What follows belongs to an exercise in optimizing a design on an open flow for small area, a short achievable clock period and few clock cycles; a production flow would make more cautious choices.
Only the layout flow was run in this run; the RTL was not checked for function there.
Power is estimated from default activity; no workload was simulated.

==> flow/constraint.sdc <==
create_clock -name core_clock -period 40.0 [get_ports {clock}]
set_input_delay 8.0000 -clock core_clock [delete_from_list [all_inputs] [get_ports {clock}]]
set_output_delay 8.0000 -clock core_clock [all_outputs]
set_load 0.01 [all_outputs]
==> flow/config.mk <==
export PLATFORM = sky130hd
export DESIGN_NAME = hardfloat_fp64_addsubdiv
export DESIGN_NICKNAME = hardfloat_fp64_addsubdiv
export VERILOG_FILES = /design/flow/design.v
export SDC_FILE = /design/flow/constraint.sdc
export NUM_CORES = 4
export LEC_CHECK = 0
export CAP_MARGIN = 30
export CORE_MARGIN = 2
export CORE_UTILIZATION = 40
export SLEW_MARGIN = 30
==> flow/run.sh <==
#!/bin/bash
# synth_recipe.tcl (not shown) runs the flow's synth.tcl, then flattens the netlist and writes it again
# the make line also repeats each setting of config.mk as NAME=value (left out here)
make -C /OpenROAD-flow-scripts/flow DESIGN_CONFIG=/design/flow/config.mk WORK_HOME=/design/flow/orfs CLKGATE_MAP_FILE= SYNTH_SCRIPT=/design/flow/synth_recipe.tcl finish
==> flow/design.v <==
module AddRawFN(
  input         io_subOp,
  input         io_a_isNaN,
  input         io_a_isInf,
  input         io_a_isZero,
  input         io_a_sign,
  input  [12:0] io_a_sExp,
  input  [53:0] io_a_sig,
  input         io_b_isNaN,
  input         io_b_isInf,
  input         io_b_isZero,
  input         io_b_sign,
  input  [12:0] io_b_sExp,
  input  [53:0] io_b_sig,
  input  [2:0]  io_roundingMode,
  output        io_invalidExc,
  output        io_rawOut_isNaN,
  output        io_rawOut_isInf,
  output        io_rawOut_isZero,
  output        io_rawOut_sign,
  output [12:0] io_rawOut_sExp,
  output [55:0] io_rawOut_sig
);
  wire  effSignB = io_b_sign ^ io_subOp;  
  wire  eqSigns = io_a_sign == effSignB;  
  wire  notEqSigns_signZero = io_roundingMode == 3'h2;  
  wire [12:0] sDiffExps = $signed(io_a_sExp) - $signed(io_b_sExp);  
  wire  _modNatAlignDist_T = $signed(sDiffExps) < 13'sh0;  
  wire [12:0] _modNatAlignDist_T_3 = $signed(io_b_sExp) - $signed(io_a_sExp);  
  wire [12:0] _modNatAlignDist_T_4 = $signed(sDiffExps) < 13'sh0 ? $signed(_modNatAlignDist_T_3) : $signed(sDiffExps);  
  wire [5:0] modNatAlignDist = _modNatAlignDist_T_4[5:0];  
  wire [6:0] _isMaxAlign_T = sDiffExps[12:6];  
  wire  _isMaxAlign_T_6 = $signed(_isMaxAlign_T) != -7'sh1 | sDiffExps[5:0] == 6'h0;  
  wire  isMaxAlign = $signed(_isMaxAlign_T) != 7'sh0 & _isMaxAlign_T_6;  
  wire [5:0] alignDist = isMaxAlign ? 6'h3f : modNatAlignDist;  
  wire  _closeSubMags_T = ~eqSigns;  
  wire  closeSubMags = ~eqSigns & ~isMaxAlign & modNatAlignDist <= 6'h1;  
  wire  _close_alignedSigA_T = 13'sh0 <= $signed(sDiffExps);  
  wire [55:0] _close_alignedSigA_T_3 = {io_a_sig, 2'h0};  
  wire [55:0] _close_alignedSigA_T_4 = 13'sh0 <= $signed(sDiffExps) & sDiffExps[0] ? _close_alignedSigA_T_3 : 56'h0;  
  wire [54:0] _close_alignedSigA_T_9 = {io_a_sig, 1'h0};  
  wire [54:0] _close_alignedSigA_T_10 = _close_alignedSigA_T & ~sDiffExps[0] ? _close_alignedSigA_T_9 : 55'h0;  
  wire [55:0] _GEN_0 = {{1'd0}, _close_alignedSigA_T_10};  
  wire [55:0] _close_alignedSigA_T_11 = _close_alignedSigA_T_4 | _GEN_0;  
  wire [53:0] _close_alignedSigA_T_13 = _modNatAlignDist_T ? io_a_sig : 54'h0;  
  wire [55:0] _GEN_1 = {{2'd0}, _close_alignedSigA_T_13};  
  wire [55:0] _close_sSigSum_T = _close_alignedSigA_T_11 | _GEN_1;  
  wire [54:0] _close_sSigSum_T_2 = {io_b_sig, 1'h0};  
  wire [55:0] _GEN_2 = {{1{_close_sSigSum_T_2[54]}},_close_sSigSum_T_2};  
  wire [55:0] close_sSigSum = $signed(_close_sSigSum_T) - $signed(_GEN_2);  
  wire  _close_sigSum_T = $signed(close_sSigSum) < 56'sh0;  
  wire [55:0] _close_sigSum_T_3 = 56'sh0 - $signed(close_sSigSum);  
  wire [55:0] _close_sigSum_T_4 = $signed(close_sSigSum) < 56'sh0 ? $signed(_close_sigSum_T_3) : $signed(close_sSigSum);  
  wire [54:0] close_sigSum = _close_sigSum_T_4[54:0];  
  wire [55:0] close_adjustedSigSum = {close_sigSum, 1'h0};  
  wire  close_reduced2SigSum_reducedVec_0 = |close_adjustedSigSum[1:0];  
  wire  close_reduced2SigSum_reducedVec_1 = |close_adjustedSigSum[3:2];  
  wire  close_reduced2SigSum_reducedVec_2 = |close_adjustedSigSum[5:4];  
  wire  close_reduced2SigSum_reducedVec_3 = |close_adjustedSigSum[7:6];  
  wire  close_reduced2SigSum_reducedVec_4 = |close_adjustedSigSum[9:8];  
  wire  close_reduced2SigSum_reducedVec_5 = |close_adjustedSigSum[11:10];  
  wire  close_reduced2SigSum_reducedVec_6 = |close_adjustedSigSum[13:12];  
  wire  close_reduced2SigSum_reducedVec_7 = |close_adjustedSigSum[15:14];  
  wire  close_reduced2SigSum_reducedVec_8 = |close_adjustedSigSum[17:16];  
  wire  close_reduced2SigSum_reducedVec_9 = |close_adjustedSigSum[19:18];  
  wire  close_reduced2SigSum_reducedVec_10 = |close_adjustedSigSum[21:20];  
  wire  close_reduced2SigSum_reducedVec_11 = |close_adjustedSigSum[23:22];  
  wire  close_reduced2SigSum_reducedVec_12 = |close_adjustedSigSum[25:24];  
  wire  close_reduced2SigSum_reducedVec_13 = |close_adjustedSigSum[27:26];  
  wire  close_reduced2SigSum_reducedVec_14 = |close_adjustedSigSum[29:28];  
  wire  close_reduced2SigSum_reducedVec_15 = |close_adjustedSigSum[31:30];  
  wire  close_reduced2SigSum_reducedVec_16 = |close_adjustedSigSum[33:32];  
  wire  close_reduced2SigSum_reducedVec_17 = |close_adjustedSigSum[35:34];  
  wire  close_reduced2SigSum_reducedVec_18 = |close_adjustedSigSum[37:36];  
  wire  close_reduced2SigSum_reducedVec_19 = |close_adjustedSigSum[39:38];  
  wire  close_reduced2SigSum_reducedVec_20 = |close_adjustedSigSum[41:40];  
  wire  close_reduced2SigSum_reducedVec_21 = |close_adjustedSigSum[43:42];  
  wire  close_reduced2SigSum_reducedVec_22 = |close_adjustedSigSum[45:44];  
  wire  close_reduced2SigSum_reducedVec_23 = |close_adjustedSigSum[47:46];  
  wire  close_reduced2SigSum_reducedVec_24 = |close_adjustedSigSum[49:48];  
  wire  close_reduced2SigSum_reducedVec_25 = |close_adjustedSigSum[51:50];  
  wire  close_reduced2SigSum_reducedVec_26 = |close_adjustedSigSum[53:52];  
  wire  close_reduced2SigSum_reducedVec_27 = |close_adjustedSigSum[55:54];  
  wire [6:0] close_reduced2SigSum_lo_lo = {close_reduced2SigSum_reducedVec_6,close_reduced2SigSum_reducedVec_5,
    close_reduced2SigSum_reducedVec_4,close_reduced2SigSum_reducedVec_3,close_reduced2SigSum_reducedVec_2,
    close_reduced2SigSum_reducedVec_1,close_reduced2SigSum_reducedVec_0};  
  wire [13:0] close_reduced2SigSum_lo = {close_reduced2SigSum_reducedVec_13,close_reduced2SigSum_reducedVec_12,
    close_reduced2SigSum_reducedVec_11,close_reduced2SigSum_reducedVec_10,close_reduced2SigSum_reducedVec_9,
    close_reduced2SigSum_reducedVec_8,close_reduced2SigSum_reducedVec_7,close_reduced2SigSum_lo_lo};  
  wire [6:0] close_reduced2SigSum_hi_lo = {close_reduced2SigSum_reducedVec_20,close_reduced2SigSum_reducedVec_19,
    close_reduced2SigSum_reducedVec_18,close_reduced2SigSum_reducedVec_17,close_reduced2SigSum_reducedVec_16,
    close_reduced2SigSum_reducedVec_15,close_reduced2SigSum_reducedVec_14};  
  wire [27:0] close_reduced2SigSum = {close_reduced2SigSum_reducedVec_27,close_reduced2SigSum_reducedVec_26,
    close_reduced2SigSum_reducedVec_25,close_reduced2SigSum_reducedVec_24,close_reduced2SigSum_reducedVec_23,
    close_reduced2SigSum_reducedVec_22,close_reduced2SigSum_reducedVec_21,close_reduced2SigSum_hi_lo,
    close_reduced2SigSum_lo};  
  wire [4:0] _close_normDistReduced2_T_28 = close_reduced2SigSum[1] ? 5'h1a : 5'h1b;  
  wire [4:0] _close_normDistReduced2_T_29 = close_reduced2SigSum[2] ? 5'h19 : _close_normDistReduced2_T_28;  
  wire [4:0] _close_normDistReduced2_T_30 = close_reduced2SigSum[3] ? 5'h18 : _close_normDistReduced2_T_29;  
  wire [4:0] _close_normDistReduced2_T_31 = close_reduced2SigSum[4] ? 5'h17 : _close_normDistReduced2_T_30;  
  wire [4:0] _close_normDistReduced2_T_32 = close_reduced2SigSum[5] ? 5'h16 : _close_normDistReduced2_T_31;  
  wire [4:0] _close_normDistReduced2_T_33 = close_reduced2SigSum[6] ? 5'h15 : _close_normDistReduced2_T_32;  
  wire [4:0] _close_normDistReduced2_T_34 = close_reduced2SigSum[7] ? 5'h14 : _close_normDistReduced2_T_33;  
  wire [4:0] _close_normDistReduced2_T_35 = close_reduced2SigSum[8] ? 5'h13 : _close_normDistReduced2_T_34;  
  wire [4:0] _close_normDistReduced2_T_36 = close_reduced2SigSum[9] ? 5'h12 : _close_normDistReduced2_T_35;  
  wire [4:0] _close_normDistReduced2_T_37 = close_reduced2SigSum[10] ? 5'h11 : _close_normDistReduced2_T_36;  
  wire [4:0] _close_normDistReduced2_T_38 = close_reduced2SigSum[11] ? 5'h10 : _close_normDistReduced2_T_37;  
  wire [4:0] _close_normDistReduced2_T_39 = close_reduced2SigSum[12] ? 5'hf : _close_normDistReduced2_T_38;  
  wire [4:0] _close_normDistReduced2_T_40 = close_reduced2SigSum[13] ? 5'he : _close_normDistReduced2_T_39;  
  wire [4:0] _close_normDistReduced2_T_41 = close_reduced2SigSum[14] ? 5'hd : _close_normDistReduced2_T_40;  
  wire [4:0] _close_normDistReduced2_T_42 = close_reduced2SigSum[15] ? 5'hc : _close_normDistReduced2_T_41;  
  wire [4:0] _close_normDistReduced2_T_43 = close_reduced2SigSum[16] ? 5'hb : _close_normDistReduced2_T_42;  
  wire [4:0] _close_normDistReduced2_T_44 = close_reduced2SigSum[17] ? 5'ha : _close_normDistReduced2_T_43;  
  wire [4:0] _close_normDistReduced2_T_45 = close_reduced2SigSum[18] ? 5'h9 : _close_normDistReduced2_T_44;  
  wire [4:0] _close_normDistReduced2_T_46 = close_reduced2SigSum[19] ? 5'h8 : _close_normDistReduced2_T_45;  
  wire [4:0] _close_normDistReduced2_T_47 = close_reduced2SigSum[20] ? 5'h7 : _close_normDistReduced2_T_46;  
  wire [4:0] _close_normDistReduced2_T_48 = close_reduced2SigSum[21] ? 5'h6 : _close_normDistReduced2_T_47;  
  wire [4:0] _close_normDistReduced2_T_49 = close_reduced2SigSum[22] ? 5'h5 : _close_normDistReduced2_T_48;  
  wire [4:0] _close_normDistReduced2_T_50 = close_reduced2SigSum[23] ? 5'h4 : _close_normDistReduced2_T_49;  
  wire [4:0] _close_normDistReduced2_T_51 = close_reduced2SigSum[24] ? 5'h3 : _close_normDistReduced2_T_50;  
  wire [4:0] _close_normDistReduced2_T_52 = close_reduced2SigSum[25] ? 5'h2 : _close_normDistReduced2_T_51;  
  wire [4:0] _close_normDistReduced2_T_53 = close_reduced2SigSum[26] ? 5'h1 : _close_normDistReduced2_T_52;  
  wire [4:0] close_normDistReduced2 = close_reduced2SigSum[27] ? 5'h0 : _close_normDistReduced2_T_53;  
  wire [5:0] close_nearNormDist = {close_normDistReduced2, 1'h0};  
  wire [117:0] _GEN_10 = {{63'd0}, close_sigSum};  
  wire [117:0] _close_sigOut_T = _GEN_10 << close_nearNormDist;  
  wire [118:0] _close_sigOut_T_1 = {_close_sigOut_T, 1'h0};  
  wire [55:0] close_sigOut = _close_sigOut_T_1[55:0];  
  wire  close_totalCancellation = ~(|close_sigOut[55:54]);  
  wire  close_notTotalCancellation_signOut = io_a_sign ^ _close_sigSum_T;  
  wire  far_signOut = _modNatAlignDist_T ? effSignB : io_a_sign;  
  wire [53:0] _far_sigLarger_T_1 = _modNatAlignDist_T ? io_b_sig : io_a_sig;  
  wire [52:0] far_sigLarger = _far_sigLarger_T_1[52:0];  
  wire [53:0] _far_sigSmaller_T_1 = _modNatAlignDist_T ? io_a_sig : io_b_sig;  
  wire [52:0] far_sigSmaller = _far_sigSmaller_T_1[52:0];  
  wire [57:0] _far_mainAlignedSigSmaller_T = {far_sigSmaller, 5'h0};  
  wire [57:0] far_mainAlignedSigSmaller = _far_mainAlignedSigSmaller_T >> alignDist;  
  wire [54:0] _far_reduced4SigSmaller_T = {far_sigSmaller, 2'h0};  
  wire  far_reduced4SigSmaller_reducedVec_0 = |_far_reduced4SigSmaller_T[3:0];  
  wire  far_reduced4SigSmaller_reducedVec_1 = |_far_reduced4SigSmaller_T[7:4];  
  wire  far_reduced4SigSmaller_reducedVec_2 = |_far_reduced4SigSmaller_T[11:8];  
  wire  far_reduced4SigSmaller_reducedVec_3 = |_far_reduced4SigSmaller_T[15:12];  
  wire  far_reduced4SigSmaller_reducedVec_4 = |_far_reduced4SigSmaller_T[19:16];  
  wire  far_reduced4SigSmaller_reducedVec_5 = |_far_reduced4SigSmaller_T[23:20];  
  wire  far_reduced4SigSmaller_reducedVec_6 = |_far_reduced4SigSmaller_T[27:24];  
  wire  far_reduced4SigSmaller_reducedVec_7 = |_far_reduced4SigSmaller_T[31:28];  
  wire  far_reduced4SigSmaller_reducedVec_8 = |_far_reduced4SigSmaller_T[35:32];  
  wire  far_reduced4SigSmaller_reducedVec_9 = |_far_reduced4SigSmaller_T[39:36];  
  wire  far_reduced4SigSmaller_reducedVec_10 = |_far_reduced4SigSmaller_T[43:40];  
  wire  far_reduced4SigSmaller_reducedVec_11 = |_far_reduced4SigSmaller_T[47:44];  
  wire  far_reduced4SigSmaller_reducedVec_12 = |_far_reduced4SigSmaller_T[51:48];  
  wire  far_reduced4SigSmaller_reducedVec_13 = |_far_reduced4SigSmaller_T[54:52];  
  wire [6:0] far_reduced4SigSmaller_lo = {far_reduced4SigSmaller_reducedVec_6,far_reduced4SigSmaller_reducedVec_5,
    far_reduced4SigSmaller_reducedVec_4,far_reduced4SigSmaller_reducedVec_3,far_reduced4SigSmaller_reducedVec_2,
    far_reduced4SigSmaller_reducedVec_1,far_reduced4SigSmaller_reducedVec_0};  
  wire [13:0] far_reduced4SigSmaller = {far_reduced4SigSmaller_reducedVec_13,far_reduced4SigSmaller_reducedVec_12,
    far_reduced4SigSmaller_reducedVec_11,far_reduced4SigSmaller_reducedVec_10,far_reduced4SigSmaller_reducedVec_9,
    far_reduced4SigSmaller_reducedVec_8,far_reduced4SigSmaller_reducedVec_7,far_reduced4SigSmaller_lo};  
  wire [16:0] far_roundExtraMask_shift = 17'sh10000 >>> alignDist[5:2];  
  wire [7:0] _GEN_3 = {{4'd0}, far_roundExtraMask_shift[9:6]};  
  wire [7:0] _far_roundExtraMask_T_6 = _GEN_3 & 8'hf;  
  wire [7:0] _far_roundExtraMask_T_8 = {far_roundExtraMask_shift[5:2], 4'h0};  
  wire [7:0] _far_roundExtraMask_T_10 = _far_roundExtraMask_T_8 & 8'hf0;  
  wire [7:0] _far_roundExtraMask_T_11 = _far_roundExtraMask_T_6 | _far_roundExtraMask_T_10;  
  wire [7:0] _GEN_4 = {{2'd0}, _far_roundExtraMask_T_11[7:2]};  
  wire [7:0] _far_roundExtraMask_T_16 = _GEN_4 & 8'h33;  
  wire [7:0] _far_roundExtraMask_T_18 = {_far_roundExtraMask_T_11[5:0], 2'h0};  
  wire [7:0] _far_roundExtraMask_T_20 = _far_roundExtraMask_T_18 & 8'hcc;  
  wire [7:0] _far_roundExtraMask_T_21 = _far_roundExtraMask_T_16 | _far_roundExtraMask_T_20;  
  wire [7:0] _GEN_5 = {{1'd0}, _far_roundExtraMask_T_21[7:1]};  
  wire [7:0] _far_roundExtraMask_T_26 = _GEN_5 & 8'h55;  
  wire [7:0] _far_roundExtraMask_T_28 = {_far_roundExtraMask_T_21[6:0], 1'h0};  
  wire [7:0] _far_roundExtraMask_T_30 = _far_roundExtraMask_T_28 & 8'haa;  
  wire [7:0] _far_roundExtraMask_T_31 = _far_roundExtraMask_T_26 | _far_roundExtraMask_T_30;  
  wire [13:0] far_roundExtraMask = {_far_roundExtraMask_T_31,far_roundExtraMask_shift[10],far_roundExtraMask_shift[11],
    far_roundExtraMask_shift[12],far_roundExtraMask_shift[13],far_roundExtraMask_shift[14],far_roundExtraMask_shift[15]}
    ;  
  wire [13:0] _far_alignedSigSmaller_T_3 = far_reduced4SigSmaller & far_roundExtraMask;  
  wire  _far_alignedSigSmaller_T_5 = |far_mainAlignedSigSmaller[2:0] | |_far_alignedSigSmaller_T_3;  
  wire [55:0] far_alignedSigSmaller = {far_mainAlignedSigSmaller[57:3],_far_alignedSigSmaller_T_5};  
  wire [55:0] _far_negAlignedSigSmaller_T = ~far_alignedSigSmaller;  
  wire [56:0] _far_negAlignedSigSmaller_T_1 = {1'h1,_far_negAlignedSigSmaller_T};  
  wire [56:0] far_negAlignedSigSmaller = _closeSubMags_T ? _far_negAlignedSigSmaller_T_1 : {{1'd0},
    far_alignedSigSmaller};  
  wire [55:0] _far_sigSum_T = {far_sigLarger, 3'h0};  
  wire [56:0] _GEN_6 = {{1'd0}, _far_sigSum_T};  
  wire [56:0] _far_sigSum_T_2 = _GEN_6 + far_negAlignedSigSmaller;  
  wire [56:0] _GEN_7 = {{56'd0}, _closeSubMags_T};  
  wire [56:0] far_sigSum = _far_sigSum_T_2 + _GEN_7;  
  wire [55:0] _GEN_8 = {{55'd0}, far_sigSum[0]};  
  wire [55:0] _far_sigOut_T_2 = far_sigSum[56:1] | _GEN_8;  
  wire [56:0] _far_sigOut_T_3 = _closeSubMags_T ? far_sigSum : {{1'd0}, _far_sigOut_T_2};  
  wire [55:0] far_sigOut = _far_sigOut_T_3[55:0];  
  wire  notSigNaN_invalidExc = io_a_isInf & io_b_isInf & _closeSubMags_T;  
  wire  notNaN_isInfOut = io_a_isInf | io_b_isInf;  
  wire  addZeros = io_a_isZero & io_b_isZero;  
  wire  notNaN_specialCase = notNaN_isInfOut | addZeros;  
  wire  notNaN_isZeroOut = addZeros | ~notNaN_isInfOut & closeSubMags & close_totalCancellation;  
  wire  _notNaN_signOut_T_1 = io_a_isInf & io_a_sign;  
  wire  _notNaN_signOut_T_2 = eqSigns & io_a_sign | _notNaN_signOut_T_1;  
  wire  _notNaN_signOut_T_3 = io_b_isInf & effSignB;  
  wire  _notNaN_signOut_T_4 = _notNaN_signOut_T_2 | _notNaN_signOut_T_3;  
  wire  _notNaN_signOut_T_7 = notNaN_isZeroOut & _closeSubMags_T & notEqSigns_signZero;  
  wire  _notNaN_signOut_T_8 = _notNaN_signOut_T_4 | _notNaN_signOut_T_7;  
  wire  _notNaN_signOut_T_9 = ~notNaN_specialCase;  
  wire  _notNaN_signOut_T_12 = ~notNaN_specialCase & closeSubMags & ~close_totalCancellation;  
  wire  _notNaN_signOut_T_13 = _notNaN_signOut_T_12 & close_notTotalCancellation_signOut;  
  wire  _notNaN_signOut_T_14 = _notNaN_signOut_T_8 | _notNaN_signOut_T_13;  
  wire  _notNaN_signOut_T_18 = _notNaN_signOut_T_9 & ~closeSubMags & far_signOut;  
  wire [12:0] _common_sExpOut_T_2 = closeSubMags | _modNatAlignDist_T ? $signed(io_b_sExp) : $signed(io_a_sExp);  
  wire [5:0] _common_sExpOut_T_3 = closeSubMags ? close_nearNormDist : {{5'd0}, _closeSubMags_T};  
  wire [6:0] _common_sExpOut_T_4 = {1'b0,$signed(_common_sExpOut_T_3)};  
  wire [12:0] _GEN_9 = {{6{_common_sExpOut_T_4[6]}},_common_sExpOut_T_4};  
  wire  _io_invalidExc_T_2 = io_a_isNaN & ~io_a_sig[51];  
  wire  _io_invalidExc_T_5 = io_b_isNaN & ~io_b_sig[51];  
  assign io_invalidExc = _io_invalidExc_T_2 | _io_invalidExc_T_5 | notSigNaN_invalidExc;  
  assign io_rawOut_isNaN = io_a_isNaN | io_b_isNaN;  
  assign io_rawOut_isInf = io_a_isInf | io_b_isInf;  
  assign io_rawOut_isZero = addZeros | ~notNaN_isInfOut & closeSubMags & close_totalCancellation;  
  assign io_rawOut_sign = _notNaN_signOut_T_14 | _notNaN_signOut_T_18;  
  assign io_rawOut_sExp = $signed(_common_sExpOut_T_2) - $signed(_GEN_9);  
  assign io_rawOut_sig = closeSubMags ? close_sigOut : far_sigOut;  
endmodule
module RoundAnyRawFNToRecFN_ie11_is55_oe11_os53(
  input         io_invalidExc,
  input         io_infiniteExc,
  input         io_in_isNaN,
  input         io_in_isInf,
  input         io_in_isZero,
  input         io_in_sign,
  input  [12:0] io_in_sExp,
  input  [55:0] io_in_sig,
  input  [2:0]  io_roundingMode,
  output [64:0] io_out,
  output [4:0]  io_exceptionFlags
);
  wire  roundingMode_near_even = io_roundingMode == 3'h0;  
  wire  roundingMode_min = io_roundingMode == 3'h2;  
  wire  roundingMode_max = io_roundingMode == 3'h3;  
  wire  roundingMode_near_maxMag = io_roundingMode == 3'h4;  
  wire  roundingMode_odd = io_roundingMode == 3'h6;  
  wire  roundMagUp = roundingMode_min & io_in_sign | roundingMode_max & ~io_in_sign;  
  wire  doShiftSigDown1 = io_in_sig[55];  
  wire [11:0] _roundMask_T_1 = ~io_in_sExp[11:0];  
  wire  roundMask_msb = _roundMask_T_1[11];  
  wire [10:0] roundMask_lsbs = _roundMask_T_1[10:0];  
  wire  roundMask_msb_1 = roundMask_lsbs[10];  
  wire [9:0] roundMask_lsbs_1 = roundMask_lsbs[9:0];  
  wire  roundMask_msb_2 = roundMask_lsbs_1[9];  
  wire [8:0] roundMask_lsbs_2 = roundMask_lsbs_1[8:0];  
  wire  roundMask_msb_3 = roundMask_lsbs_2[8];  
  wire [7:0] roundMask_lsbs_3 = roundMask_lsbs_2[7:0];  
  wire  roundMask_msb_4 = roundMask_lsbs_3[7];  
  wire [6:0] roundMask_lsbs_4 = roundMask_lsbs_3[6:0];  
  wire  roundMask_msb_5 = roundMask_lsbs_4[6];  
  wire [5:0] roundMask_lsbs_5 = roundMask_lsbs_4[5:0];  
  wire [64:0] roundMask_shift = 65'sh10000000000000000 >>> roundMask_lsbs_5;  
  wire [31:0] _GEN_0 = {{16'd0}, roundMask_shift[44:29]};  
  wire [31:0] _roundMask_T_7 = _GEN_0 & 32'hffff;  
  wire [31:0] _roundMask_T_9 = {roundMask_shift[28:13], 16'h0};  
  wire [31:0] _roundMask_T_11 = _roundMask_T_9 & 32'hffff0000;  
  wire [31:0] _roundMask_T_12 = _roundMask_T_7 | _roundMask_T_11;  
  wire [31:0] _GEN_1 = {{8'd0}, _roundMask_T_12[31:8]};  
  wire [31:0] _roundMask_T_17 = _GEN_1 & 32'hff00ff;  
  wire [31:0] _roundMask_T_19 = {_roundMask_T_12[23:0], 8'h0};  
  wire [31:0] _roundMask_T_21 = _roundMask_T_19 & 32'hff00ff00;  
  wire [31:0] _roundMask_T_22 = _roundMask_T_17 | _roundMask_T_21;  
  wire [31:0] _GEN_2 = {{4'd0}, _roundMask_T_22[31:4]};  
  wire [31:0] _roundMask_T_27 = _GEN_2 & 32'hf0f0f0f;  
  wire [31:0] _roundMask_T_29 = {_roundMask_T_22[27:0], 4'h0};  
  wire [31:0] _roundMask_T_31 = _roundMask_T_29 & 32'hf0f0f0f0;  
  wire [31:0] _roundMask_T_32 = _roundMask_T_27 | _roundMask_T_31;  
  wire [31:0] _GEN_3 = {{2'd0}, _roundMask_T_32[31:2]};  
  wire [31:0] _roundMask_T_37 = _GEN_3 & 32'h33333333;  
  wire [31:0] _roundMask_T_39 = {_roundMask_T_32[29:0], 2'h0};  
  wire [31:0] _roundMask_T_41 = _roundMask_T_39 & 32'hcccccccc;  
  wire [31:0] _roundMask_T_42 = _roundMask_T_37 | _roundMask_T_41;  
  wire [31:0] _GEN_4 = {{1'd0}, _roundMask_T_42[31:1]};  
  wire [31:0] _roundMask_T_47 = _GEN_4 & 32'h55555555;  
  wire [31:0] _roundMask_T_49 = {_roundMask_T_42[30:0], 1'h0};  
  wire [31:0] _roundMask_T_51 = _roundMask_T_49 & 32'haaaaaaaa;  
  wire [31:0] _roundMask_T_52 = _roundMask_T_47 | _roundMask_T_51;  
  wire [15:0] _GEN_5 = {{8'd0}, roundMask_shift[60:53]};  
  wire [15:0] _roundMask_T_58 = _GEN_5 & 16'hff;  
  wire [15:0] _roundMask_T_60 = {roundMask_shift[52:45], 8'h0};  
  wire [15:0] _roundMask_T_62 = _roundMask_T_60 & 16'hff00;  
  wire [15:0] _roundMask_T_63 = _roundMask_T_58 | _roundMask_T_62;  
  wire [15:0] _GEN_6 = {{4'd0}, _roundMask_T_63[15:4]};  
  wire [15:0] _roundMask_T_68 = _GEN_6 & 16'hf0f;  
  wire [15:0] _roundMask_T_70 = {_roundMask_T_63[11:0], 4'h0};  
  wire [15:0] _roundMask_T_72 = _roundMask_T_70 & 16'hf0f0;  
  wire [15:0] _roundMask_T_73 = _roundMask_T_68 | _roundMask_T_72;  
  wire [15:0] _GEN_7 = {{2'd0}, _roundMask_T_73[15:2]};  
  wire [15:0] _roundMask_T_78 = _GEN_7 & 16'h3333;  
  wire [15:0] _roundMask_T_80 = {_roundMask_T_73[13:0], 2'h0};  
  wire [15:0] _roundMask_T_82 = _roundMask_T_80 & 16'hcccc;  
  wire [15:0] _roundMask_T_83 = _roundMask_T_78 | _roundMask_T_82;  
  wire [15:0] _GEN_8 = {{1'd0}, _roundMask_T_83[15:1]};  
  wire [15:0] _roundMask_T_88 = _GEN_8 & 16'h5555;  
  wire [15:0] _roundMask_T_90 = {_roundMask_T_83[14:0], 1'h0};  
  wire [15:0] _roundMask_T_92 = _roundMask_T_90 & 16'haaaa;  
  wire [15:0] _roundMask_T_93 = _roundMask_T_88 | _roundMask_T_92;  
  wire [50:0] _roundMask_T_102 = {_roundMask_T_52,_roundMask_T_93,roundMask_shift[61],roundMask_shift[62],
    roundMask_shift[63]};  
  wire [50:0] _roundMask_T_103 = ~_roundMask_T_102;  
  wire [50:0] _roundMask_T_104 = roundMask_msb_5 ? 51'h0 : _roundMask_T_103;  
  wire [50:0] _roundMask_T_105 = ~_roundMask_T_104;  
  wire [50:0] _roundMask_T_106 = ~_roundMask_T_105;  
  wire [50:0] _roundMask_T_107 = roundMask_msb_4 ? 51'h0 : _roundMask_T_106;  
  wire [50:0] _roundMask_T_108 = ~_roundMask_T_107;  
  wire [50:0] _roundMask_T_109 = ~_roundMask_T_108;  
  wire [50:0] _roundMask_T_110 = roundMask_msb_3 ? 51'h0 : _roundMask_T_109;  
  wire [50:0] _roundMask_T_111 = ~_roundMask_T_110;  
  wire [50:0] _roundMask_T_112 = ~_roundMask_T_111;  
  wire [50:0] _roundMask_T_113 = roundMask_msb_2 ? 51'h0 : _roundMask_T_112;  
  wire [50:0] _roundMask_T_114 = ~_roundMask_T_113;  
  wire [53:0] _roundMask_T_115 = {_roundMask_T_114,3'h7};  
  wire [2:0] _roundMask_T_122 = {roundMask_shift[0],roundMask_shift[1],roundMask_shift[2]};  
  wire [2:0] _roundMask_T_123 = roundMask_msb_5 ? _roundMask_T_122 : 3'h0;  
  wire [2:0] _roundMask_T_124 = roundMask_msb_4 ? _roundMask_T_123 : 3'h0;  
  wire [2:0] _roundMask_T_125 = roundMask_msb_3 ? _roundMask_T_124 : 3'h0;  
  wire [2:0] _roundMask_T_126 = roundMask_msb_2 ? _roundMask_T_125 : 3'h0;  
  wire [53:0] _roundMask_T_127 = roundMask_msb_1 ? _roundMask_T_115 : {{51'd0}, _roundMask_T_126};  
  wire [53:0] _roundMask_T_128 = roundMask_msb ? _roundMask_T_127 : 54'h0;  
  wire [53:0] _GEN_9 = {{53'd0}, doShiftSigDown1};  
  wire [53:0] _roundMask_T_129 = _roundMask_T_128 | _GEN_9;  
  wire [55:0] roundMask = {_roundMask_T_129,2'h3};  
  wire [56:0] _shiftedRoundMask_T = {1'h0,_roundMask_T_129,2'h3};  
  wire [55:0] shiftedRoundMask = _shiftedRoundMask_T[56:1];  
  wire [55:0] _roundPosMask_T = ~shiftedRoundMask;  
  wire [55:0] roundPosMask = _roundPosMask_T & roundMask;  
  wire [55:0] _roundPosBit_T = io_in_sig & roundPosMask;  
  wire  roundPosBit = |_roundPosBit_T;  
  wire [55:0] _anyRoundExtra_T = io_in_sig & shiftedRoundMask;  
  wire  anyRoundExtra = |_anyRoundExtra_T;  
  wire  anyRound = roundPosBit | anyRoundExtra;  
  wire  _roundIncr_T = roundingMode_near_even | roundingMode_near_maxMag;  
  wire  _roundIncr_T_1 = (roundingMode_near_even | roundingMode_near_maxMag) & roundPosBit;  
  wire  _roundIncr_T_2 = roundMagUp & anyRound;  
  wire  roundIncr = _roundIncr_T_1 | _roundIncr_T_2;  
  wire [55:0] _roundedSig_T = io_in_sig | roundMask;  
  wire [54:0] _roundedSig_T_2 = _roundedSig_T[55:2] + 54'h1;  
  wire  _roundedSig_T_4 = ~anyRoundExtra;  
  wire [54:0] _roundedSig_T_7 = roundingMode_near_even & roundPosBit & _roundedSig_T_4 ? roundMask[55:1] : 55'h0;  
  wire [54:0] _roundedSig_T_8 = ~_roundedSig_T_7;  
  wire [54:0] _roundedSig_T_9 = _roundedSig_T_2 & _roundedSig_T_8;  
  wire [55:0] _roundedSig_T_10 = ~roundMask;  
  wire [55:0] _roundedSig_T_11 = io_in_sig & _roundedSig_T_10;  
  wire [54:0] _roundedSig_T_15 = roundingMode_odd & anyRound ? roundPosMask[55:1] : 55'h0;  
  wire [54:0] _GEN_10 = {{1'd0}, _roundedSig_T_11[55:2]};  
  wire [54:0] _roundedSig_T_16 = _GEN_10 | _roundedSig_T_15;  
  wire [54:0] roundedSig = roundIncr ? _roundedSig_T_9 : _roundedSig_T_16;  
  wire [2:0] _sRoundedExp_T_1 = {1'b0,$signed(roundedSig[54:53])};  
  wire [12:0] _GEN_11 = {{10{_sRoundedExp_T_1[2]}},_sRoundedExp_T_1};  
  wire [13:0] sRoundedExp = $signed(io_in_sExp) + $signed(_GEN_11);  
  wire [11:0] common_expOut = sRoundedExp[11:0];  
  wire [51:0] common_fractOut = doShiftSigDown1 ? roundedSig[52:1] : roundedSig[51:0];  
  wire [3:0] _common_overflow_T = sRoundedExp[13:10];  
  wire  common_overflow = $signed(_common_overflow_T) >= 4'sh3;  
  wire  common_totalUnderflow = $signed(sRoundedExp) < 14'sh3ce;  
  wire [1:0] _common_underflow_T = io_in_sExp[12:11];  
  wire  _common_underflow_T_5 = doShiftSigDown1 ? roundMask[3] : roundMask[2];  
  wire  _common_underflow_T_6 = anyRound & $signed(_common_underflow_T) <= 2'sh0 & _common_underflow_T_5;  
  wire  common_underflow = common_totalUnderflow | _common_underflow_T_6;  
  wire  common_inexact = common_totalUnderflow | anyRound;  
  wire  isNaNOut = io_invalidExc | io_in_isNaN;  
  wire  notNaN_isSpecialInfOut = io_infiniteExc | io_in_isInf;  
  wire  commonCase = ~isNaNOut & ~notNaN_isSpecialInfOut & ~io_in_isZero;  
  wire  overflow = commonCase & common_overflow;  
  wire  underflow = commonCase & common_underflow;  
  wire  inexact = overflow | commonCase & common_inexact;  
  wire  overflow_roundMagUp = _roundIncr_T | roundMagUp;  
  wire  pegMinNonzeroMagOut = commonCase & common_totalUnderflow & (roundMagUp | roundingMode_odd);  
  wire  pegMaxFiniteMagOut = overflow & ~overflow_roundMagUp;  
  wire  notNaN_isInfOut = notNaN_isSpecialInfOut | overflow & overflow_roundMagUp;  
  wire  signOut = isNaNOut ? 1'h0 : io_in_sign;  
  wire [11:0] _expOut_T_1 = io_in_isZero | common_totalUnderflow ? 12'he00 : 12'h0;  
  wire [11:0] _expOut_T_2 = ~_expOut_T_1;  
  wire [11:0] _expOut_T_3 = common_expOut & _expOut_T_2;  
  wire [11:0] _expOut_T_5 = pegMinNonzeroMagOut ? 12'hc31 : 12'h0;  
  wire [11:0] _expOut_T_6 = ~_expOut_T_5;  
  wire [11:0] _expOut_T_7 = _expOut_T_3 & _expOut_T_6;  
  wire [11:0] _expOut_T_8 = pegMaxFiniteMagOut ? 12'h400 : 12'h0;  
  wire [11:0] _expOut_T_9 = ~_expOut_T_8;  
  wire [11:0] _expOut_T_10 = _expOut_T_7 & _expOut_T_9;  
  wire [11:0] _expOut_T_11 = notNaN_isInfOut ? 12'h200 : 12'h0;  
  wire [11:0] _expOut_T_12 = ~_expOut_T_11;  
  wire [11:0] _expOut_T_13 = _expOut_T_10 & _expOut_T_12;  
  wire [11:0] _expOut_T_14 = pegMinNonzeroMagOut ? 12'h3ce : 12'h0;  
  wire [11:0] _expOut_T_15 = _expOut_T_13 | _expOut_T_14;  
  wire [11:0] _expOut_T_16 = pegMaxFiniteMagOut ? 12'hbff : 12'h0;  
  wire [11:0] _expOut_T_17 = _expOut_T_15 | _expOut_T_16;  
  wire [11:0] _expOut_T_18 = notNaN_isInfOut ? 12'hc00 : 12'h0;  
  wire [11:0] _expOut_T_19 = _expOut_T_17 | _expOut_T_18;  
  wire [11:0] _expOut_T_20 = isNaNOut ? 12'he00 : 12'h0;  
  wire [11:0] expOut = _expOut_T_19 | _expOut_T_20;  
  wire [51:0] _fractOut_T_2 = isNaNOut ? 52'h8000000000000 : 52'h0;  
  wire [51:0] _fractOut_T_3 = isNaNOut | io_in_isZero | common_totalUnderflow ? _fractOut_T_2 : common_fractOut;  
  wire [51:0] _fractOut_T_5 = pegMaxFiniteMagOut ? 52'hfffffffffffff : 52'h0;  
  wire [51:0] fractOut = _fractOut_T_3 | _fractOut_T_5;  
  wire [12:0] _io_out_T = {signOut,expOut};  
  wire [3:0] _io_exceptionFlags_T_2 = {io_invalidExc,io_infiniteExc,overflow,underflow};  
  assign io_out = {_io_out_T,fractOut};  
  assign io_exceptionFlags = {_io_exceptionFlags_T_2,inexact};  
endmodule
module RoundRawFNToRecFN_e11_s53(
  input         io_invalidExc,
  input         io_infiniteExc,
  input         io_in_isNaN,
  input         io_in_isInf,
  input         io_in_isZero,
  input         io_in_sign,
  input  [12:0] io_in_sExp,
  input  [55:0] io_in_sig,
  input  [2:0]  io_roundingMode,
  output [64:0] io_out,
  output [4:0]  io_exceptionFlags
);
  wire  roundAnyRawFNToRecFN_io_invalidExc;  
  wire  roundAnyRawFNToRecFN_io_infiniteExc;  
  wire  roundAnyRawFNToRecFN_io_in_isNaN;  
  wire  roundAnyRawFNToRecFN_io_in_isInf;  
  wire  roundAnyRawFNToRecFN_io_in_isZero;  
  wire  roundAnyRawFNToRecFN_io_in_sign;  
  wire [12:0] roundAnyRawFNToRecFN_io_in_sExp;  
  wire [55:0] roundAnyRawFNToRecFN_io_in_sig;  
  wire [2:0] roundAnyRawFNToRecFN_io_roundingMode;  
  wire [64:0] roundAnyRawFNToRecFN_io_out;  
  wire [4:0] roundAnyRawFNToRecFN_io_exceptionFlags;  
  RoundAnyRawFNToRecFN_ie11_is55_oe11_os53 roundAnyRawFNToRecFN (  
    .io_invalidExc(roundAnyRawFNToRecFN_io_invalidExc),
    .io_infiniteExc(roundAnyRawFNToRecFN_io_infiniteExc),
    .io_in_isNaN(roundAnyRawFNToRecFN_io_in_isNaN),
    .io_in_isInf(roundAnyRawFNToRecFN_io_in_isInf),
    .io_in_isZero(roundAnyRawFNToRecFN_io_in_isZero),
    .io_in_sign(roundAnyRawFNToRecFN_io_in_sign),
    .io_in_sExp(roundAnyRawFNToRecFN_io_in_sExp),
    .io_in_sig(roundAnyRawFNToRecFN_io_in_sig),
    .io_roundingMode(roundAnyRawFNToRecFN_io_roundingMode),
    .io_out(roundAnyRawFNToRecFN_io_out),
    .io_exceptionFlags(roundAnyRawFNToRecFN_io_exceptionFlags)
  );
  assign io_out = roundAnyRawFNToRecFN_io_out;  
  assign io_exceptionFlags = roundAnyRawFNToRecFN_io_exceptionFlags;  
  assign roundAnyRawFNToRecFN_io_invalidExc = io_invalidExc;  
  assign roundAnyRawFNToRecFN_io_infiniteExc = io_infiniteExc;  
  assign roundAnyRawFNToRecFN_io_in_isNaN = io_in_isNaN;  
  assign roundAnyRawFNToRecFN_io_in_isInf = io_in_isInf;  
  assign roundAnyRawFNToRecFN_io_in_isZero = io_in_isZero;  
  assign roundAnyRawFNToRecFN_io_in_sign = io_in_sign;  
  assign roundAnyRawFNToRecFN_io_in_sExp = io_in_sExp;  
  assign roundAnyRawFNToRecFN_io_in_sig = io_in_sig;  
  assign roundAnyRawFNToRecFN_io_roundingMode = io_roundingMode;  
endmodule
module AddRecFN(
  input         io_subOp,
  input  [64:0] io_a,
  input  [64:0] io_b,
  input  [2:0]  io_roundingMode,
  output [64:0] io_out,
  output [4:0]  io_exceptionFlags
);
  wire  addRawFN__io_subOp;  
  wire  addRawFN__io_a_isNaN;  
  wire  addRawFN__io_a_isInf;  
  wire  addRawFN__io_a_isZero;  
  wire  addRawFN__io_a_sign;  
  wire [12:0] addRawFN__io_a_sExp;  
  wire [53:0] addRawFN__io_a_sig;  
  wire  addRawFN__io_b_isNaN;  
  wire  addRawFN__io_b_isInf;  
  wire  addRawFN__io_b_isZero;  
  wire  addRawFN__io_b_sign;  
  wire [12:0] addRawFN__io_b_sExp;  
  wire [53:0] addRawFN__io_b_sig;  
  wire [2:0] addRawFN__io_roundingMode;  
  wire  addRawFN__io_invalidExc;  
  wire  addRawFN__io_rawOut_isNaN;  
  wire  addRawFN__io_rawOut_isInf;  
  wire  addRawFN__io_rawOut_isZero;  
  wire  addRawFN__io_rawOut_sign;  
  wire [12:0] addRawFN__io_rawOut_sExp;  
  wire [55:0] addRawFN__io_rawOut_sig;  
  wire  roundRawFNToRecFN_io_invalidExc;  
  wire  roundRawFNToRecFN_io_infiniteExc;  
  wire  roundRawFNToRecFN_io_in_isNaN;  
  wire  roundRawFNToRecFN_io_in_isInf;  
  wire  roundRawFNToRecFN_io_in_isZero;  
  wire  roundRawFNToRecFN_io_in_sign;  
  wire [12:0] roundRawFNToRecFN_io_in_sExp;  
  wire [55:0] roundRawFNToRecFN_io_in_sig;  
  wire [2:0] roundRawFNToRecFN_io_roundingMode;  
  wire [64:0] roundRawFNToRecFN_io_out;  
  wire [4:0] roundRawFNToRecFN_io_exceptionFlags;  
  wire [11:0] addRawFN_io_a_exp = io_a[63:52];  
  wire  addRawFN_io_a_isZero = addRawFN_io_a_exp[11:9] == 3'h0;  
  wire  addRawFN_io_a_isSpecial = addRawFN_io_a_exp[11:10] == 2'h3;  
  wire  _addRawFN_io_a_out_sig_T = ~addRawFN_io_a_isZero;  
  wire [1:0] _addRawFN_io_a_out_sig_T_1 = {1'h0,_addRawFN_io_a_out_sig_T};  
  wire [11:0] addRawFN_io_b_exp = io_b[63:52];  
  wire  addRawFN_io_b_isZero = addRawFN_io_b_exp[11:9] == 3'h0;  
  wire  addRawFN_io_b_isSpecial = addRawFN_io_b_exp[11:10] == 2'h3;  
  wire  _addRawFN_io_b_out_sig_T = ~addRawFN_io_b_isZero;  
  wire [1:0] _addRawFN_io_b_out_sig_T_1 = {1'h0,_addRawFN_io_b_out_sig_T};  
  AddRawFN addRawFN_ (  
    .io_subOp(addRawFN__io_subOp),
    .io_a_isNaN(addRawFN__io_a_isNaN),
    .io_a_isInf(addRawFN__io_a_isInf),
    .io_a_isZero(addRawFN__io_a_isZero),
    .io_a_sign(addRawFN__io_a_sign),
    .io_a_sExp(addRawFN__io_a_sExp),
    .io_a_sig(addRawFN__io_a_sig),
    .io_b_isNaN(addRawFN__io_b_isNaN),
    .io_b_isInf(addRawFN__io_b_isInf),
    .io_b_isZero(addRawFN__io_b_isZero),
    .io_b_sign(addRawFN__io_b_sign),
    .io_b_sExp(addRawFN__io_b_sExp),
    .io_b_sig(addRawFN__io_b_sig),
    .io_roundingMode(addRawFN__io_roundingMode),
    .io_invalidExc(addRawFN__io_invalidExc),
    .io_rawOut_isNaN(addRawFN__io_rawOut_isNaN),
    .io_rawOut_isInf(addRawFN__io_rawOut_isInf),
    .io_rawOut_isZero(addRawFN__io_rawOut_isZero),
    .io_rawOut_sign(addRawFN__io_rawOut_sign),
    .io_rawOut_sExp(addRawFN__io_rawOut_sExp),
    .io_rawOut_sig(addRawFN__io_rawOut_sig)
  );
  RoundRawFNToRecFN_e11_s53 roundRawFNToRecFN (  
    .io_invalidExc(roundRawFNToRecFN_io_invalidExc),
    .io_infiniteExc(roundRawFNToRecFN_io_infiniteExc),
    .io_in_isNaN(roundRawFNToRecFN_io_in_isNaN),
    .io_in_isInf(roundRawFNToRecFN_io_in_isInf),
    .io_in_isZero(roundRawFNToRecFN_io_in_isZero),
    .io_in_sign(roundRawFNToRecFN_io_in_sign),
    .io_in_sExp(roundRawFNToRecFN_io_in_sExp),
    .io_in_sig(roundRawFNToRecFN_io_in_sig),
    .io_roundingMode(roundRawFNToRecFN_io_roundingMode),
    .io_out(roundRawFNToRecFN_io_out),
    .io_exceptionFlags(roundRawFNToRecFN_io_exceptionFlags)
  );
  assign io_out = roundRawFNToRecFN_io_out;  
  assign io_exceptionFlags = roundRawFNToRecFN_io_exceptionFlags;  
  assign addRawFN__io_subOp = io_subOp;  
  assign addRawFN__io_a_isNaN = addRawFN_io_a_isSpecial & addRawFN_io_a_exp[9];  
  assign addRawFN__io_a_isInf = addRawFN_io_a_isSpecial & ~addRawFN_io_a_exp[9];  
  assign addRawFN__io_a_isZero = addRawFN_io_a_exp[11:9] == 3'h0;  
  assign addRawFN__io_a_sign = io_a[64];  
  assign addRawFN__io_a_sExp = {1'b0,$signed(addRawFN_io_a_exp)};  
  assign addRawFN__io_a_sig = {_addRawFN_io_a_out_sig_T_1,io_a[51:0]};  
  assign addRawFN__io_b_isNaN = addRawFN_io_b_isSpecial & addRawFN_io_b_exp[9];  
  assign addRawFN__io_b_isInf = addRawFN_io_b_isSpecial & ~addRawFN_io_b_exp[9];  
  assign addRawFN__io_b_isZero = addRawFN_io_b_exp[11:9] == 3'h0;  
  assign addRawFN__io_b_sign = io_b[64];  
  assign addRawFN__io_b_sExp = {1'b0,$signed(addRawFN_io_b_exp)};  
  assign addRawFN__io_b_sig = {_addRawFN_io_b_out_sig_T_1,io_b[51:0]};  
  assign addRawFN__io_roundingMode = io_roundingMode;  
  assign roundRawFNToRecFN_io_invalidExc = addRawFN__io_invalidExc;  
  assign roundRawFNToRecFN_io_infiniteExc = 1'h0;  
  assign roundRawFNToRecFN_io_in_isNaN = addRawFN__io_rawOut_isNaN;  
  assign roundRawFNToRecFN_io_in_isInf = addRawFN__io_rawOut_isInf;  
  assign roundRawFNToRecFN_io_in_isZero = addRawFN__io_rawOut_isZero;  
  assign roundRawFNToRecFN_io_in_sign = addRawFN__io_rawOut_sign;  
  assign roundRawFNToRecFN_io_in_sExp = addRawFN__io_rawOut_sExp;  
  assign roundRawFNToRecFN_io_in_sig = addRawFN__io_rawOut_sig;  
  assign roundRawFNToRecFN_io_roundingMode = io_roundingMode;  
endmodule
module DivSqrtRawFN_small_e11_s53(
  input         clock,
  input         reset,
  output        io_inReady,
  input         io_inValid,
  input         io_sqrtOp,
  input         io_a_isNaN,
  input         io_a_isInf,
  input         io_a_isZero,
  input         io_a_sign,
  input  [12:0] io_a_sExp,
  input  [53:0] io_a_sig,
  input         io_b_isNaN,
  input         io_b_isInf,
  input         io_b_isZero,
  input         io_b_sign,
  input  [12:0] io_b_sExp,
  input  [53:0] io_b_sig,
  input  [2:0]  io_roundingMode,
  output        io_rawOutValid_div,
  output        io_rawOutValid_sqrt,
  output [2:0]  io_roundingModeOut,
  output        io_invalidExc,
  output        io_infiniteExc,
  output        io_rawOut_isNaN,
  output        io_rawOut_isInf,
  output        io_rawOut_isZero,
  output        io_rawOut_sign,
  output [12:0] io_rawOut_sExp,
  output [55:0] io_rawOut_sig
);
  reg [5:0] cycleNum;  
  reg  inReady;  
  reg  rawOutValid;  
  reg  sqrtOp_Z;  
  reg  majorExc_Z;  
  reg  isNaN_Z;  
  reg  isInf_Z;  
  reg  isZero_Z;  
  reg  sign_Z;  
  reg [12:0] sExp_Z;  
  reg [52:0] fractB_Z;  
  reg [2:0] roundingMode_Z;  
  reg [54:0] rem_Z;  
  reg  notZeroRem_Z;  
  reg [54:0] sigX_Z;  
  wire  notSigNaNIn_invalidExc_S_div = io_a_isZero & io_b_isZero | io_a_isInf & io_b_isInf;  
  wire  _notSigNaNIn_invalidExc_S_sqrt_T = ~io_a_isNaN;  
  wire  notSigNaNIn_invalidExc_S_sqrt = ~io_a_isNaN & ~io_a_isZero & io_a_sign;  
  wire  _majorExc_S_T_2 = io_a_isNaN & ~io_a_sig[51];  
  wire  _majorExc_S_T_3 = _majorExc_S_T_2 | notSigNaNIn_invalidExc_S_sqrt;  
  wire  _majorExc_S_T_9 = io_b_isNaN & ~io_b_sig[51];  
  wire  _majorExc_S_T_11 = _majorExc_S_T_2 | _majorExc_S_T_9 | notSigNaNIn_invalidExc_S_div;  
  wire  _majorExc_S_T_15 = _notSigNaNIn_invalidExc_S_sqrt_T & ~io_a_isInf & io_b_isZero;  
  wire  _majorExc_S_T_16 = _majorExc_S_T_11 | _majorExc_S_T_15;  
  wire  _isNaN_S_T = io_a_isNaN | notSigNaNIn_invalidExc_S_sqrt;  
  wire  _isNaN_S_T_2 = io_a_isNaN | io_b_isNaN | notSigNaNIn_invalidExc_S_div;  
  wire  _sign_S_T = ~io_sqrtOp;  
  wire  sign_S = io_a_sign ^ ~io_sqrtOp & io_b_sign;  
  wire  specialCaseA_S = io_a_isNaN | io_a_isInf | io_a_isZero;  
  wire  specialCaseB_S = io_b_isNaN | io_b_isInf | io_b_isZero;  
  wire  _normalCase_S_div_T = ~specialCaseA_S;  
  wire  normalCase_S_div = ~specialCaseA_S & ~specialCaseB_S;  
  wire  normalCase_S_sqrt = _normalCase_S_div_T & ~io_a_sign;  
  wire  normalCase_S = io_sqrtOp ? normalCase_S_sqrt : normalCase_S_div;  
  wire [10:0] _sExpQuot_S_div_T_2 = ~io_b_sExp[10:0];  
  wire [11:0] _sExpQuot_S_div_T_4 = {io_b_sExp[11],_sExpQuot_S_div_T_2};  
  wire [12:0] _GEN_15 = {{1{_sExpQuot_S_div_T_4[11]}},_sExpQuot_S_div_T_4};  
  wire [13:0] sExpQuot_S_div = $signed(io_a_sExp) + $signed(_GEN_15);  
  wire [3:0] _sSatExpQuot_S_div_T_2 = 14'she00 <= $signed(sExpQuot_S_div) ? 4'h6 : sExpQuot_S_div[12:9];  
  wire [12:0] sSatExpQuot_S_div = {_sSatExpQuot_S_div_T_2,sExpQuot_S_div[8:0]};  
  wire  _evenSqrt_S_T_1 = ~io_a_sExp[0];  
  wire  evenSqrt_S = io_sqrtOp & ~io_a_sExp[0];  
  wire  oddSqrt_S = io_sqrtOp & io_a_sExp[0];  
  wire  idle = cycleNum == 6'h0;  
  wire  entering = inReady & io_inValid;  
  wire  entering_normalCase = entering & normalCase_S;  
  wire  skipCycle2 = cycleNum == 6'h3 & sigX_Z[54];  
  wire  _inReady_T_1 = entering & ~normalCase_S;  
  wire [5:0] _inReady_T_17 = cycleNum - 6'h1;  
  wire  _inReady_T_18 = _inReady_T_17 <= 6'h1;  
  wire  _inReady_T_19 = ~entering & ~skipCycle2 & _inReady_T_18;  
  wire  _inReady_T_20 = _inReady_T_1 | _inReady_T_19;  
  wire  _inReady_T_23 = _inReady_T_20 | skipCycle2;  
  wire  _rawOutValid_T_18 = _inReady_T_17 == 6'h1;  
  wire  _rawOutValid_T_19 = ~entering & ~skipCycle2 & _rawOutValid_T_18;  
  wire  _rawOutValid_T_20 = _inReady_T_1 | _rawOutValid_T_19;  
  wire  _rawOutValid_T_23 = _rawOutValid_T_20 | skipCycle2;  
  wire [5:0] _cycleNum_T_4 = io_a_sExp[0] ? 6'h35 : 6'h36;  
  wire [5:0] _cycleNum_T_5 = io_sqrtOp ? _cycleNum_T_4 : 6'h37;  
  wire [5:0] _cycleNum_T_6 = entering_normalCase ? _cycleNum_T_5 : 6'h0;  
  wire [5:0] _GEN_16 = {{5'd0}, _inReady_T_1};  
  wire [5:0] _cycleNum_T_7 = _GEN_16 | _cycleNum_T_6;  
  wire [5:0] _cycleNum_T_14 = ~entering & ~skipCycle2 ? _inReady_T_17 : 6'h0;  
  wire [5:0] _cycleNum_T_15 = _cycleNum_T_7 | _cycleNum_T_14;  
  wire [5:0] _GEN_17 = {{5'd0}, skipCycle2};  
  wire [5:0] _cycleNum_T_17 = _cycleNum_T_15 | _GEN_17;  
  wire  _GEN_0 = ~idle | entering ? _inReady_T_23 : inReady;  
  wire [11:0] _sExp_Z_T = io_a_sExp[12:1];  
  wire [12:0] _sExp_Z_T_1 = $signed(_sExp_Z_T) + 12'sh400;  
  wire  _T_2 = ~inReady;  
  wire  _T_3 = ~inReady & sqrtOp_Z;  
  wire  _fractB_Z_T_1 = inReady & _sign_S_T;  
  wire [52:0] _fractB_Z_T_3 = {io_b_sig[51:0], 1'h0};  
  wire [52:0] _fractB_Z_T_4 = inReady & _sign_S_T ? _fractB_Z_T_3 : 53'h0;  
  wire  _fractB_Z_T_5 = inReady & io_sqrtOp;  
  wire [51:0] _fractB_Z_T_8 = inReady & io_sqrtOp & io_a_sExp[0] ? 52'h8000000000000 : 52'h0;  
  wire [52:0] _GEN_18 = {{1'd0}, _fractB_Z_T_8};  
  wire [52:0] _fractB_Z_T_9 = _fractB_Z_T_4 | _GEN_18;  
  wire [52:0] _fractB_Z_T_14 = _fractB_Z_T_5 & _evenSqrt_S_T_1 ? 53'h10000000000000 : 53'h0;  
  wire [52:0] _fractB_Z_T_15 = _fractB_Z_T_9 | _fractB_Z_T_14;  
  wire [51:0] _fractB_Z_T_25 = _T_2 ? fractB_Z[52:1] : 52'h0;  
  wire [52:0] _GEN_19 = {{1'd0}, _fractB_Z_T_25};  
  wire [52:0] _fractB_Z_T_26 = _fractB_Z_T_15 | _GEN_19;  
  wire [54:0] _rem_T_2 = {io_a_sig, 1'h0};  
  wire [54:0] _rem_T_3 = inReady & ~oddSqrt_S ? _rem_T_2 : 55'h0;  
  wire  _rem_T_4 = inReady & oddSqrt_S;  
  wire [1:0] _rem_T_7 = io_a_sig[52:51] - 2'h1;  
  wire [53:0] _rem_T_9 = {io_a_sig[50:0], 3'h0};  
  wire [55:0] _rem_T_10 = {_rem_T_7,_rem_T_9};  
  wire [55:0] _rem_T_11 = inReady & oddSqrt_S ? _rem_T_10 : 56'h0;  
  wire [55:0] _GEN_20 = {{1'd0}, _rem_T_3};  
  wire [55:0] _rem_T_12 = _GEN_20 | _rem_T_11;  
  wire [55:0] _rem_T_14 = {rem_Z, 1'h0};  
  wire [55:0] _rem_T_15 = _T_2 ? _rem_T_14 : 56'h0;  
  wire [55:0] rem = _rem_T_12 | _rem_T_15;  
  wire [63:0] _bitMask_T = 64'h1 << cycleNum;  
  wire [61:0] bitMask = _bitMask_T[63:2];  
  wire [54:0] _trialTerm_T_2 = {io_b_sig, 1'h0};  
  wire [54:0] _trialTerm_T_3 = _fractB_Z_T_1 ? _trialTerm_T_2 : 55'h0;  
  wire [53:0] _trialTerm_T_5 = inReady & evenSqrt_S ? 54'h20000000000000 : 54'h0;  
  wire [54:0] _GEN_21 = {{1'd0}, _trialTerm_T_5};  
  wire [54:0] _trialTerm_T_6 = _trialTerm_T_3 | _GEN_21;  
  wire [54:0] _trialTerm_T_8 = _rem_T_4 ? 55'h50000000000000 : 55'h0;  
  wire [54:0] _trialTerm_T_9 = _trialTerm_T_6 | _trialTerm_T_8;  
  wire [52:0] _trialTerm_T_11 = _T_2 ? fractB_Z : 53'h0;  
  wire [54:0] _GEN_22 = {{2'd0}, _trialTerm_T_11};  
  wire [54:0] _trialTerm_T_12 = _trialTerm_T_9 | _GEN_22;  
  wire  _trialTerm_T_14 = ~sqrtOp_Z;  
  wire [53:0] _trialTerm_T_17 = _T_2 & ~sqrtOp_Z ? 54'h20000000000000 : 54'h0;  
  wire [54:0] _GEN_23 = {{1'd0}, _trialTerm_T_17};  
  wire [54:0] _trialTerm_T_18 = _trialTerm_T_12 | _GEN_23;  
  wire [55:0] _trialTerm_T_21 = {sigX_Z, 1'h0};  
  wire [55:0] _trialTerm_T_22 = _T_3 ? _trialTerm_T_21 : 56'h0;  
  wire [55:0] _GEN_24 = {{1'd0}, _trialTerm_T_18};  
  wire [55:0] trialTerm = _GEN_24 | _trialTerm_T_22;  
  wire [56:0] _trialRem_T = {1'b0,$signed(rem)};  
  wire [56:0] _trialRem_T_1 = {1'b0,$signed(trialTerm)};  
  wire [57:0] trialRem = $signed(_trialRem_T) - $signed(_trialRem_T_1);  
  wire  newBit = 58'sh0 <= $signed(trialRem);  
  wire [57:0] _nextRem_Z_T = $signed(_trialRem_T) - $signed(_trialRem_T_1);  
  wire [57:0] _nextRem_Z_T_1 = newBit ? _nextRem_Z_T : {{2'd0}, rem};  
  wire [54:0] nextRem_Z = _nextRem_Z_T_1[54:0];  
  wire [54:0] _sigX_Z_T_2 = {newBit, 54'h0};  
  wire [54:0] _sigX_Z_T_3 = _fractB_Z_T_1 ? _sigX_Z_T_2 : 55'h0;  
  wire [53:0] _sigX_Z_T_5 = _fractB_Z_T_5 ? 54'h20000000000000 : 54'h0;  
  wire [54:0] _GEN_30 = {{1'd0}, _sigX_Z_T_5};  
  wire [54:0] _sigX_Z_T_6 = _sigX_Z_T_3 | _GEN_30;  
  wire [52:0] _sigX_Z_T_8 = {newBit, 52'h0};  
  wire [52:0] _sigX_Z_T_9 = _rem_T_4 ? _sigX_Z_T_8 : 53'h0;  
  wire [54:0] _GEN_31 = {{2'd0}, _sigX_Z_T_9};  
  wire [54:0] _sigX_Z_T_10 = _sigX_Z_T_6 | _GEN_31;  
  wire [54:0] _sigX_Z_T_12 = _T_2 ? sigX_Z : 55'h0;  
  wire [54:0] _sigX_Z_T_13 = _sigX_Z_T_10 | _sigX_Z_T_12;  
  wire [61:0] _sigX_Z_T_16 = _T_2 & newBit ? bitMask : 62'h0;  
  wire [61:0] _GEN_32 = {{7'd0}, _sigX_Z_T_13};  
  wire [61:0] _sigX_Z_T_17 = _GEN_32 | _sigX_Z_T_16;  
  wire [61:0] _GEN_14 = entering | _T_2 ? _sigX_Z_T_17 : {{7'd0}, sigX_Z};  
  wire [55:0] _GEN_33 = {{55'd0}, notZeroRem_Z};  
  assign io_inReady = inReady;  
  assign io_rawOutValid_div = rawOutValid & _trialTerm_T_14;  
  assign io_rawOutValid_sqrt = rawOutValid & sqrtOp_Z;  
  assign io_roundingModeOut = roundingMode_Z;  
  assign io_invalidExc = majorExc_Z & isNaN_Z;  
  assign io_infiniteExc = majorExc_Z & ~isNaN_Z;  
  assign io_rawOut_isNaN = isNaN_Z;  
  assign io_rawOut_isInf = isInf_Z;  
  assign io_rawOut_isZero = isZero_Z;  
  assign io_rawOut_sign = sign_Z;  
  assign io_rawOut_sExp = sExp_Z;  
  assign io_rawOut_sig = _trialTerm_T_21 | _GEN_33;  
  always @(posedge clock) begin
    if (reset) begin  
      cycleNum <= 6'h0;  
    end else if (~idle | entering) begin  
      cycleNum <= _cycleNum_T_17;  
    end
    inReady <= reset | _GEN_0;  
    if (reset) begin  
      rawOutValid <= 1'h0;  
    end else if (~idle | entering) begin  
      rawOutValid <= _rawOutValid_T_23;  
    end
    if (entering) begin  
      sqrtOp_Z <= io_sqrtOp;  
    end
    if (entering) begin  
      if (io_sqrtOp) begin  
        majorExc_Z <= _majorExc_S_T_3;
      end else begin
        majorExc_Z <= _majorExc_S_T_16;
      end
    end
    if (entering) begin  
      if (io_sqrtOp) begin  
        isNaN_Z <= _isNaN_S_T;
      end else begin
        isNaN_Z <= _isNaN_S_T_2;
      end
    end
    if (entering) begin  
      if (io_sqrtOp) begin  
        isInf_Z <= io_a_isInf;
      end else begin
        isInf_Z <= io_a_isInf | io_b_isZero;
      end
    end
    if (entering) begin  
      if (io_sqrtOp) begin  
        isZero_Z <= io_a_isZero;
      end else begin
        isZero_Z <= io_a_isZero | io_b_isInf;
      end
    end
    if (entering) begin  
      sign_Z <= sign_S;  
    end
    if (entering) begin  
      if (io_sqrtOp) begin  
        sExp_Z <= _sExp_Z_T_1;
      end else begin
        sExp_Z <= sSatExpQuot_S_div;
      end
    end
    if (entering | ~inReady & sqrtOp_Z) begin  
      fractB_Z <= _fractB_Z_T_26;  
    end
    if (entering) begin  
      roundingMode_Z <= io_roundingMode;  
    end
    if (entering | _T_2) begin  
      rem_Z <= nextRem_Z;  
    end
    if (entering | _T_2) begin  
      if (inReady | newBit) begin  
        notZeroRem_Z <= $signed(trialRem) != 58'sh0;
      end
    end
    sigX_Z <= _GEN_14[54:0];
  end
endmodule
module DivSqrtRecFMToRaw_small_e11_s53(
  input         clock,
  input         reset,
  output        io_inReady,
  input         io_inValid,
  input         io_sqrtOp,
  input  [64:0] io_a,
  input  [64:0] io_b,
  input  [2:0]  io_roundingMode,
  output        io_rawOutValid_div,
  output        io_rawOutValid_sqrt,
  output [2:0]  io_roundingModeOut,
  output        io_invalidExc,
  output        io_infiniteExc,
  output        io_rawOut_isNaN,
  output        io_rawOut_isInf,
  output        io_rawOut_isZero,
  output        io_rawOut_sign,
  output [12:0] io_rawOut_sExp,
  output [55:0] io_rawOut_sig
);
  wire  divSqrtRawFN__clock;  
  wire  divSqrtRawFN__reset;  
  wire  divSqrtRawFN__io_inReady;  
  wire  divSqrtRawFN__io_inValid;  
  wire  divSqrtRawFN__io_sqrtOp;  
  wire  divSqrtRawFN__io_a_isNaN;  
  wire  divSqrtRawFN__io_a_isInf;  
  wire  divSqrtRawFN__io_a_isZero;  
  wire  divSqrtRawFN__io_a_sign;  
  wire [12:0] divSqrtRawFN__io_a_sExp;  
  wire [53:0] divSqrtRawFN__io_a_sig;  
  wire  divSqrtRawFN__io_b_isNaN;  
  wire  divSqrtRawFN__io_b_isInf;  
  wire  divSqrtRawFN__io_b_isZero;  
  wire  divSqrtRawFN__io_b_sign;  
  wire [12:0] divSqrtRawFN__io_b_sExp;  
  wire [53:0] divSqrtRawFN__io_b_sig;  
  wire [2:0] divSqrtRawFN__io_roundingMode;  
  wire  divSqrtRawFN__io_rawOutValid_div;  
  wire  divSqrtRawFN__io_rawOutValid_sqrt;  
  wire [2:0] divSqrtRawFN__io_roundingModeOut;  
  wire  divSqrtRawFN__io_invalidExc;  
  wire  divSqrtRawFN__io_infiniteExc;  
  wire  divSqrtRawFN__io_rawOut_isNaN;  
  wire  divSqrtRawFN__io_rawOut_isInf;  
  wire  divSqrtRawFN__io_rawOut_isZero;  
  wire  divSqrtRawFN__io_rawOut_sign;  
  wire [12:0] divSqrtRawFN__io_rawOut_sExp;  
  wire [55:0] divSqrtRawFN__io_rawOut_sig;  
  wire [11:0] divSqrtRawFN_io_a_exp = io_a[63:52];  
  wire  divSqrtRawFN_io_a_isZero = divSqrtRawFN_io_a_exp[11:9] == 3'h0;  
  wire  divSqrtRawFN_io_a_isSpecial = divSqrtRawFN_io_a_exp[11:10] == 2'h3;  
  wire  _divSqrtRawFN_io_a_out_sig_T = ~divSqrtRawFN_io_a_isZero;  
  wire [1:0] _divSqrtRawFN_io_a_out_sig_T_1 = {1'h0,_divSqrtRawFN_io_a_out_sig_T};  
  wire [11:0] divSqrtRawFN_io_b_exp = io_b[63:52];  
  wire  divSqrtRawFN_io_b_isZero = divSqrtRawFN_io_b_exp[11:9] == 3'h0;  
  wire  divSqrtRawFN_io_b_isSpecial = divSqrtRawFN_io_b_exp[11:10] == 2'h3;  
  wire  _divSqrtRawFN_io_b_out_sig_T = ~divSqrtRawFN_io_b_isZero;  
  wire [1:0] _divSqrtRawFN_io_b_out_sig_T_1 = {1'h0,_divSqrtRawFN_io_b_out_sig_T};  
  DivSqrtRawFN_small_e11_s53 divSqrtRawFN_ (  
    .clock(divSqrtRawFN__clock),
    .reset(divSqrtRawFN__reset),
    .io_inReady(divSqrtRawFN__io_inReady),
    .io_inValid(divSqrtRawFN__io_inValid),
    .io_sqrtOp(divSqrtRawFN__io_sqrtOp),
    .io_a_isNaN(divSqrtRawFN__io_a_isNaN),
    .io_a_isInf(divSqrtRawFN__io_a_isInf),
    .io_a_isZero(divSqrtRawFN__io_a_isZero),
    .io_a_sign(divSqrtRawFN__io_a_sign),
    .io_a_sExp(divSqrtRawFN__io_a_sExp),
    .io_a_sig(divSqrtRawFN__io_a_sig),
    .io_b_isNaN(divSqrtRawFN__io_b_isNaN),
    .io_b_isInf(divSqrtRawFN__io_b_isInf),
    .io_b_isZero(divSqrtRawFN__io_b_isZero),
    .io_b_sign(divSqrtRawFN__io_b_sign),
    .io_b_sExp(divSqrtRawFN__io_b_sExp),
    .io_b_sig(divSqrtRawFN__io_b_sig),
    .io_roundingMode(divSqrtRawFN__io_roundingMode),
    .io_rawOutValid_div(divSqrtRawFN__io_rawOutValid_div),
    .io_rawOutValid_sqrt(divSqrtRawFN__io_rawOutValid_sqrt),
    .io_roundingModeOut(divSqrtRawFN__io_roundingModeOut),
    .io_invalidExc(divSqrtRawFN__io_invalidExc),
    .io_infiniteExc(divSqrtRawFN__io_infiniteExc),
    .io_rawOut_isNaN(divSqrtRawFN__io_rawOut_isNaN),
    .io_rawOut_isInf(divSqrtRawFN__io_rawOut_isInf),
    .io_rawOut_isZero(divSqrtRawFN__io_rawOut_isZero),
    .io_rawOut_sign(divSqrtRawFN__io_rawOut_sign),
    .io_rawOut_sExp(divSqrtRawFN__io_rawOut_sExp),
    .io_rawOut_sig(divSqrtRawFN__io_rawOut_sig)
  );
  assign io_inReady = divSqrtRawFN__io_inReady;  
  assign io_rawOutValid_div = divSqrtRawFN__io_rawOutValid_div;  
  assign io_rawOutValid_sqrt = divSqrtRawFN__io_rawOutValid_sqrt;  
  assign io_roundingModeOut = divSqrtRawFN__io_roundingModeOut;  
  assign io_invalidExc = divSqrtRawFN__io_invalidExc;  
  assign io_infiniteExc = divSqrtRawFN__io_infiniteExc;  
  assign io_rawOut_isNaN = divSqrtRawFN__io_rawOut_isNaN;  
  assign io_rawOut_isInf = divSqrtRawFN__io_rawOut_isInf;  
  assign io_rawOut_isZero = divSqrtRawFN__io_rawOut_isZero;  
  assign io_rawOut_sign = divSqrtRawFN__io_rawOut_sign;  
  assign io_rawOut_sExp = divSqrtRawFN__io_rawOut_sExp;  
  assign io_rawOut_sig = divSqrtRawFN__io_rawOut_sig;  
  assign divSqrtRawFN__clock = clock;
  assign divSqrtRawFN__reset = reset;
  assign divSqrtRawFN__io_inValid = io_inValid;  
  assign divSqrtRawFN__io_sqrtOp = io_sqrtOp;  
  assign divSqrtRawFN__io_a_isNaN = divSqrtRawFN_io_a_isSpecial & divSqrtRawFN_io_a_exp[9];  
  assign divSqrtRawFN__io_a_isInf = divSqrtRawFN_io_a_isSpecial & ~divSqrtRawFN_io_a_exp[9];  
  assign divSqrtRawFN__io_a_isZero = divSqrtRawFN_io_a_exp[11:9] == 3'h0;  
  assign divSqrtRawFN__io_a_sign = io_a[64];  
  assign divSqrtRawFN__io_a_sExp = {1'b0,$signed(divSqrtRawFN_io_a_exp)};  
  assign divSqrtRawFN__io_a_sig = {_divSqrtRawFN_io_a_out_sig_T_1,io_a[51:0]};  
  assign divSqrtRawFN__io_b_isNaN = divSqrtRawFN_io_b_isSpecial & divSqrtRawFN_io_b_exp[9];  
  assign divSqrtRawFN__io_b_isInf = divSqrtRawFN_io_b_isSpecial & ~divSqrtRawFN_io_b_exp[9];  
  assign divSqrtRawFN__io_b_isZero = divSqrtRawFN_io_b_exp[11:9] == 3'h0;  
  assign divSqrtRawFN__io_b_sign = io_b[64];  
  assign divSqrtRawFN__io_b_sExp = {1'b0,$signed(divSqrtRawFN_io_b_exp)};  
  assign divSqrtRawFN__io_b_sig = {_divSqrtRawFN_io_b_out_sig_T_1,io_b[51:0]};  
  assign divSqrtRawFN__io_roundingMode = io_roundingMode;  
endmodule
module DivSqrtRecFM_small_e11_s53(
  input         clock,
  input         reset,
  output        io_inReady,
  input         io_inValid,
  input         io_sqrtOp,
  input  [64:0] io_a,
  input  [64:0] io_b,
  input  [2:0]  io_roundingMode,
  output        io_outValid_div,
  output        io_outValid_sqrt,
  output [64:0] io_out,
  output [4:0]  io_exceptionFlags
);
  wire  divSqrtRecFNToRaw_clock;  
  wire  divSqrtRecFNToRaw_reset;  
  wire  divSqrtRecFNToRaw_io_inReady;  
  wire  divSqrtRecFNToRaw_io_inValid;  
  wire  divSqrtRecFNToRaw_io_sqrtOp;  
  wire [64:0] divSqrtRecFNToRaw_io_a;  
  wire [64:0] divSqrtRecFNToRaw_io_b;  
  wire [2:0] divSqrtRecFNToRaw_io_roundingMode;  
  wire  divSqrtRecFNToRaw_io_rawOutValid_div;  
  wire  divSqrtRecFNToRaw_io_rawOutValid_sqrt;  
  wire [2:0] divSqrtRecFNToRaw_io_roundingModeOut;  
  wire  divSqrtRecFNToRaw_io_invalidExc;  
  wire  divSqrtRecFNToRaw_io_infiniteExc;  
  wire  divSqrtRecFNToRaw_io_rawOut_isNaN;  
  wire  divSqrtRecFNToRaw_io_rawOut_isInf;  
  wire  divSqrtRecFNToRaw_io_rawOut_isZero;  
  wire  divSqrtRecFNToRaw_io_rawOut_sign;  
  wire [12:0] divSqrtRecFNToRaw_io_rawOut_sExp;  
  wire [55:0] divSqrtRecFNToRaw_io_rawOut_sig;  
  wire  roundRawFNToRecFN_io_invalidExc;  
  wire  roundRawFNToRecFN_io_infiniteExc;  
  wire  roundRawFNToRecFN_io_in_isNaN;  
  wire  roundRawFNToRecFN_io_in_isInf;  
  wire  roundRawFNToRecFN_io_in_isZero;  
  wire  roundRawFNToRecFN_io_in_sign;  
  wire [12:0] roundRawFNToRecFN_io_in_sExp;  
  wire [55:0] roundRawFNToRecFN_io_in_sig;  
  wire [2:0] roundRawFNToRecFN_io_roundingMode;  
  wire [64:0] roundRawFNToRecFN_io_out;  
  wire [4:0] roundRawFNToRecFN_io_exceptionFlags;  
  DivSqrtRecFMToRaw_small_e11_s53 divSqrtRecFNToRaw (  
    .clock(divSqrtRecFNToRaw_clock),
    .reset(divSqrtRecFNToRaw_reset),
    .io_inReady(divSqrtRecFNToRaw_io_inReady),
    .io_inValid(divSqrtRecFNToRaw_io_inValid),
    .io_sqrtOp(divSqrtRecFNToRaw_io_sqrtOp),
    .io_a(divSqrtRecFNToRaw_io_a),
    .io_b(divSqrtRecFNToRaw_io_b),
    .io_roundingMode(divSqrtRecFNToRaw_io_roundingMode),
    .io_rawOutValid_div(divSqrtRecFNToRaw_io_rawOutValid_div),
    .io_rawOutValid_sqrt(divSqrtRecFNToRaw_io_rawOutValid_sqrt),
    .io_roundingModeOut(divSqrtRecFNToRaw_io_roundingModeOut),
    .io_invalidExc(divSqrtRecFNToRaw_io_invalidExc),
    .io_infiniteExc(divSqrtRecFNToRaw_io_infiniteExc),
    .io_rawOut_isNaN(divSqrtRecFNToRaw_io_rawOut_isNaN),
    .io_rawOut_isInf(divSqrtRecFNToRaw_io_rawOut_isInf),
    .io_rawOut_isZero(divSqrtRecFNToRaw_io_rawOut_isZero),
    .io_rawOut_sign(divSqrtRecFNToRaw_io_rawOut_sign),
    .io_rawOut_sExp(divSqrtRecFNToRaw_io_rawOut_sExp),
    .io_rawOut_sig(divSqrtRecFNToRaw_io_rawOut_sig)
  );
  RoundRawFNToRecFN_e11_s53 roundRawFNToRecFN (  
    .io_invalidExc(roundRawFNToRecFN_io_invalidExc),
    .io_infiniteExc(roundRawFNToRecFN_io_infiniteExc),
    .io_in_isNaN(roundRawFNToRecFN_io_in_isNaN),
    .io_in_isInf(roundRawFNToRecFN_io_in_isInf),
    .io_in_isZero(roundRawFNToRecFN_io_in_isZero),
    .io_in_sign(roundRawFNToRecFN_io_in_sign),
    .io_in_sExp(roundRawFNToRecFN_io_in_sExp),
    .io_in_sig(roundRawFNToRecFN_io_in_sig),
    .io_roundingMode(roundRawFNToRecFN_io_roundingMode),
    .io_out(roundRawFNToRecFN_io_out),
    .io_exceptionFlags(roundRawFNToRecFN_io_exceptionFlags)
  );
  assign io_inReady = divSqrtRecFNToRaw_io_inReady;  
  assign io_outValid_div = divSqrtRecFNToRaw_io_rawOutValid_div;  
  assign io_outValid_sqrt = divSqrtRecFNToRaw_io_rawOutValid_sqrt;  
  assign io_out = roundRawFNToRecFN_io_out;  
  assign io_exceptionFlags = roundRawFNToRecFN_io_exceptionFlags;  
  assign divSqrtRecFNToRaw_clock = clock;
  assign divSqrtRecFNToRaw_reset = reset;
  assign divSqrtRecFNToRaw_io_inValid = io_inValid;  
  assign divSqrtRecFNToRaw_io_sqrtOp = io_sqrtOp;  
  assign divSqrtRecFNToRaw_io_a = io_a;  
  assign divSqrtRecFNToRaw_io_b = io_b;  
  assign divSqrtRecFNToRaw_io_roundingMode = io_roundingMode;  
  assign roundRawFNToRecFN_io_invalidExc = divSqrtRecFNToRaw_io_invalidExc;  
  assign roundRawFNToRecFN_io_infiniteExc = divSqrtRecFNToRaw_io_infiniteExc;  
  assign roundRawFNToRecFN_io_in_isNaN = divSqrtRecFNToRaw_io_rawOut_isNaN;  
  assign roundRawFNToRecFN_io_in_isInf = divSqrtRecFNToRaw_io_rawOut_isInf;  
  assign roundRawFNToRecFN_io_in_isZero = divSqrtRecFNToRaw_io_rawOut_isZero;  
  assign roundRawFNToRecFN_io_in_sign = divSqrtRecFNToRaw_io_rawOut_sign;  
  assign roundRawFNToRecFN_io_in_sExp = divSqrtRecFNToRaw_io_rawOut_sExp;  
  assign roundRawFNToRecFN_io_in_sig = divSqrtRecFNToRaw_io_rawOut_sig;  
  assign roundRawFNToRecFN_io_roundingMode = divSqrtRecFNToRaw_io_roundingModeOut;  
endmodule
module hardfloat_fp64_addsubdiv(
  input         clock,
  input         reset,
  input         io_opSel,
  input  [63:0] io_a,
  input  [63:0] io_b,
  input  [63:0] io_c,
  input  [2:0]  io_roundingMode,
  input         io_subOp,
  input         io_sqrtOp,
  output        io_outValid,
  output [63:0] io_out,
  output [4:0]  io_exceptionFlags
);
  wire  add_f0_io_subOp;  
  wire [64:0] add_f0_io_a;  
  wire [64:0] add_f0_io_b;  
  wire [2:0] add_f0_io_roundingMode;  
  wire [64:0] add_f0_io_out;  
  wire [4:0] add_f0_io_exceptionFlags;  
  wire  divsqrt_f0_clock;  
  wire  divsqrt_f0_reset;  
  wire  divsqrt_f0_io_inReady;  
  wire  divsqrt_f0_io_inValid;  
  wire  divsqrt_f0_io_sqrtOp;  
  wire [64:0] divsqrt_f0_io_a;  
  wire [64:0] divsqrt_f0_io_b;  
  wire [2:0] divsqrt_f0_io_roundingMode;  
  wire  divsqrt_f0_io_outValid_div;  
  wire  divsqrt_f0_io_outValid_sqrt;  
  wire [64:0] divsqrt_f0_io_out;  
  wire [4:0] divsqrt_f0_io_exceptionFlags;  
  wire  roundingMatches_0 = 3'h0 == io_roundingMode;  
  wire  fmt0_recA_rawIn_sign = io_a[63];  
  wire [10:0] fmt0_recA_rawIn_expIn = io_a[62:52];  
  wire [51:0] fmt0_recA_rawIn_fractIn = io_a[51:0];  
  wire  fmt0_recA_rawIn_isZeroExpIn = fmt0_recA_rawIn_expIn == 11'h0;  
  wire  fmt0_recA_rawIn_isZeroFractIn = fmt0_recA_rawIn_fractIn == 52'h0;  
  wire [5:0] _fmt0_recA_rawIn_normDist_T_52 = fmt0_recA_rawIn_fractIn[1] ? 6'h32 : 6'h33;  
  wire [5:0] _fmt0_recA_rawIn_normDist_T_53 = fmt0_recA_rawIn_fractIn[2] ? 6'h31 : _fmt0_recA_rawIn_normDist_T_52;  
  wire [5:0] _fmt0_recA_rawIn_normDist_T_54 = fmt0_recA_rawIn_fractIn[3] ? 6'h30 : _fmt0_recA_rawIn_normDist_T_53;  
  wire [5:0] _fmt0_recA_rawIn_normDist_T_55 = fmt0_recA_rawIn_fractIn[4] ? 6'h2f : _fmt0_recA_rawIn_normDist_T_54;  
  wire [5:0] _fmt0_recA_rawIn_normDist_T_56 = fmt0_recA_rawIn_fractIn[5] ? 6'h2e : _fmt0_recA_rawIn_normDist_T_55;  
  wire [5:0] _fmt0_recA_rawIn_normDist_T_57 = fmt0_recA_rawIn_fractIn[6] ? 6'h2d : _fmt0_recA_rawIn_normDist_T_56;  
  wire [5:0] _fmt0_recA_rawIn_normDist_T_58 = fmt0_recA_rawIn_fractIn[7] ? 6'h2c : _fmt0_recA_rawIn_normDist_T_57;  
  wire [5:0] _fmt0_recA_rawIn_normDist_T_59 = fmt0_recA_rawIn_fractIn[8] ? 6'h2b : _fmt0_recA_rawIn_normDist_T_58;  
  wire [5:0] _fmt0_recA_rawIn_normDist_T_60 = fmt0_recA_rawIn_fractIn[9] ? 6'h2a : _fmt0_recA_rawIn_normDist_T_59;  
  wire [5:0] _fmt0_recA_rawIn_normDist_T_61 = fmt0_recA_rawIn_fractIn[10] ? 6'h29 : _fmt0_recA_rawIn_normDist_T_60;  
  wire [5:0] _fmt0_recA_rawIn_normDist_T_62 = fmt0_recA_rawIn_fractIn[11] ? 6'h28 : _fmt0_recA_rawIn_normDist_T_61;  
  wire [5:0] _fmt0_recA_rawIn_normDist_T_63 = fmt0_recA_rawIn_fractIn[12] ? 6'h27 : _fmt0_recA_rawIn_normDist_T_62;  
  wire [5:0] _fmt0_recA_rawIn_normDist_T_64 = fmt0_recA_rawIn_fractIn[13] ? 6'h26 : _fmt0_recA_rawIn_normDist_T_63;  
  wire [5:0] _fmt0_recA_rawIn_normDist_T_65 = fmt0_recA_rawIn_fractIn[14] ? 6'h25 : _fmt0_recA_rawIn_normDist_T_64;  
  wire [5:0] _fmt0_recA_rawIn_normDist_T_66 = fmt0_recA_rawIn_fractIn[15] ? 6'h24 : _fmt0_recA_rawIn_normDist_T_65;  
  wire [5:0] _fmt0_recA_rawIn_normDist_T_67 = fmt0_recA_rawIn_fractIn[16] ? 6'h23 : _fmt0_recA_rawIn_normDist_T_66;  
  wire [5:0] _fmt0_recA_rawIn_normDist_T_68 = fmt0_recA_rawIn_fractIn[17] ? 6'h22 : _fmt0_recA_rawIn_normDist_T_67;  
  wire [5:0] _fmt0_recA_rawIn_normDist_T_69 = fmt0_recA_rawIn_fractIn[18] ? 6'h21 : _fmt0_recA_rawIn_normDist_T_68;  
  wire [5:0] _fmt0_recA_rawIn_normDist_T_70 = fmt0_recA_rawIn_fractIn[19] ? 6'h20 : _fmt0_recA_rawIn_normDist_T_69;  
  wire [5:0] _fmt0_recA_rawIn_normDist_T_71 = fmt0_recA_rawIn_fractIn[20] ? 6'h1f : _fmt0_recA_rawIn_normDist_T_70;  
  wire [5:0] _fmt0_recA_rawIn_normDist_T_72 = fmt0_recA_rawIn_fractIn[21] ? 6'h1e : _fmt0_recA_rawIn_normDist_T_71;  
  wire [5:0] _fmt0_recA_rawIn_normDist_T_73 = fmt0_recA_rawIn_fractIn[22] ? 6'h1d : _fmt0_recA_rawIn_normDist_T_72;  
  wire [5:0] _fmt0_recA_rawIn_normDist_T_74 = fmt0_recA_rawIn_fractIn[23] ? 6'h1c : _fmt0_recA_rawIn_normDist_T_73;  
  wire [5:0] _fmt0_recA_rawIn_normDist_T_75 = fmt0_recA_rawIn_fractIn[24] ? 6'h1b : _fmt0_recA_rawIn_normDist_T_74;  
  wire [5:0] _fmt0_recA_rawIn_normDist_T_76 = fmt0_recA_rawIn_fractIn[25] ? 6'h1a : _fmt0_recA_rawIn_normDist_T_75;  
  wire [5:0] _fmt0_recA_rawIn_normDist_T_77 = fmt0_recA_rawIn_fractIn[26] ? 6'h19 : _fmt0_recA_rawIn_normDist_T_76;  
  wire [5:0] _fmt0_recA_rawIn_normDist_T_78 = fmt0_recA_rawIn_fractIn[27] ? 6'h18 : _fmt0_recA_rawIn_normDist_T_77;  
  wire [5:0] _fmt0_recA_rawIn_normDist_T_79 = fmt0_recA_rawIn_fractIn[28] ? 6'h17 : _fmt0_recA_rawIn_normDist_T_78;  
  wire [5:0] _fmt0_recA_rawIn_normDist_T_80 = fmt0_recA_rawIn_fractIn[29] ? 6'h16 : _fmt0_recA_rawIn_normDist_T_79;  
  wire [5:0] _fmt0_recA_rawIn_normDist_T_81 = fmt0_recA_rawIn_fractIn[30] ? 6'h15 : _fmt0_recA_rawIn_normDist_T_80;  
  wire [5:0] _fmt0_recA_rawIn_normDist_T_82 = fmt0_recA_rawIn_fractIn[31] ? 6'h14 : _fmt0_recA_rawIn_normDist_T_81;  
  wire [5:0] _fmt0_recA_rawIn_normDist_T_83 = fmt0_recA_rawIn_fractIn[32] ? 6'h13 : _fmt0_recA_rawIn_normDist_T_82;  
  wire [5:0] _fmt0_recA_rawIn_normDist_T_84 = fmt0_recA_rawIn_fractIn[33] ? 6'h12 : _fmt0_recA_rawIn_normDist_T_83;  
  wire [5:0] _fmt0_recA_rawIn_normDist_T_85 = fmt0_recA_rawIn_fractIn[34] ? 6'h11 : _fmt0_recA_rawIn_normDist_T_84;  
  wire [5:0] _fmt0_recA_rawIn_normDist_T_86 = fmt0_recA_rawIn_fractIn[35] ? 6'h10 : _fmt0_recA_rawIn_normDist_T_85;  
  wire [5:0] _fmt0_recA_rawIn_normDist_T_87 = fmt0_recA_rawIn_fractIn[36] ? 6'hf : _fmt0_recA_rawIn_normDist_T_86;  
  wire [5:0] _fmt0_recA_rawIn_normDist_T_88 = fmt0_recA_rawIn_fractIn[37] ? 6'he : _fmt0_recA_rawIn_normDist_T_87;  
  wire [5:0] _fmt0_recA_rawIn_normDist_T_89 = fmt0_recA_rawIn_fractIn[38] ? 6'hd : _fmt0_recA_rawIn_normDist_T_88;  
  wire [5:0] _fmt0_recA_rawIn_normDist_T_90 = fmt0_recA_rawIn_fractIn[39] ? 6'hc : _fmt0_recA_rawIn_normDist_T_89;  
  wire [5:0] _fmt0_recA_rawIn_normDist_T_91 = fmt0_recA_rawIn_fractIn[40] ? 6'hb : _fmt0_recA_rawIn_normDist_T_90;  
  wire [5:0] _fmt0_recA_rawIn_normDist_T_92 = fmt0_recA_rawIn_fractIn[41] ? 6'ha : _fmt0_recA_rawIn_normDist_T_91;  
  wire [5:0] _fmt0_recA_rawIn_normDist_T_93 = fmt0_recA_rawIn_fractIn[42] ? 6'h9 : _fmt0_recA_rawIn_normDist_T_92;  
  wire [5:0] _fmt0_recA_rawIn_normDist_T_94 = fmt0_recA_rawIn_fractIn[43] ? 6'h8 : _fmt0_recA_rawIn_normDist_T_93;  
  wire [5:0] _fmt0_recA_rawIn_normDist_T_95 = fmt0_recA_rawIn_fractIn[44] ? 6'h7 : _fmt0_recA_rawIn_normDist_T_94;  
  wire [5:0] _fmt0_recA_rawIn_normDist_T_96 = fmt0_recA_rawIn_fractIn[45] ? 6'h6 : _fmt0_recA_rawIn_normDist_T_95;  
  wire [5:0] _fmt0_recA_rawIn_normDist_T_97 = fmt0_recA_rawIn_fractIn[46] ? 6'h5 : _fmt0_recA_rawIn_normDist_T_96;  
  wire [5:0] _fmt0_recA_rawIn_normDist_T_98 = fmt0_recA_rawIn_fractIn[47] ? 6'h4 : _fmt0_recA_rawIn_normDist_T_97;  
  wire [5:0] _fmt0_recA_rawIn_normDist_T_99 = fmt0_recA_rawIn_fractIn[48] ? 6'h3 : _fmt0_recA_rawIn_normDist_T_98;  
  wire [5:0] _fmt0_recA_rawIn_normDist_T_100 = fmt0_recA_rawIn_fractIn[49] ? 6'h2 : _fmt0_recA_rawIn_normDist_T_99;  
  wire [5:0] _fmt0_recA_rawIn_normDist_T_101 = fmt0_recA_rawIn_fractIn[50] ? 6'h1 : _fmt0_recA_rawIn_normDist_T_100;  
  wire [5:0] fmt0_recA_rawIn_normDist = fmt0_recA_rawIn_fractIn[51] ? 6'h0 : _fmt0_recA_rawIn_normDist_T_101;  
  wire [114:0] _GEN_7 = {{63'd0}, fmt0_recA_rawIn_fractIn};  
  wire [114:0] _fmt0_recA_rawIn_subnormFract_T = _GEN_7 << fmt0_recA_rawIn_normDist;  
  wire [51:0] fmt0_recA_rawIn_subnormFract = {_fmt0_recA_rawIn_subnormFract_T[50:0], 1'h0};  
  wire [11:0] _GEN_13 = {{6'd0}, fmt0_recA_rawIn_normDist};  
  wire [11:0] _fmt0_recA_rawIn_adjustedExp_T = _GEN_13 ^ 12'hfff;  
  wire [11:0] _fmt0_recA_rawIn_adjustedExp_T_1 = fmt0_recA_rawIn_isZeroExpIn ? _fmt0_recA_rawIn_adjustedExp_T : {{1
    'd0}, fmt0_recA_rawIn_expIn};  
  wire [1:0] _fmt0_recA_rawIn_adjustedExp_T_2 = fmt0_recA_rawIn_isZeroExpIn ? 2'h2 : 2'h1;  
  wire [10:0] _GEN_14 = {{9'd0}, _fmt0_recA_rawIn_adjustedExp_T_2};  
  wire [10:0] _fmt0_recA_rawIn_adjustedExp_T_3 = 11'h400 | _GEN_14;  
  wire [11:0] _GEN_15 = {{1'd0}, _fmt0_recA_rawIn_adjustedExp_T_3};  
  wire [11:0] fmt0_recA_rawIn_adjustedExp = _fmt0_recA_rawIn_adjustedExp_T_1 + _GEN_15;  
  wire  fmt0_recA_rawIn_isZero = fmt0_recA_rawIn_isZeroExpIn & fmt0_recA_rawIn_isZeroFractIn;  
  wire  fmt0_recA_rawIn_isSpecial = fmt0_recA_rawIn_adjustedExp[11:10] == 2'h3;  
  wire  fmt0_recA_rawIn__isNaN = fmt0_recA_rawIn_isSpecial & ~fmt0_recA_rawIn_isZeroFractIn;  
  wire [12:0] fmt0_recA_rawIn__sExp = {1'b0,$signed(fmt0_recA_rawIn_adjustedExp)};  
  wire  _fmt0_recA_rawIn_out_sig_T = ~fmt0_recA_rawIn_isZero;  
  wire [51:0] _fmt0_recA_rawIn_out_sig_T_2 = fmt0_recA_rawIn_isZeroExpIn ? fmt0_recA_rawIn_subnormFract :
    fmt0_recA_rawIn_fractIn;  
  wire [53:0] fmt0_recA_rawIn__sig = {1'h0,_fmt0_recA_rawIn_out_sig_T,_fmt0_recA_rawIn_out_sig_T_2};  
  wire [2:0] _fmt0_recA_T_2 = fmt0_recA_rawIn_isZero ? 3'h0 : fmt0_recA_rawIn__sExp[11:9];  
  wire [2:0] _GEN_16 = {{2'd0}, fmt0_recA_rawIn__isNaN};  
  wire [2:0] _fmt0_recA_T_4 = _fmt0_recA_T_2 | _GEN_16;  
  wire [12:0] _fmt0_recA_T_7 = {fmt0_recA_rawIn_sign,_fmt0_recA_T_4,fmt0_recA_rawIn__sExp[8:0]};  
  wire  fmt0_recB_rawIn_sign = io_b[63];  
  wire [10:0] fmt0_recB_rawIn_expIn = io_b[62:52];  
  wire [51:0] fmt0_recB_rawIn_fractIn = io_b[51:0];  
  wire  fmt0_recB_rawIn_isZeroExpIn = fmt0_recB_rawIn_expIn == 11'h0;  
  wire  fmt0_recB_rawIn_isZeroFractIn = fmt0_recB_rawIn_fractIn == 52'h0;  
  wire [5:0] _fmt0_recB_rawIn_normDist_T_52 = fmt0_recB_rawIn_fractIn[1] ? 6'h32 : 6'h33;  
  wire [5:0] _fmt0_recB_rawIn_normDist_T_53 = fmt0_recB_rawIn_fractIn[2] ? 6'h31 : _fmt0_recB_rawIn_normDist_T_52;  
  wire [5:0] _fmt0_recB_rawIn_normDist_T_54 = fmt0_recB_rawIn_fractIn[3] ? 6'h30 : _fmt0_recB_rawIn_normDist_T_53;  
  wire [5:0] _fmt0_recB_rawIn_normDist_T_55 = fmt0_recB_rawIn_fractIn[4] ? 6'h2f : _fmt0_recB_rawIn_normDist_T_54;  
  wire [5:0] _fmt0_recB_rawIn_normDist_T_56 = fmt0_recB_rawIn_fractIn[5] ? 6'h2e : _fmt0_recB_rawIn_normDist_T_55;  
  wire [5:0] _fmt0_recB_rawIn_normDist_T_57 = fmt0_recB_rawIn_fractIn[6] ? 6'h2d : _fmt0_recB_rawIn_normDist_T_56;  
  wire [5:0] _fmt0_recB_rawIn_normDist_T_58 = fmt0_recB_rawIn_fractIn[7] ? 6'h2c : _fmt0_recB_rawIn_normDist_T_57;  
  wire [5:0] _fmt0_recB_rawIn_normDist_T_59 = fmt0_recB_rawIn_fractIn[8] ? 6'h2b : _fmt0_recB_rawIn_normDist_T_58;  
  wire [5:0] _fmt0_recB_rawIn_normDist_T_60 = fmt0_recB_rawIn_fractIn[9] ? 6'h2a : _fmt0_recB_rawIn_normDist_T_59;  
  wire [5:0] _fmt0_recB_rawIn_normDist_T_61 = fmt0_recB_rawIn_fractIn[10] ? 6'h29 : _fmt0_recB_rawIn_normDist_T_60;  
  wire [5:0] _fmt0_recB_rawIn_normDist_T_62 = fmt0_recB_rawIn_fractIn[11] ? 6'h28 : _fmt0_recB_rawIn_normDist_T_61;  
  wire [5:0] _fmt0_recB_rawIn_normDist_T_63 = fmt0_recB_rawIn_fractIn[12] ? 6'h27 : _fmt0_recB_rawIn_normDist_T_62;  
  wire [5:0] _fmt0_recB_rawIn_normDist_T_64 = fmt0_recB_rawIn_fractIn[13] ? 6'h26 : _fmt0_recB_rawIn_normDist_T_63;  
  wire [5:0] _fmt0_recB_rawIn_normDist_T_65 = fmt0_recB_rawIn_fractIn[14] ? 6'h25 : _fmt0_recB_rawIn_normDist_T_64;  
  wire [5:0] _fmt0_recB_rawIn_normDist_T_66 = fmt0_recB_rawIn_fractIn[15] ? 6'h24 : _fmt0_recB_rawIn_normDist_T_65;  
  wire [5:0] _fmt0_recB_rawIn_normDist_T_67 = fmt0_recB_rawIn_fractIn[16] ? 6'h23 : _fmt0_recB_rawIn_normDist_T_66;  
  wire [5:0] _fmt0_recB_rawIn_normDist_T_68 = fmt0_recB_rawIn_fractIn[17] ? 6'h22 : _fmt0_recB_rawIn_normDist_T_67;  
  wire [5:0] _fmt0_recB_rawIn_normDist_T_69 = fmt0_recB_rawIn_fractIn[18] ? 6'h21 : _fmt0_recB_rawIn_normDist_T_68;  
  wire [5:0] _fmt0_recB_rawIn_normDist_T_70 = fmt0_recB_rawIn_fractIn[19] ? 6'h20 : _fmt0_recB_rawIn_normDist_T_69;  
  wire [5:0] _fmt0_recB_rawIn_normDist_T_71 = fmt0_recB_rawIn_fractIn[20] ? 6'h1f : _fmt0_recB_rawIn_normDist_T_70;  
  wire [5:0] _fmt0_recB_rawIn_normDist_T_72 = fmt0_recB_rawIn_fractIn[21] ? 6'h1e : _fmt0_recB_rawIn_normDist_T_71;  
  wire [5:0] _fmt0_recB_rawIn_normDist_T_73 = fmt0_recB_rawIn_fractIn[22] ? 6'h1d : _fmt0_recB_rawIn_normDist_T_72;  
  wire [5:0] _fmt0_recB_rawIn_normDist_T_74 = fmt0_recB_rawIn_fractIn[23] ? 6'h1c : _fmt0_recB_rawIn_normDist_T_73;  
  wire [5:0] _fmt0_recB_rawIn_normDist_T_75 = fmt0_recB_rawIn_fractIn[24] ? 6'h1b : _fmt0_recB_rawIn_normDist_T_74;  
  wire [5:0] _fmt0_recB_rawIn_normDist_T_76 = fmt0_recB_rawIn_fractIn[25] ? 6'h1a : _fmt0_recB_rawIn_normDist_T_75;  
  wire [5:0] _fmt0_recB_rawIn_normDist_T_77 = fmt0_recB_rawIn_fractIn[26] ? 6'h19 : _fmt0_recB_rawIn_normDist_T_76;  
  wire [5:0] _fmt0_recB_rawIn_normDist_T_78 = fmt0_recB_rawIn_fractIn[27] ? 6'h18 : _fmt0_recB_rawIn_normDist_T_77;  
  wire [5:0] _fmt0_recB_rawIn_normDist_T_79 = fmt0_recB_rawIn_fractIn[28] ? 6'h17 : _fmt0_recB_rawIn_normDist_T_78;  
  wire [5:0] _fmt0_recB_rawIn_normDist_T_80 = fmt0_recB_rawIn_fractIn[29] ? 6'h16 : _fmt0_recB_rawIn_normDist_T_79;  
  wire [5:0] _fmt0_recB_rawIn_normDist_T_81 = fmt0_recB_rawIn_fractIn[30] ? 6'h15 : _fmt0_recB_rawIn_normDist_T_80;  
  wire [5:0] _fmt0_recB_rawIn_normDist_T_82 = fmt0_recB_rawIn_fractIn[31] ? 6'h14 : _fmt0_recB_rawIn_normDist_T_81;  
  wire [5:0] _fmt0_recB_rawIn_normDist_T_83 = fmt0_recB_rawIn_fractIn[32] ? 6'h13 : _fmt0_recB_rawIn_normDist_T_82;  
  wire [5:0] _fmt0_recB_rawIn_normDist_T_84 = fmt0_recB_rawIn_fractIn[33] ? 6'h12 : _fmt0_recB_rawIn_normDist_T_83;  
  wire [5:0] _fmt0_recB_rawIn_normDist_T_85 = fmt0_recB_rawIn_fractIn[34] ? 6'h11 : _fmt0_recB_rawIn_normDist_T_84;  
  wire [5:0] _fmt0_recB_rawIn_normDist_T_86 = fmt0_recB_rawIn_fractIn[35] ? 6'h10 : _fmt0_recB_rawIn_normDist_T_85;  
  wire [5:0] _fmt0_recB_rawIn_normDist_T_87 = fmt0_recB_rawIn_fractIn[36] ? 6'hf : _fmt0_recB_rawIn_normDist_T_86;  
  wire [5:0] _fmt0_recB_rawIn_normDist_T_88 = fmt0_recB_rawIn_fractIn[37] ? 6'he : _fmt0_recB_rawIn_normDist_T_87;  
  wire [5:0] _fmt0_recB_rawIn_normDist_T_89 = fmt0_recB_rawIn_fractIn[38] ? 6'hd : _fmt0_recB_rawIn_normDist_T_88;  
  wire [5:0] _fmt0_recB_rawIn_normDist_T_90 = fmt0_recB_rawIn_fractIn[39] ? 6'hc : _fmt0_recB_rawIn_normDist_T_89;  
  wire [5:0] _fmt0_recB_rawIn_normDist_T_91 = fmt0_recB_rawIn_fractIn[40] ? 6'hb : _fmt0_recB_rawIn_normDist_T_90;  
  wire [5:0] _fmt0_recB_rawIn_normDist_T_92 = fmt0_recB_rawIn_fractIn[41] ? 6'ha : _fmt0_recB_rawIn_normDist_T_91;  
  wire [5:0] _fmt0_recB_rawIn_normDist_T_93 = fmt0_recB_rawIn_fractIn[42] ? 6'h9 : _fmt0_recB_rawIn_normDist_T_92;  
  wire [5:0] _fmt0_recB_rawIn_normDist_T_94 = fmt0_recB_rawIn_fractIn[43] ? 6'h8 : _fmt0_recB_rawIn_normDist_T_93;  
  wire [5:0] _fmt0_recB_rawIn_normDist_T_95 = fmt0_recB_rawIn_fractIn[44] ? 6'h7 : _fmt0_recB_rawIn_normDist_T_94;  
  wire [5:0] _fmt0_recB_rawIn_normDist_T_96 = fmt0_recB_rawIn_fractIn[45] ? 6'h6 : _fmt0_recB_rawIn_normDist_T_95;  
  wire [5:0] _fmt0_recB_rawIn_normDist_T_97 = fmt0_recB_rawIn_fractIn[46] ? 6'h5 : _fmt0_recB_rawIn_normDist_T_96;  
  wire [5:0] _fmt0_recB_rawIn_normDist_T_98 = fmt0_recB_rawIn_fractIn[47] ? 6'h4 : _fmt0_recB_rawIn_normDist_T_97;  
  wire [5:0] _fmt0_recB_rawIn_normDist_T_99 = fmt0_recB_rawIn_fractIn[48] ? 6'h3 : _fmt0_recB_rawIn_normDist_T_98;  
  wire [5:0] _fmt0_recB_rawIn_normDist_T_100 = fmt0_recB_rawIn_fractIn[49] ? 6'h2 : _fmt0_recB_rawIn_normDist_T_99;  
  wire [5:0] _fmt0_recB_rawIn_normDist_T_101 = fmt0_recB_rawIn_fractIn[50] ? 6'h1 : _fmt0_recB_rawIn_normDist_T_100;  
  wire [5:0] fmt0_recB_rawIn_normDist = fmt0_recB_rawIn_fractIn[51] ? 6'h0 : _fmt0_recB_rawIn_normDist_T_101;  
  wire [114:0] _GEN_8 = {{63'd0}, fmt0_recB_rawIn_fractIn};  
  wire [114:0] _fmt0_recB_rawIn_subnormFract_T = _GEN_8 << fmt0_recB_rawIn_normDist;  
  wire [51:0] fmt0_recB_rawIn_subnormFract = {_fmt0_recB_rawIn_subnormFract_T[50:0], 1'h0};  
  wire [11:0] _GEN_17 = {{6'd0}, fmt0_recB_rawIn_normDist};  
  wire [11:0] _fmt0_recB_rawIn_adjustedExp_T = _GEN_17 ^ 12'hfff;  
  wire [11:0] _fmt0_recB_rawIn_adjustedExp_T_1 = fmt0_recB_rawIn_isZeroExpIn ? _fmt0_recB_rawIn_adjustedExp_T : {{1
    'd0}, fmt0_recB_rawIn_expIn};  
  wire [1:0] _fmt0_recB_rawIn_adjustedExp_T_2 = fmt0_recB_rawIn_isZeroExpIn ? 2'h2 : 2'h1;  
  wire [10:0] _GEN_18 = {{9'd0}, _fmt0_recB_rawIn_adjustedExp_T_2};  
  wire [10:0] _fmt0_recB_rawIn_adjustedExp_T_3 = 11'h400 | _GEN_18;  
  wire [11:0] _GEN_19 = {{1'd0}, _fmt0_recB_rawIn_adjustedExp_T_3};  
  wire [11:0] fmt0_recB_rawIn_adjustedExp = _fmt0_recB_rawIn_adjustedExp_T_1 + _GEN_19;  
  wire  fmt0_recB_rawIn_isZero = fmt0_recB_rawIn_isZeroExpIn & fmt0_recB_rawIn_isZeroFractIn;  
  wire  fmt0_recB_rawIn_isSpecial = fmt0_recB_rawIn_adjustedExp[11:10] == 2'h3;  
  wire  fmt0_recB_rawIn__isNaN = fmt0_recB_rawIn_isSpecial & ~fmt0_recB_rawIn_isZeroFractIn;  
  wire [12:0] fmt0_recB_rawIn__sExp = {1'b0,$signed(fmt0_recB_rawIn_adjustedExp)};  
  wire  _fmt0_recB_rawIn_out_sig_T = ~fmt0_recB_rawIn_isZero;  
  wire [51:0] _fmt0_recB_rawIn_out_sig_T_2 = fmt0_recB_rawIn_isZeroExpIn ? fmt0_recB_rawIn_subnormFract :
    fmt0_recB_rawIn_fractIn;  
  wire [53:0] fmt0_recB_rawIn__sig = {1'h0,_fmt0_recB_rawIn_out_sig_T,_fmt0_recB_rawIn_out_sig_T_2};  
  wire [2:0] _fmt0_recB_T_2 = fmt0_recB_rawIn_isZero ? 3'h0 : fmt0_recB_rawIn__sExp[11:9];  
  wire [2:0] _GEN_20 = {{2'd0}, fmt0_recB_rawIn__isNaN};  
  wire [2:0] _fmt0_recB_T_4 = _fmt0_recB_T_2 | _GEN_20;  
  wire [12:0] _fmt0_recB_T_7 = {fmt0_recB_rawIn_sign,_fmt0_recB_T_4,fmt0_recB_rawIn__sExp[8:0]};  
  wire  divOutValid = divsqrt_f0_io_outValid_div | divsqrt_f0_io_outValid_sqrt;  
  reg  busy;  
  wire  divFire = io_opSel & ~busy & divsqrt_f0_io_inReady;  
  wire  _GEN_0 = divFire | busy;  
  wire  _GEN_2 = io_opSel & divFire;  
  wire [64:0] _GEN_4 = io_opSel ? divsqrt_f0_io_out : 65'h0;  
  wire [4:0] _GEN_5 = io_opSel ? divsqrt_f0_io_exceptionFlags : 5'h0;  
  wire  _GEN_6 = io_opSel & divOutValid;  
  wire [64:0] outRec = ~io_opSel ? add_f0_io_out : _GEN_4;  
  wire  recNonZero = |outRec;  
  wire [11:0] outIeee_rawIn_exp = outRec[63:52];  
  wire  outIeee_rawIn_isZero = outIeee_rawIn_exp[11:9] == 3'h0;  
  wire  outIeee_rawIn_isSpecial = outIeee_rawIn_exp[11:10] == 2'h3;  
  wire  outIeee_rawIn__isNaN = outIeee_rawIn_isSpecial & outIeee_rawIn_exp[9];  
  wire  outIeee_rawIn__isInf = outIeee_rawIn_isSpecial & ~outIeee_rawIn_exp[9];  
  wire  outIeee_rawIn__sign = outRec[64];  
  wire [12:0] outIeee_rawIn__sExp = {1'b0,$signed(outIeee_rawIn_exp)};  
  wire  _outIeee_rawIn_out_sig_T = ~outIeee_rawIn_isZero;  
  wire [53:0] outIeee_rawIn__sig = {1'h0,_outIeee_rawIn_out_sig_T,outRec[51:0]};  
  wire  outIeee_isSubnormal = $signed(outIeee_rawIn__sExp) < 13'sh402;  
  wire [5:0] outIeee_denormShiftDist = 6'h1 - outIeee_rawIn__sExp[5:0];  
  wire [52:0] _outIeee_denormFract_T_1 = outIeee_rawIn__sig[53:1] >> outIeee_denormShiftDist;  
  wire [51:0] outIeee_denormFract = _outIeee_denormFract_T_1[51:0];  
  wire [10:0] _outIeee_expOut_T_2 = outIeee_rawIn__sExp[10:0] - 11'h401;  
  wire [10:0] _outIeee_expOut_T_3 = outIeee_isSubnormal ? 11'h0 : _outIeee_expOut_T_2;  
  wire  _outIeee_expOut_T_4 = outIeee_rawIn__isNaN | outIeee_rawIn__isInf;  
  wire [10:0] _outIeee_expOut_T_6 = _outIeee_expOut_T_4 ? 11'h7ff : 11'h0;  
  wire [10:0] outIeee_expOut = _outIeee_expOut_T_3 | _outIeee_expOut_T_6;  
  wire [51:0] _outIeee_fractOut_T_1 = outIeee_rawIn__isInf ? 52'h0 : outIeee_rawIn__sig[51:0];  
  wire [51:0] outIeee_fractOut = outIeee_isSubnormal ? outIeee_denormFract : _outIeee_fractOut_T_1;  
  wire [63:0] outIeee = {outIeee_rawIn__sign,outIeee_expOut,outIeee_fractOut};  
  AddRecFN add_f0 (  
    .io_subOp(add_f0_io_subOp),
    .io_a(add_f0_io_a),
    .io_b(add_f0_io_b),
    .io_roundingMode(add_f0_io_roundingMode),
    .io_out(add_f0_io_out),
    .io_exceptionFlags(add_f0_io_exceptionFlags)
  );
  DivSqrtRecFM_small_e11_s53 divsqrt_f0 (  
    .clock(divsqrt_f0_clock),
    .reset(divsqrt_f0_reset),
    .io_inReady(divsqrt_f0_io_inReady),
    .io_inValid(divsqrt_f0_io_inValid),
    .io_sqrtOp(divsqrt_f0_io_sqrtOp),
    .io_a(divsqrt_f0_io_a),
    .io_b(divsqrt_f0_io_b),
    .io_roundingMode(divsqrt_f0_io_roundingMode),
    .io_outValid_div(divsqrt_f0_io_outValid_div),
    .io_outValid_sqrt(divsqrt_f0_io_outValid_sqrt),
    .io_out(divsqrt_f0_io_out),
    .io_exceptionFlags(divsqrt_f0_io_exceptionFlags)
  );
  assign io_outValid = ~io_opSel | _GEN_6;  
  assign io_out = recNonZero ? outIeee : 64'h0;  
  assign io_exceptionFlags = ~io_opSel ? add_f0_io_exceptionFlags : _GEN_5;  
  assign add_f0_io_subOp = io_subOp;  
  assign add_f0_io_a = {_fmt0_recA_T_7,fmt0_recA_rawIn__sig[51:0]};  
  assign add_f0_io_b = {_fmt0_recB_T_7,fmt0_recB_rawIn__sig[51:0]};  
  assign add_f0_io_roundingMode = roundingMatches_0 ? io_roundingMode : 3'h0;  
  assign divsqrt_f0_clock = clock;
  assign divsqrt_f0_reset = reset;
  assign divsqrt_f0_io_inValid = ~io_opSel ? 1'h0 : _GEN_2;  
  assign divsqrt_f0_io_sqrtOp = io_sqrtOp;  
  assign divsqrt_f0_io_a = {_fmt0_recA_T_7,fmt0_recA_rawIn__sig[51:0]};  
  assign divsqrt_f0_io_b = {_fmt0_recB_T_7,fmt0_recB_rawIn__sig[51:0]};  
  assign divsqrt_f0_io_roundingMode = roundingMatches_0 ? io_roundingMode : 3'h0;  
  always @(posedge clock) begin
    if (reset) begin  
      busy <= 1'h0;  
    end else if (!(~io_opSel)) begin  
      if (io_opSel) begin  
        if (divOutValid) begin  
          busy <= 1'h0;  
        end else begin
          busy <= _GEN_0;
        end
      end
    end
  end
endmodule
Figure 1. The metal 1 layer.
Scale: 1 px per µm. Supply wires on this layer in grey.
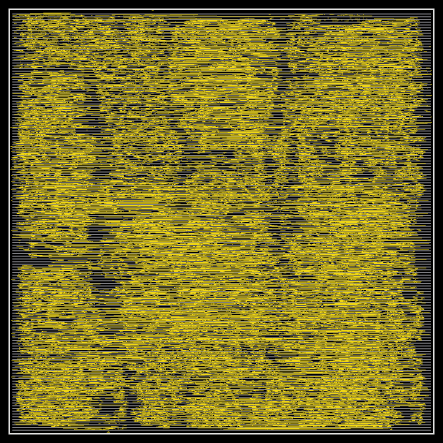
The layer carries 172 mm of wire. The longest straight run is 153 µm.

Figure 2. Metal 2.
Scale: 1 px per µm.
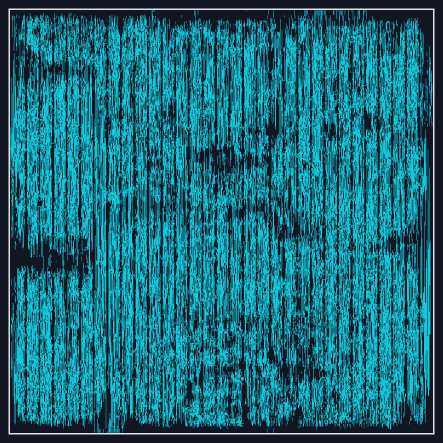
The wires run mostly vertical. The longest straight run is 239 µm.
met2 Resource Use GR: 71.26%
via total after detailed routing: 98,120
sum of routed wire length over all layers: 476,500 µm

==> metrics list <==
* GR Layer Usage met1: 61.48%
- Clock insertion delay at the later pin of the skew report: around 0.47 ns
* Count of inverters not on the clock network in the layout: between 300 and 400
- Synth async-reset ratio: 0%
- The number of global-route vias before repair is ~90,000.
- Max-slew violations: 0
* Run status: timing/DRC/antenna clean
- Each instance of the synthesized netlist takes up on average 6.474 µm².
- In this run, distinct cell masters in the synthesized netlist total around 150.
- Clock buf/inv share: less than 1%
- Layout area overhead: 10.40%
- The repair_antennas step left the layout with diodes totalling 15.
- Starting Density: around two fifths
- The layout has 18,520 filler cells.
- Parity-gate share of the synthesized area counting xor and xnor cells: about 3.8%
- The count of nets left with antenna violations once routing finished came out at 0.
* Hold-fix buffer count after cts: 0
* Hold depth: 1
- Summing all placed instances gives a cell area of ~77,000 µm².
- Data-path buffer share of cell area in the final layout: ~8.4%
- For this run, the post-layout net count is approximately 11,000.
- Number of placed cells counting well taps: approximately 13,000
- Critical path endpoint category: primary output
- Ranked by total area, the top cell class in this layout is multi-input gates.
- Multiplexer cells account for a little under 9% of the synthesized area.
- Worst reg2reg path depth: 40
- Counting the buffers created by CTS gives 17.
- Number of vias per cell: about 7.5
* Routed metal-1 wirelength: 172,300 µm
- Post-layout instance count excluding filler cells: between 10,000 and 15,000
* Final Skew: between 0.02 and 0.025 ns
* Synth top area share: around 8.0%
* Hold Vio Cnt, Final: 0
* Deepest clock path buffer count: 2
- After synthesis the cells add up to roughly 70,000 µm².
- For this design the ratio of total power to cell area is 70.23 nW/µm².
- Power, Total: 5.445 mW
* Register-to-Register Setup Slack: around 27 ns
- Area taken by flip-flops and latches: 5769 µm²
- Crit-path max FO: 26
- Placer Congestion: ~1.1
* Post-DR wirelength/cell: ~36 µm
- Seq cells post-synth: 195
## metrics by stage
| step | hold slack, ns | utilization, % |
|---|---|---|
| 2_1_floorplan | 0.4246 | - |
| 3_3_place_gp | 0.4581 | 43.81 |
| 3_5_place_dp | 0.4637 | 43.92 |
| 4_1_cts | 0.4725 | 44.25 |
| 5_1_grt | 0.4929 | 44.49 |
| 6_report | 0.4687 | 44.50 |
## state kept, by name (all words and copies together), names as in the netlist
signal,flops
busy,1
divsqrt_f0.divSqrtRecFNToRaw.divSqrtRawFN_.cycleNum,6
divsqrt_f0.divSqrtRecFNToRaw.divSqrtRawFN_.fractB_Z,53
divsqrt_f0.divSqrtRecFNToRaw.divSqrtRawFN_.inReady,1
divsqrt_f0.divSqrtRecFNToRaw.divSqrtRawFN_.isInf_Z,1
divsqrt_f0.divSqrtRecFNToRaw.divSqrtRawFN_.isNaN_Z,1
divsqrt_f0.divSqrtRecFNToRaw.divSqrtRawFN_.isZero_Z,1
divsqrt_f0.divSqrtRecFNToRaw.divSqrtRawFN_.majorExc_Z,1
divsqrt_f0.divSqrtRecFNToRaw.divSqrtRawFN_.notZeroRem_Z,1
divsqrt_f0.divSqrtRecFNToRaw.divSqrtRawFN_.rawOutValid,1
divsqrt_f0.divSqrtRecFNToRaw.divSqrtRawFN_.rem_Z,55
divsqrt_f0.divSqrtRecFNToRaw.divSqrtRawFN_.roundingMode_Z,3
divsqrt_f0.divSqrtRecFNToRaw.divSqrtRawFN_.sExp_Z,13
divsqrt_f0.divSqrtRecFNToRaw.divSqrtRawFN_.sigX_Z,55
divsqrt_f0.divSqrtRecFNToRaw.divSqrtRawFN_.sign_Z,1
divsqrt_f0.divSqrtRecFNToRaw.divSqrtRawFN_.sqrtOp_Z,1
## worst reg2reg max path: cells and delay by family, from the launching register on
family          cells  cell delay, ns
simple gates        7            2.25
flops               1            0.83
buf+inv             2            1.12
fa+ha+maj           1            0.41
compound gates     30            7.76
## how the worst max path moves through the flow
stage	cells after the start	endpoint	from
after floorplan	92	io_out[6]	io_b[16]
final	82	io_out[20]	io_a[40]
after detailed placement	87	io_out[9]	io_b[16]
after global routing	91	io_out[9]	io_b[21]
after global placement	87	io_out[9]	io_b[16]
after CTS	87	io_out[9]	io_b[16]
## where the power goes
group          switching, mW  total, mW  internal, mW
clock network         0.0908      0.174        0.0830
registers              0.139      0.523         0.384
logic                   3.21       4.75          1.54
total                   3.44       5.45          2.01

-- re-timing with driven ports --
No port has a modelled driver above. Below, the same layout with a new extraction and two added sets of constraints.
Step 1, drivers: a clkbuf_16 drives clock and a buf_2 each remaining input, both assumed.
Step 2 also shifts input and output timing later by t, the mid clock arrival at the registers, as if the neighbouring blocks saw the same clock.
Three values: ideal ports, drivers, drivers and shift; two values: the first two.
t (ns): 0.522
setup WS [ns]: 0.714 / 0.691 / 0.691
hold WS [ns]: 0.469 / 0.469 / 0.469
After both steps this run still meets setup and hold. The setup slack of this run moves by -0.023 ns with the drivers and by -0.023 ns with both steps.
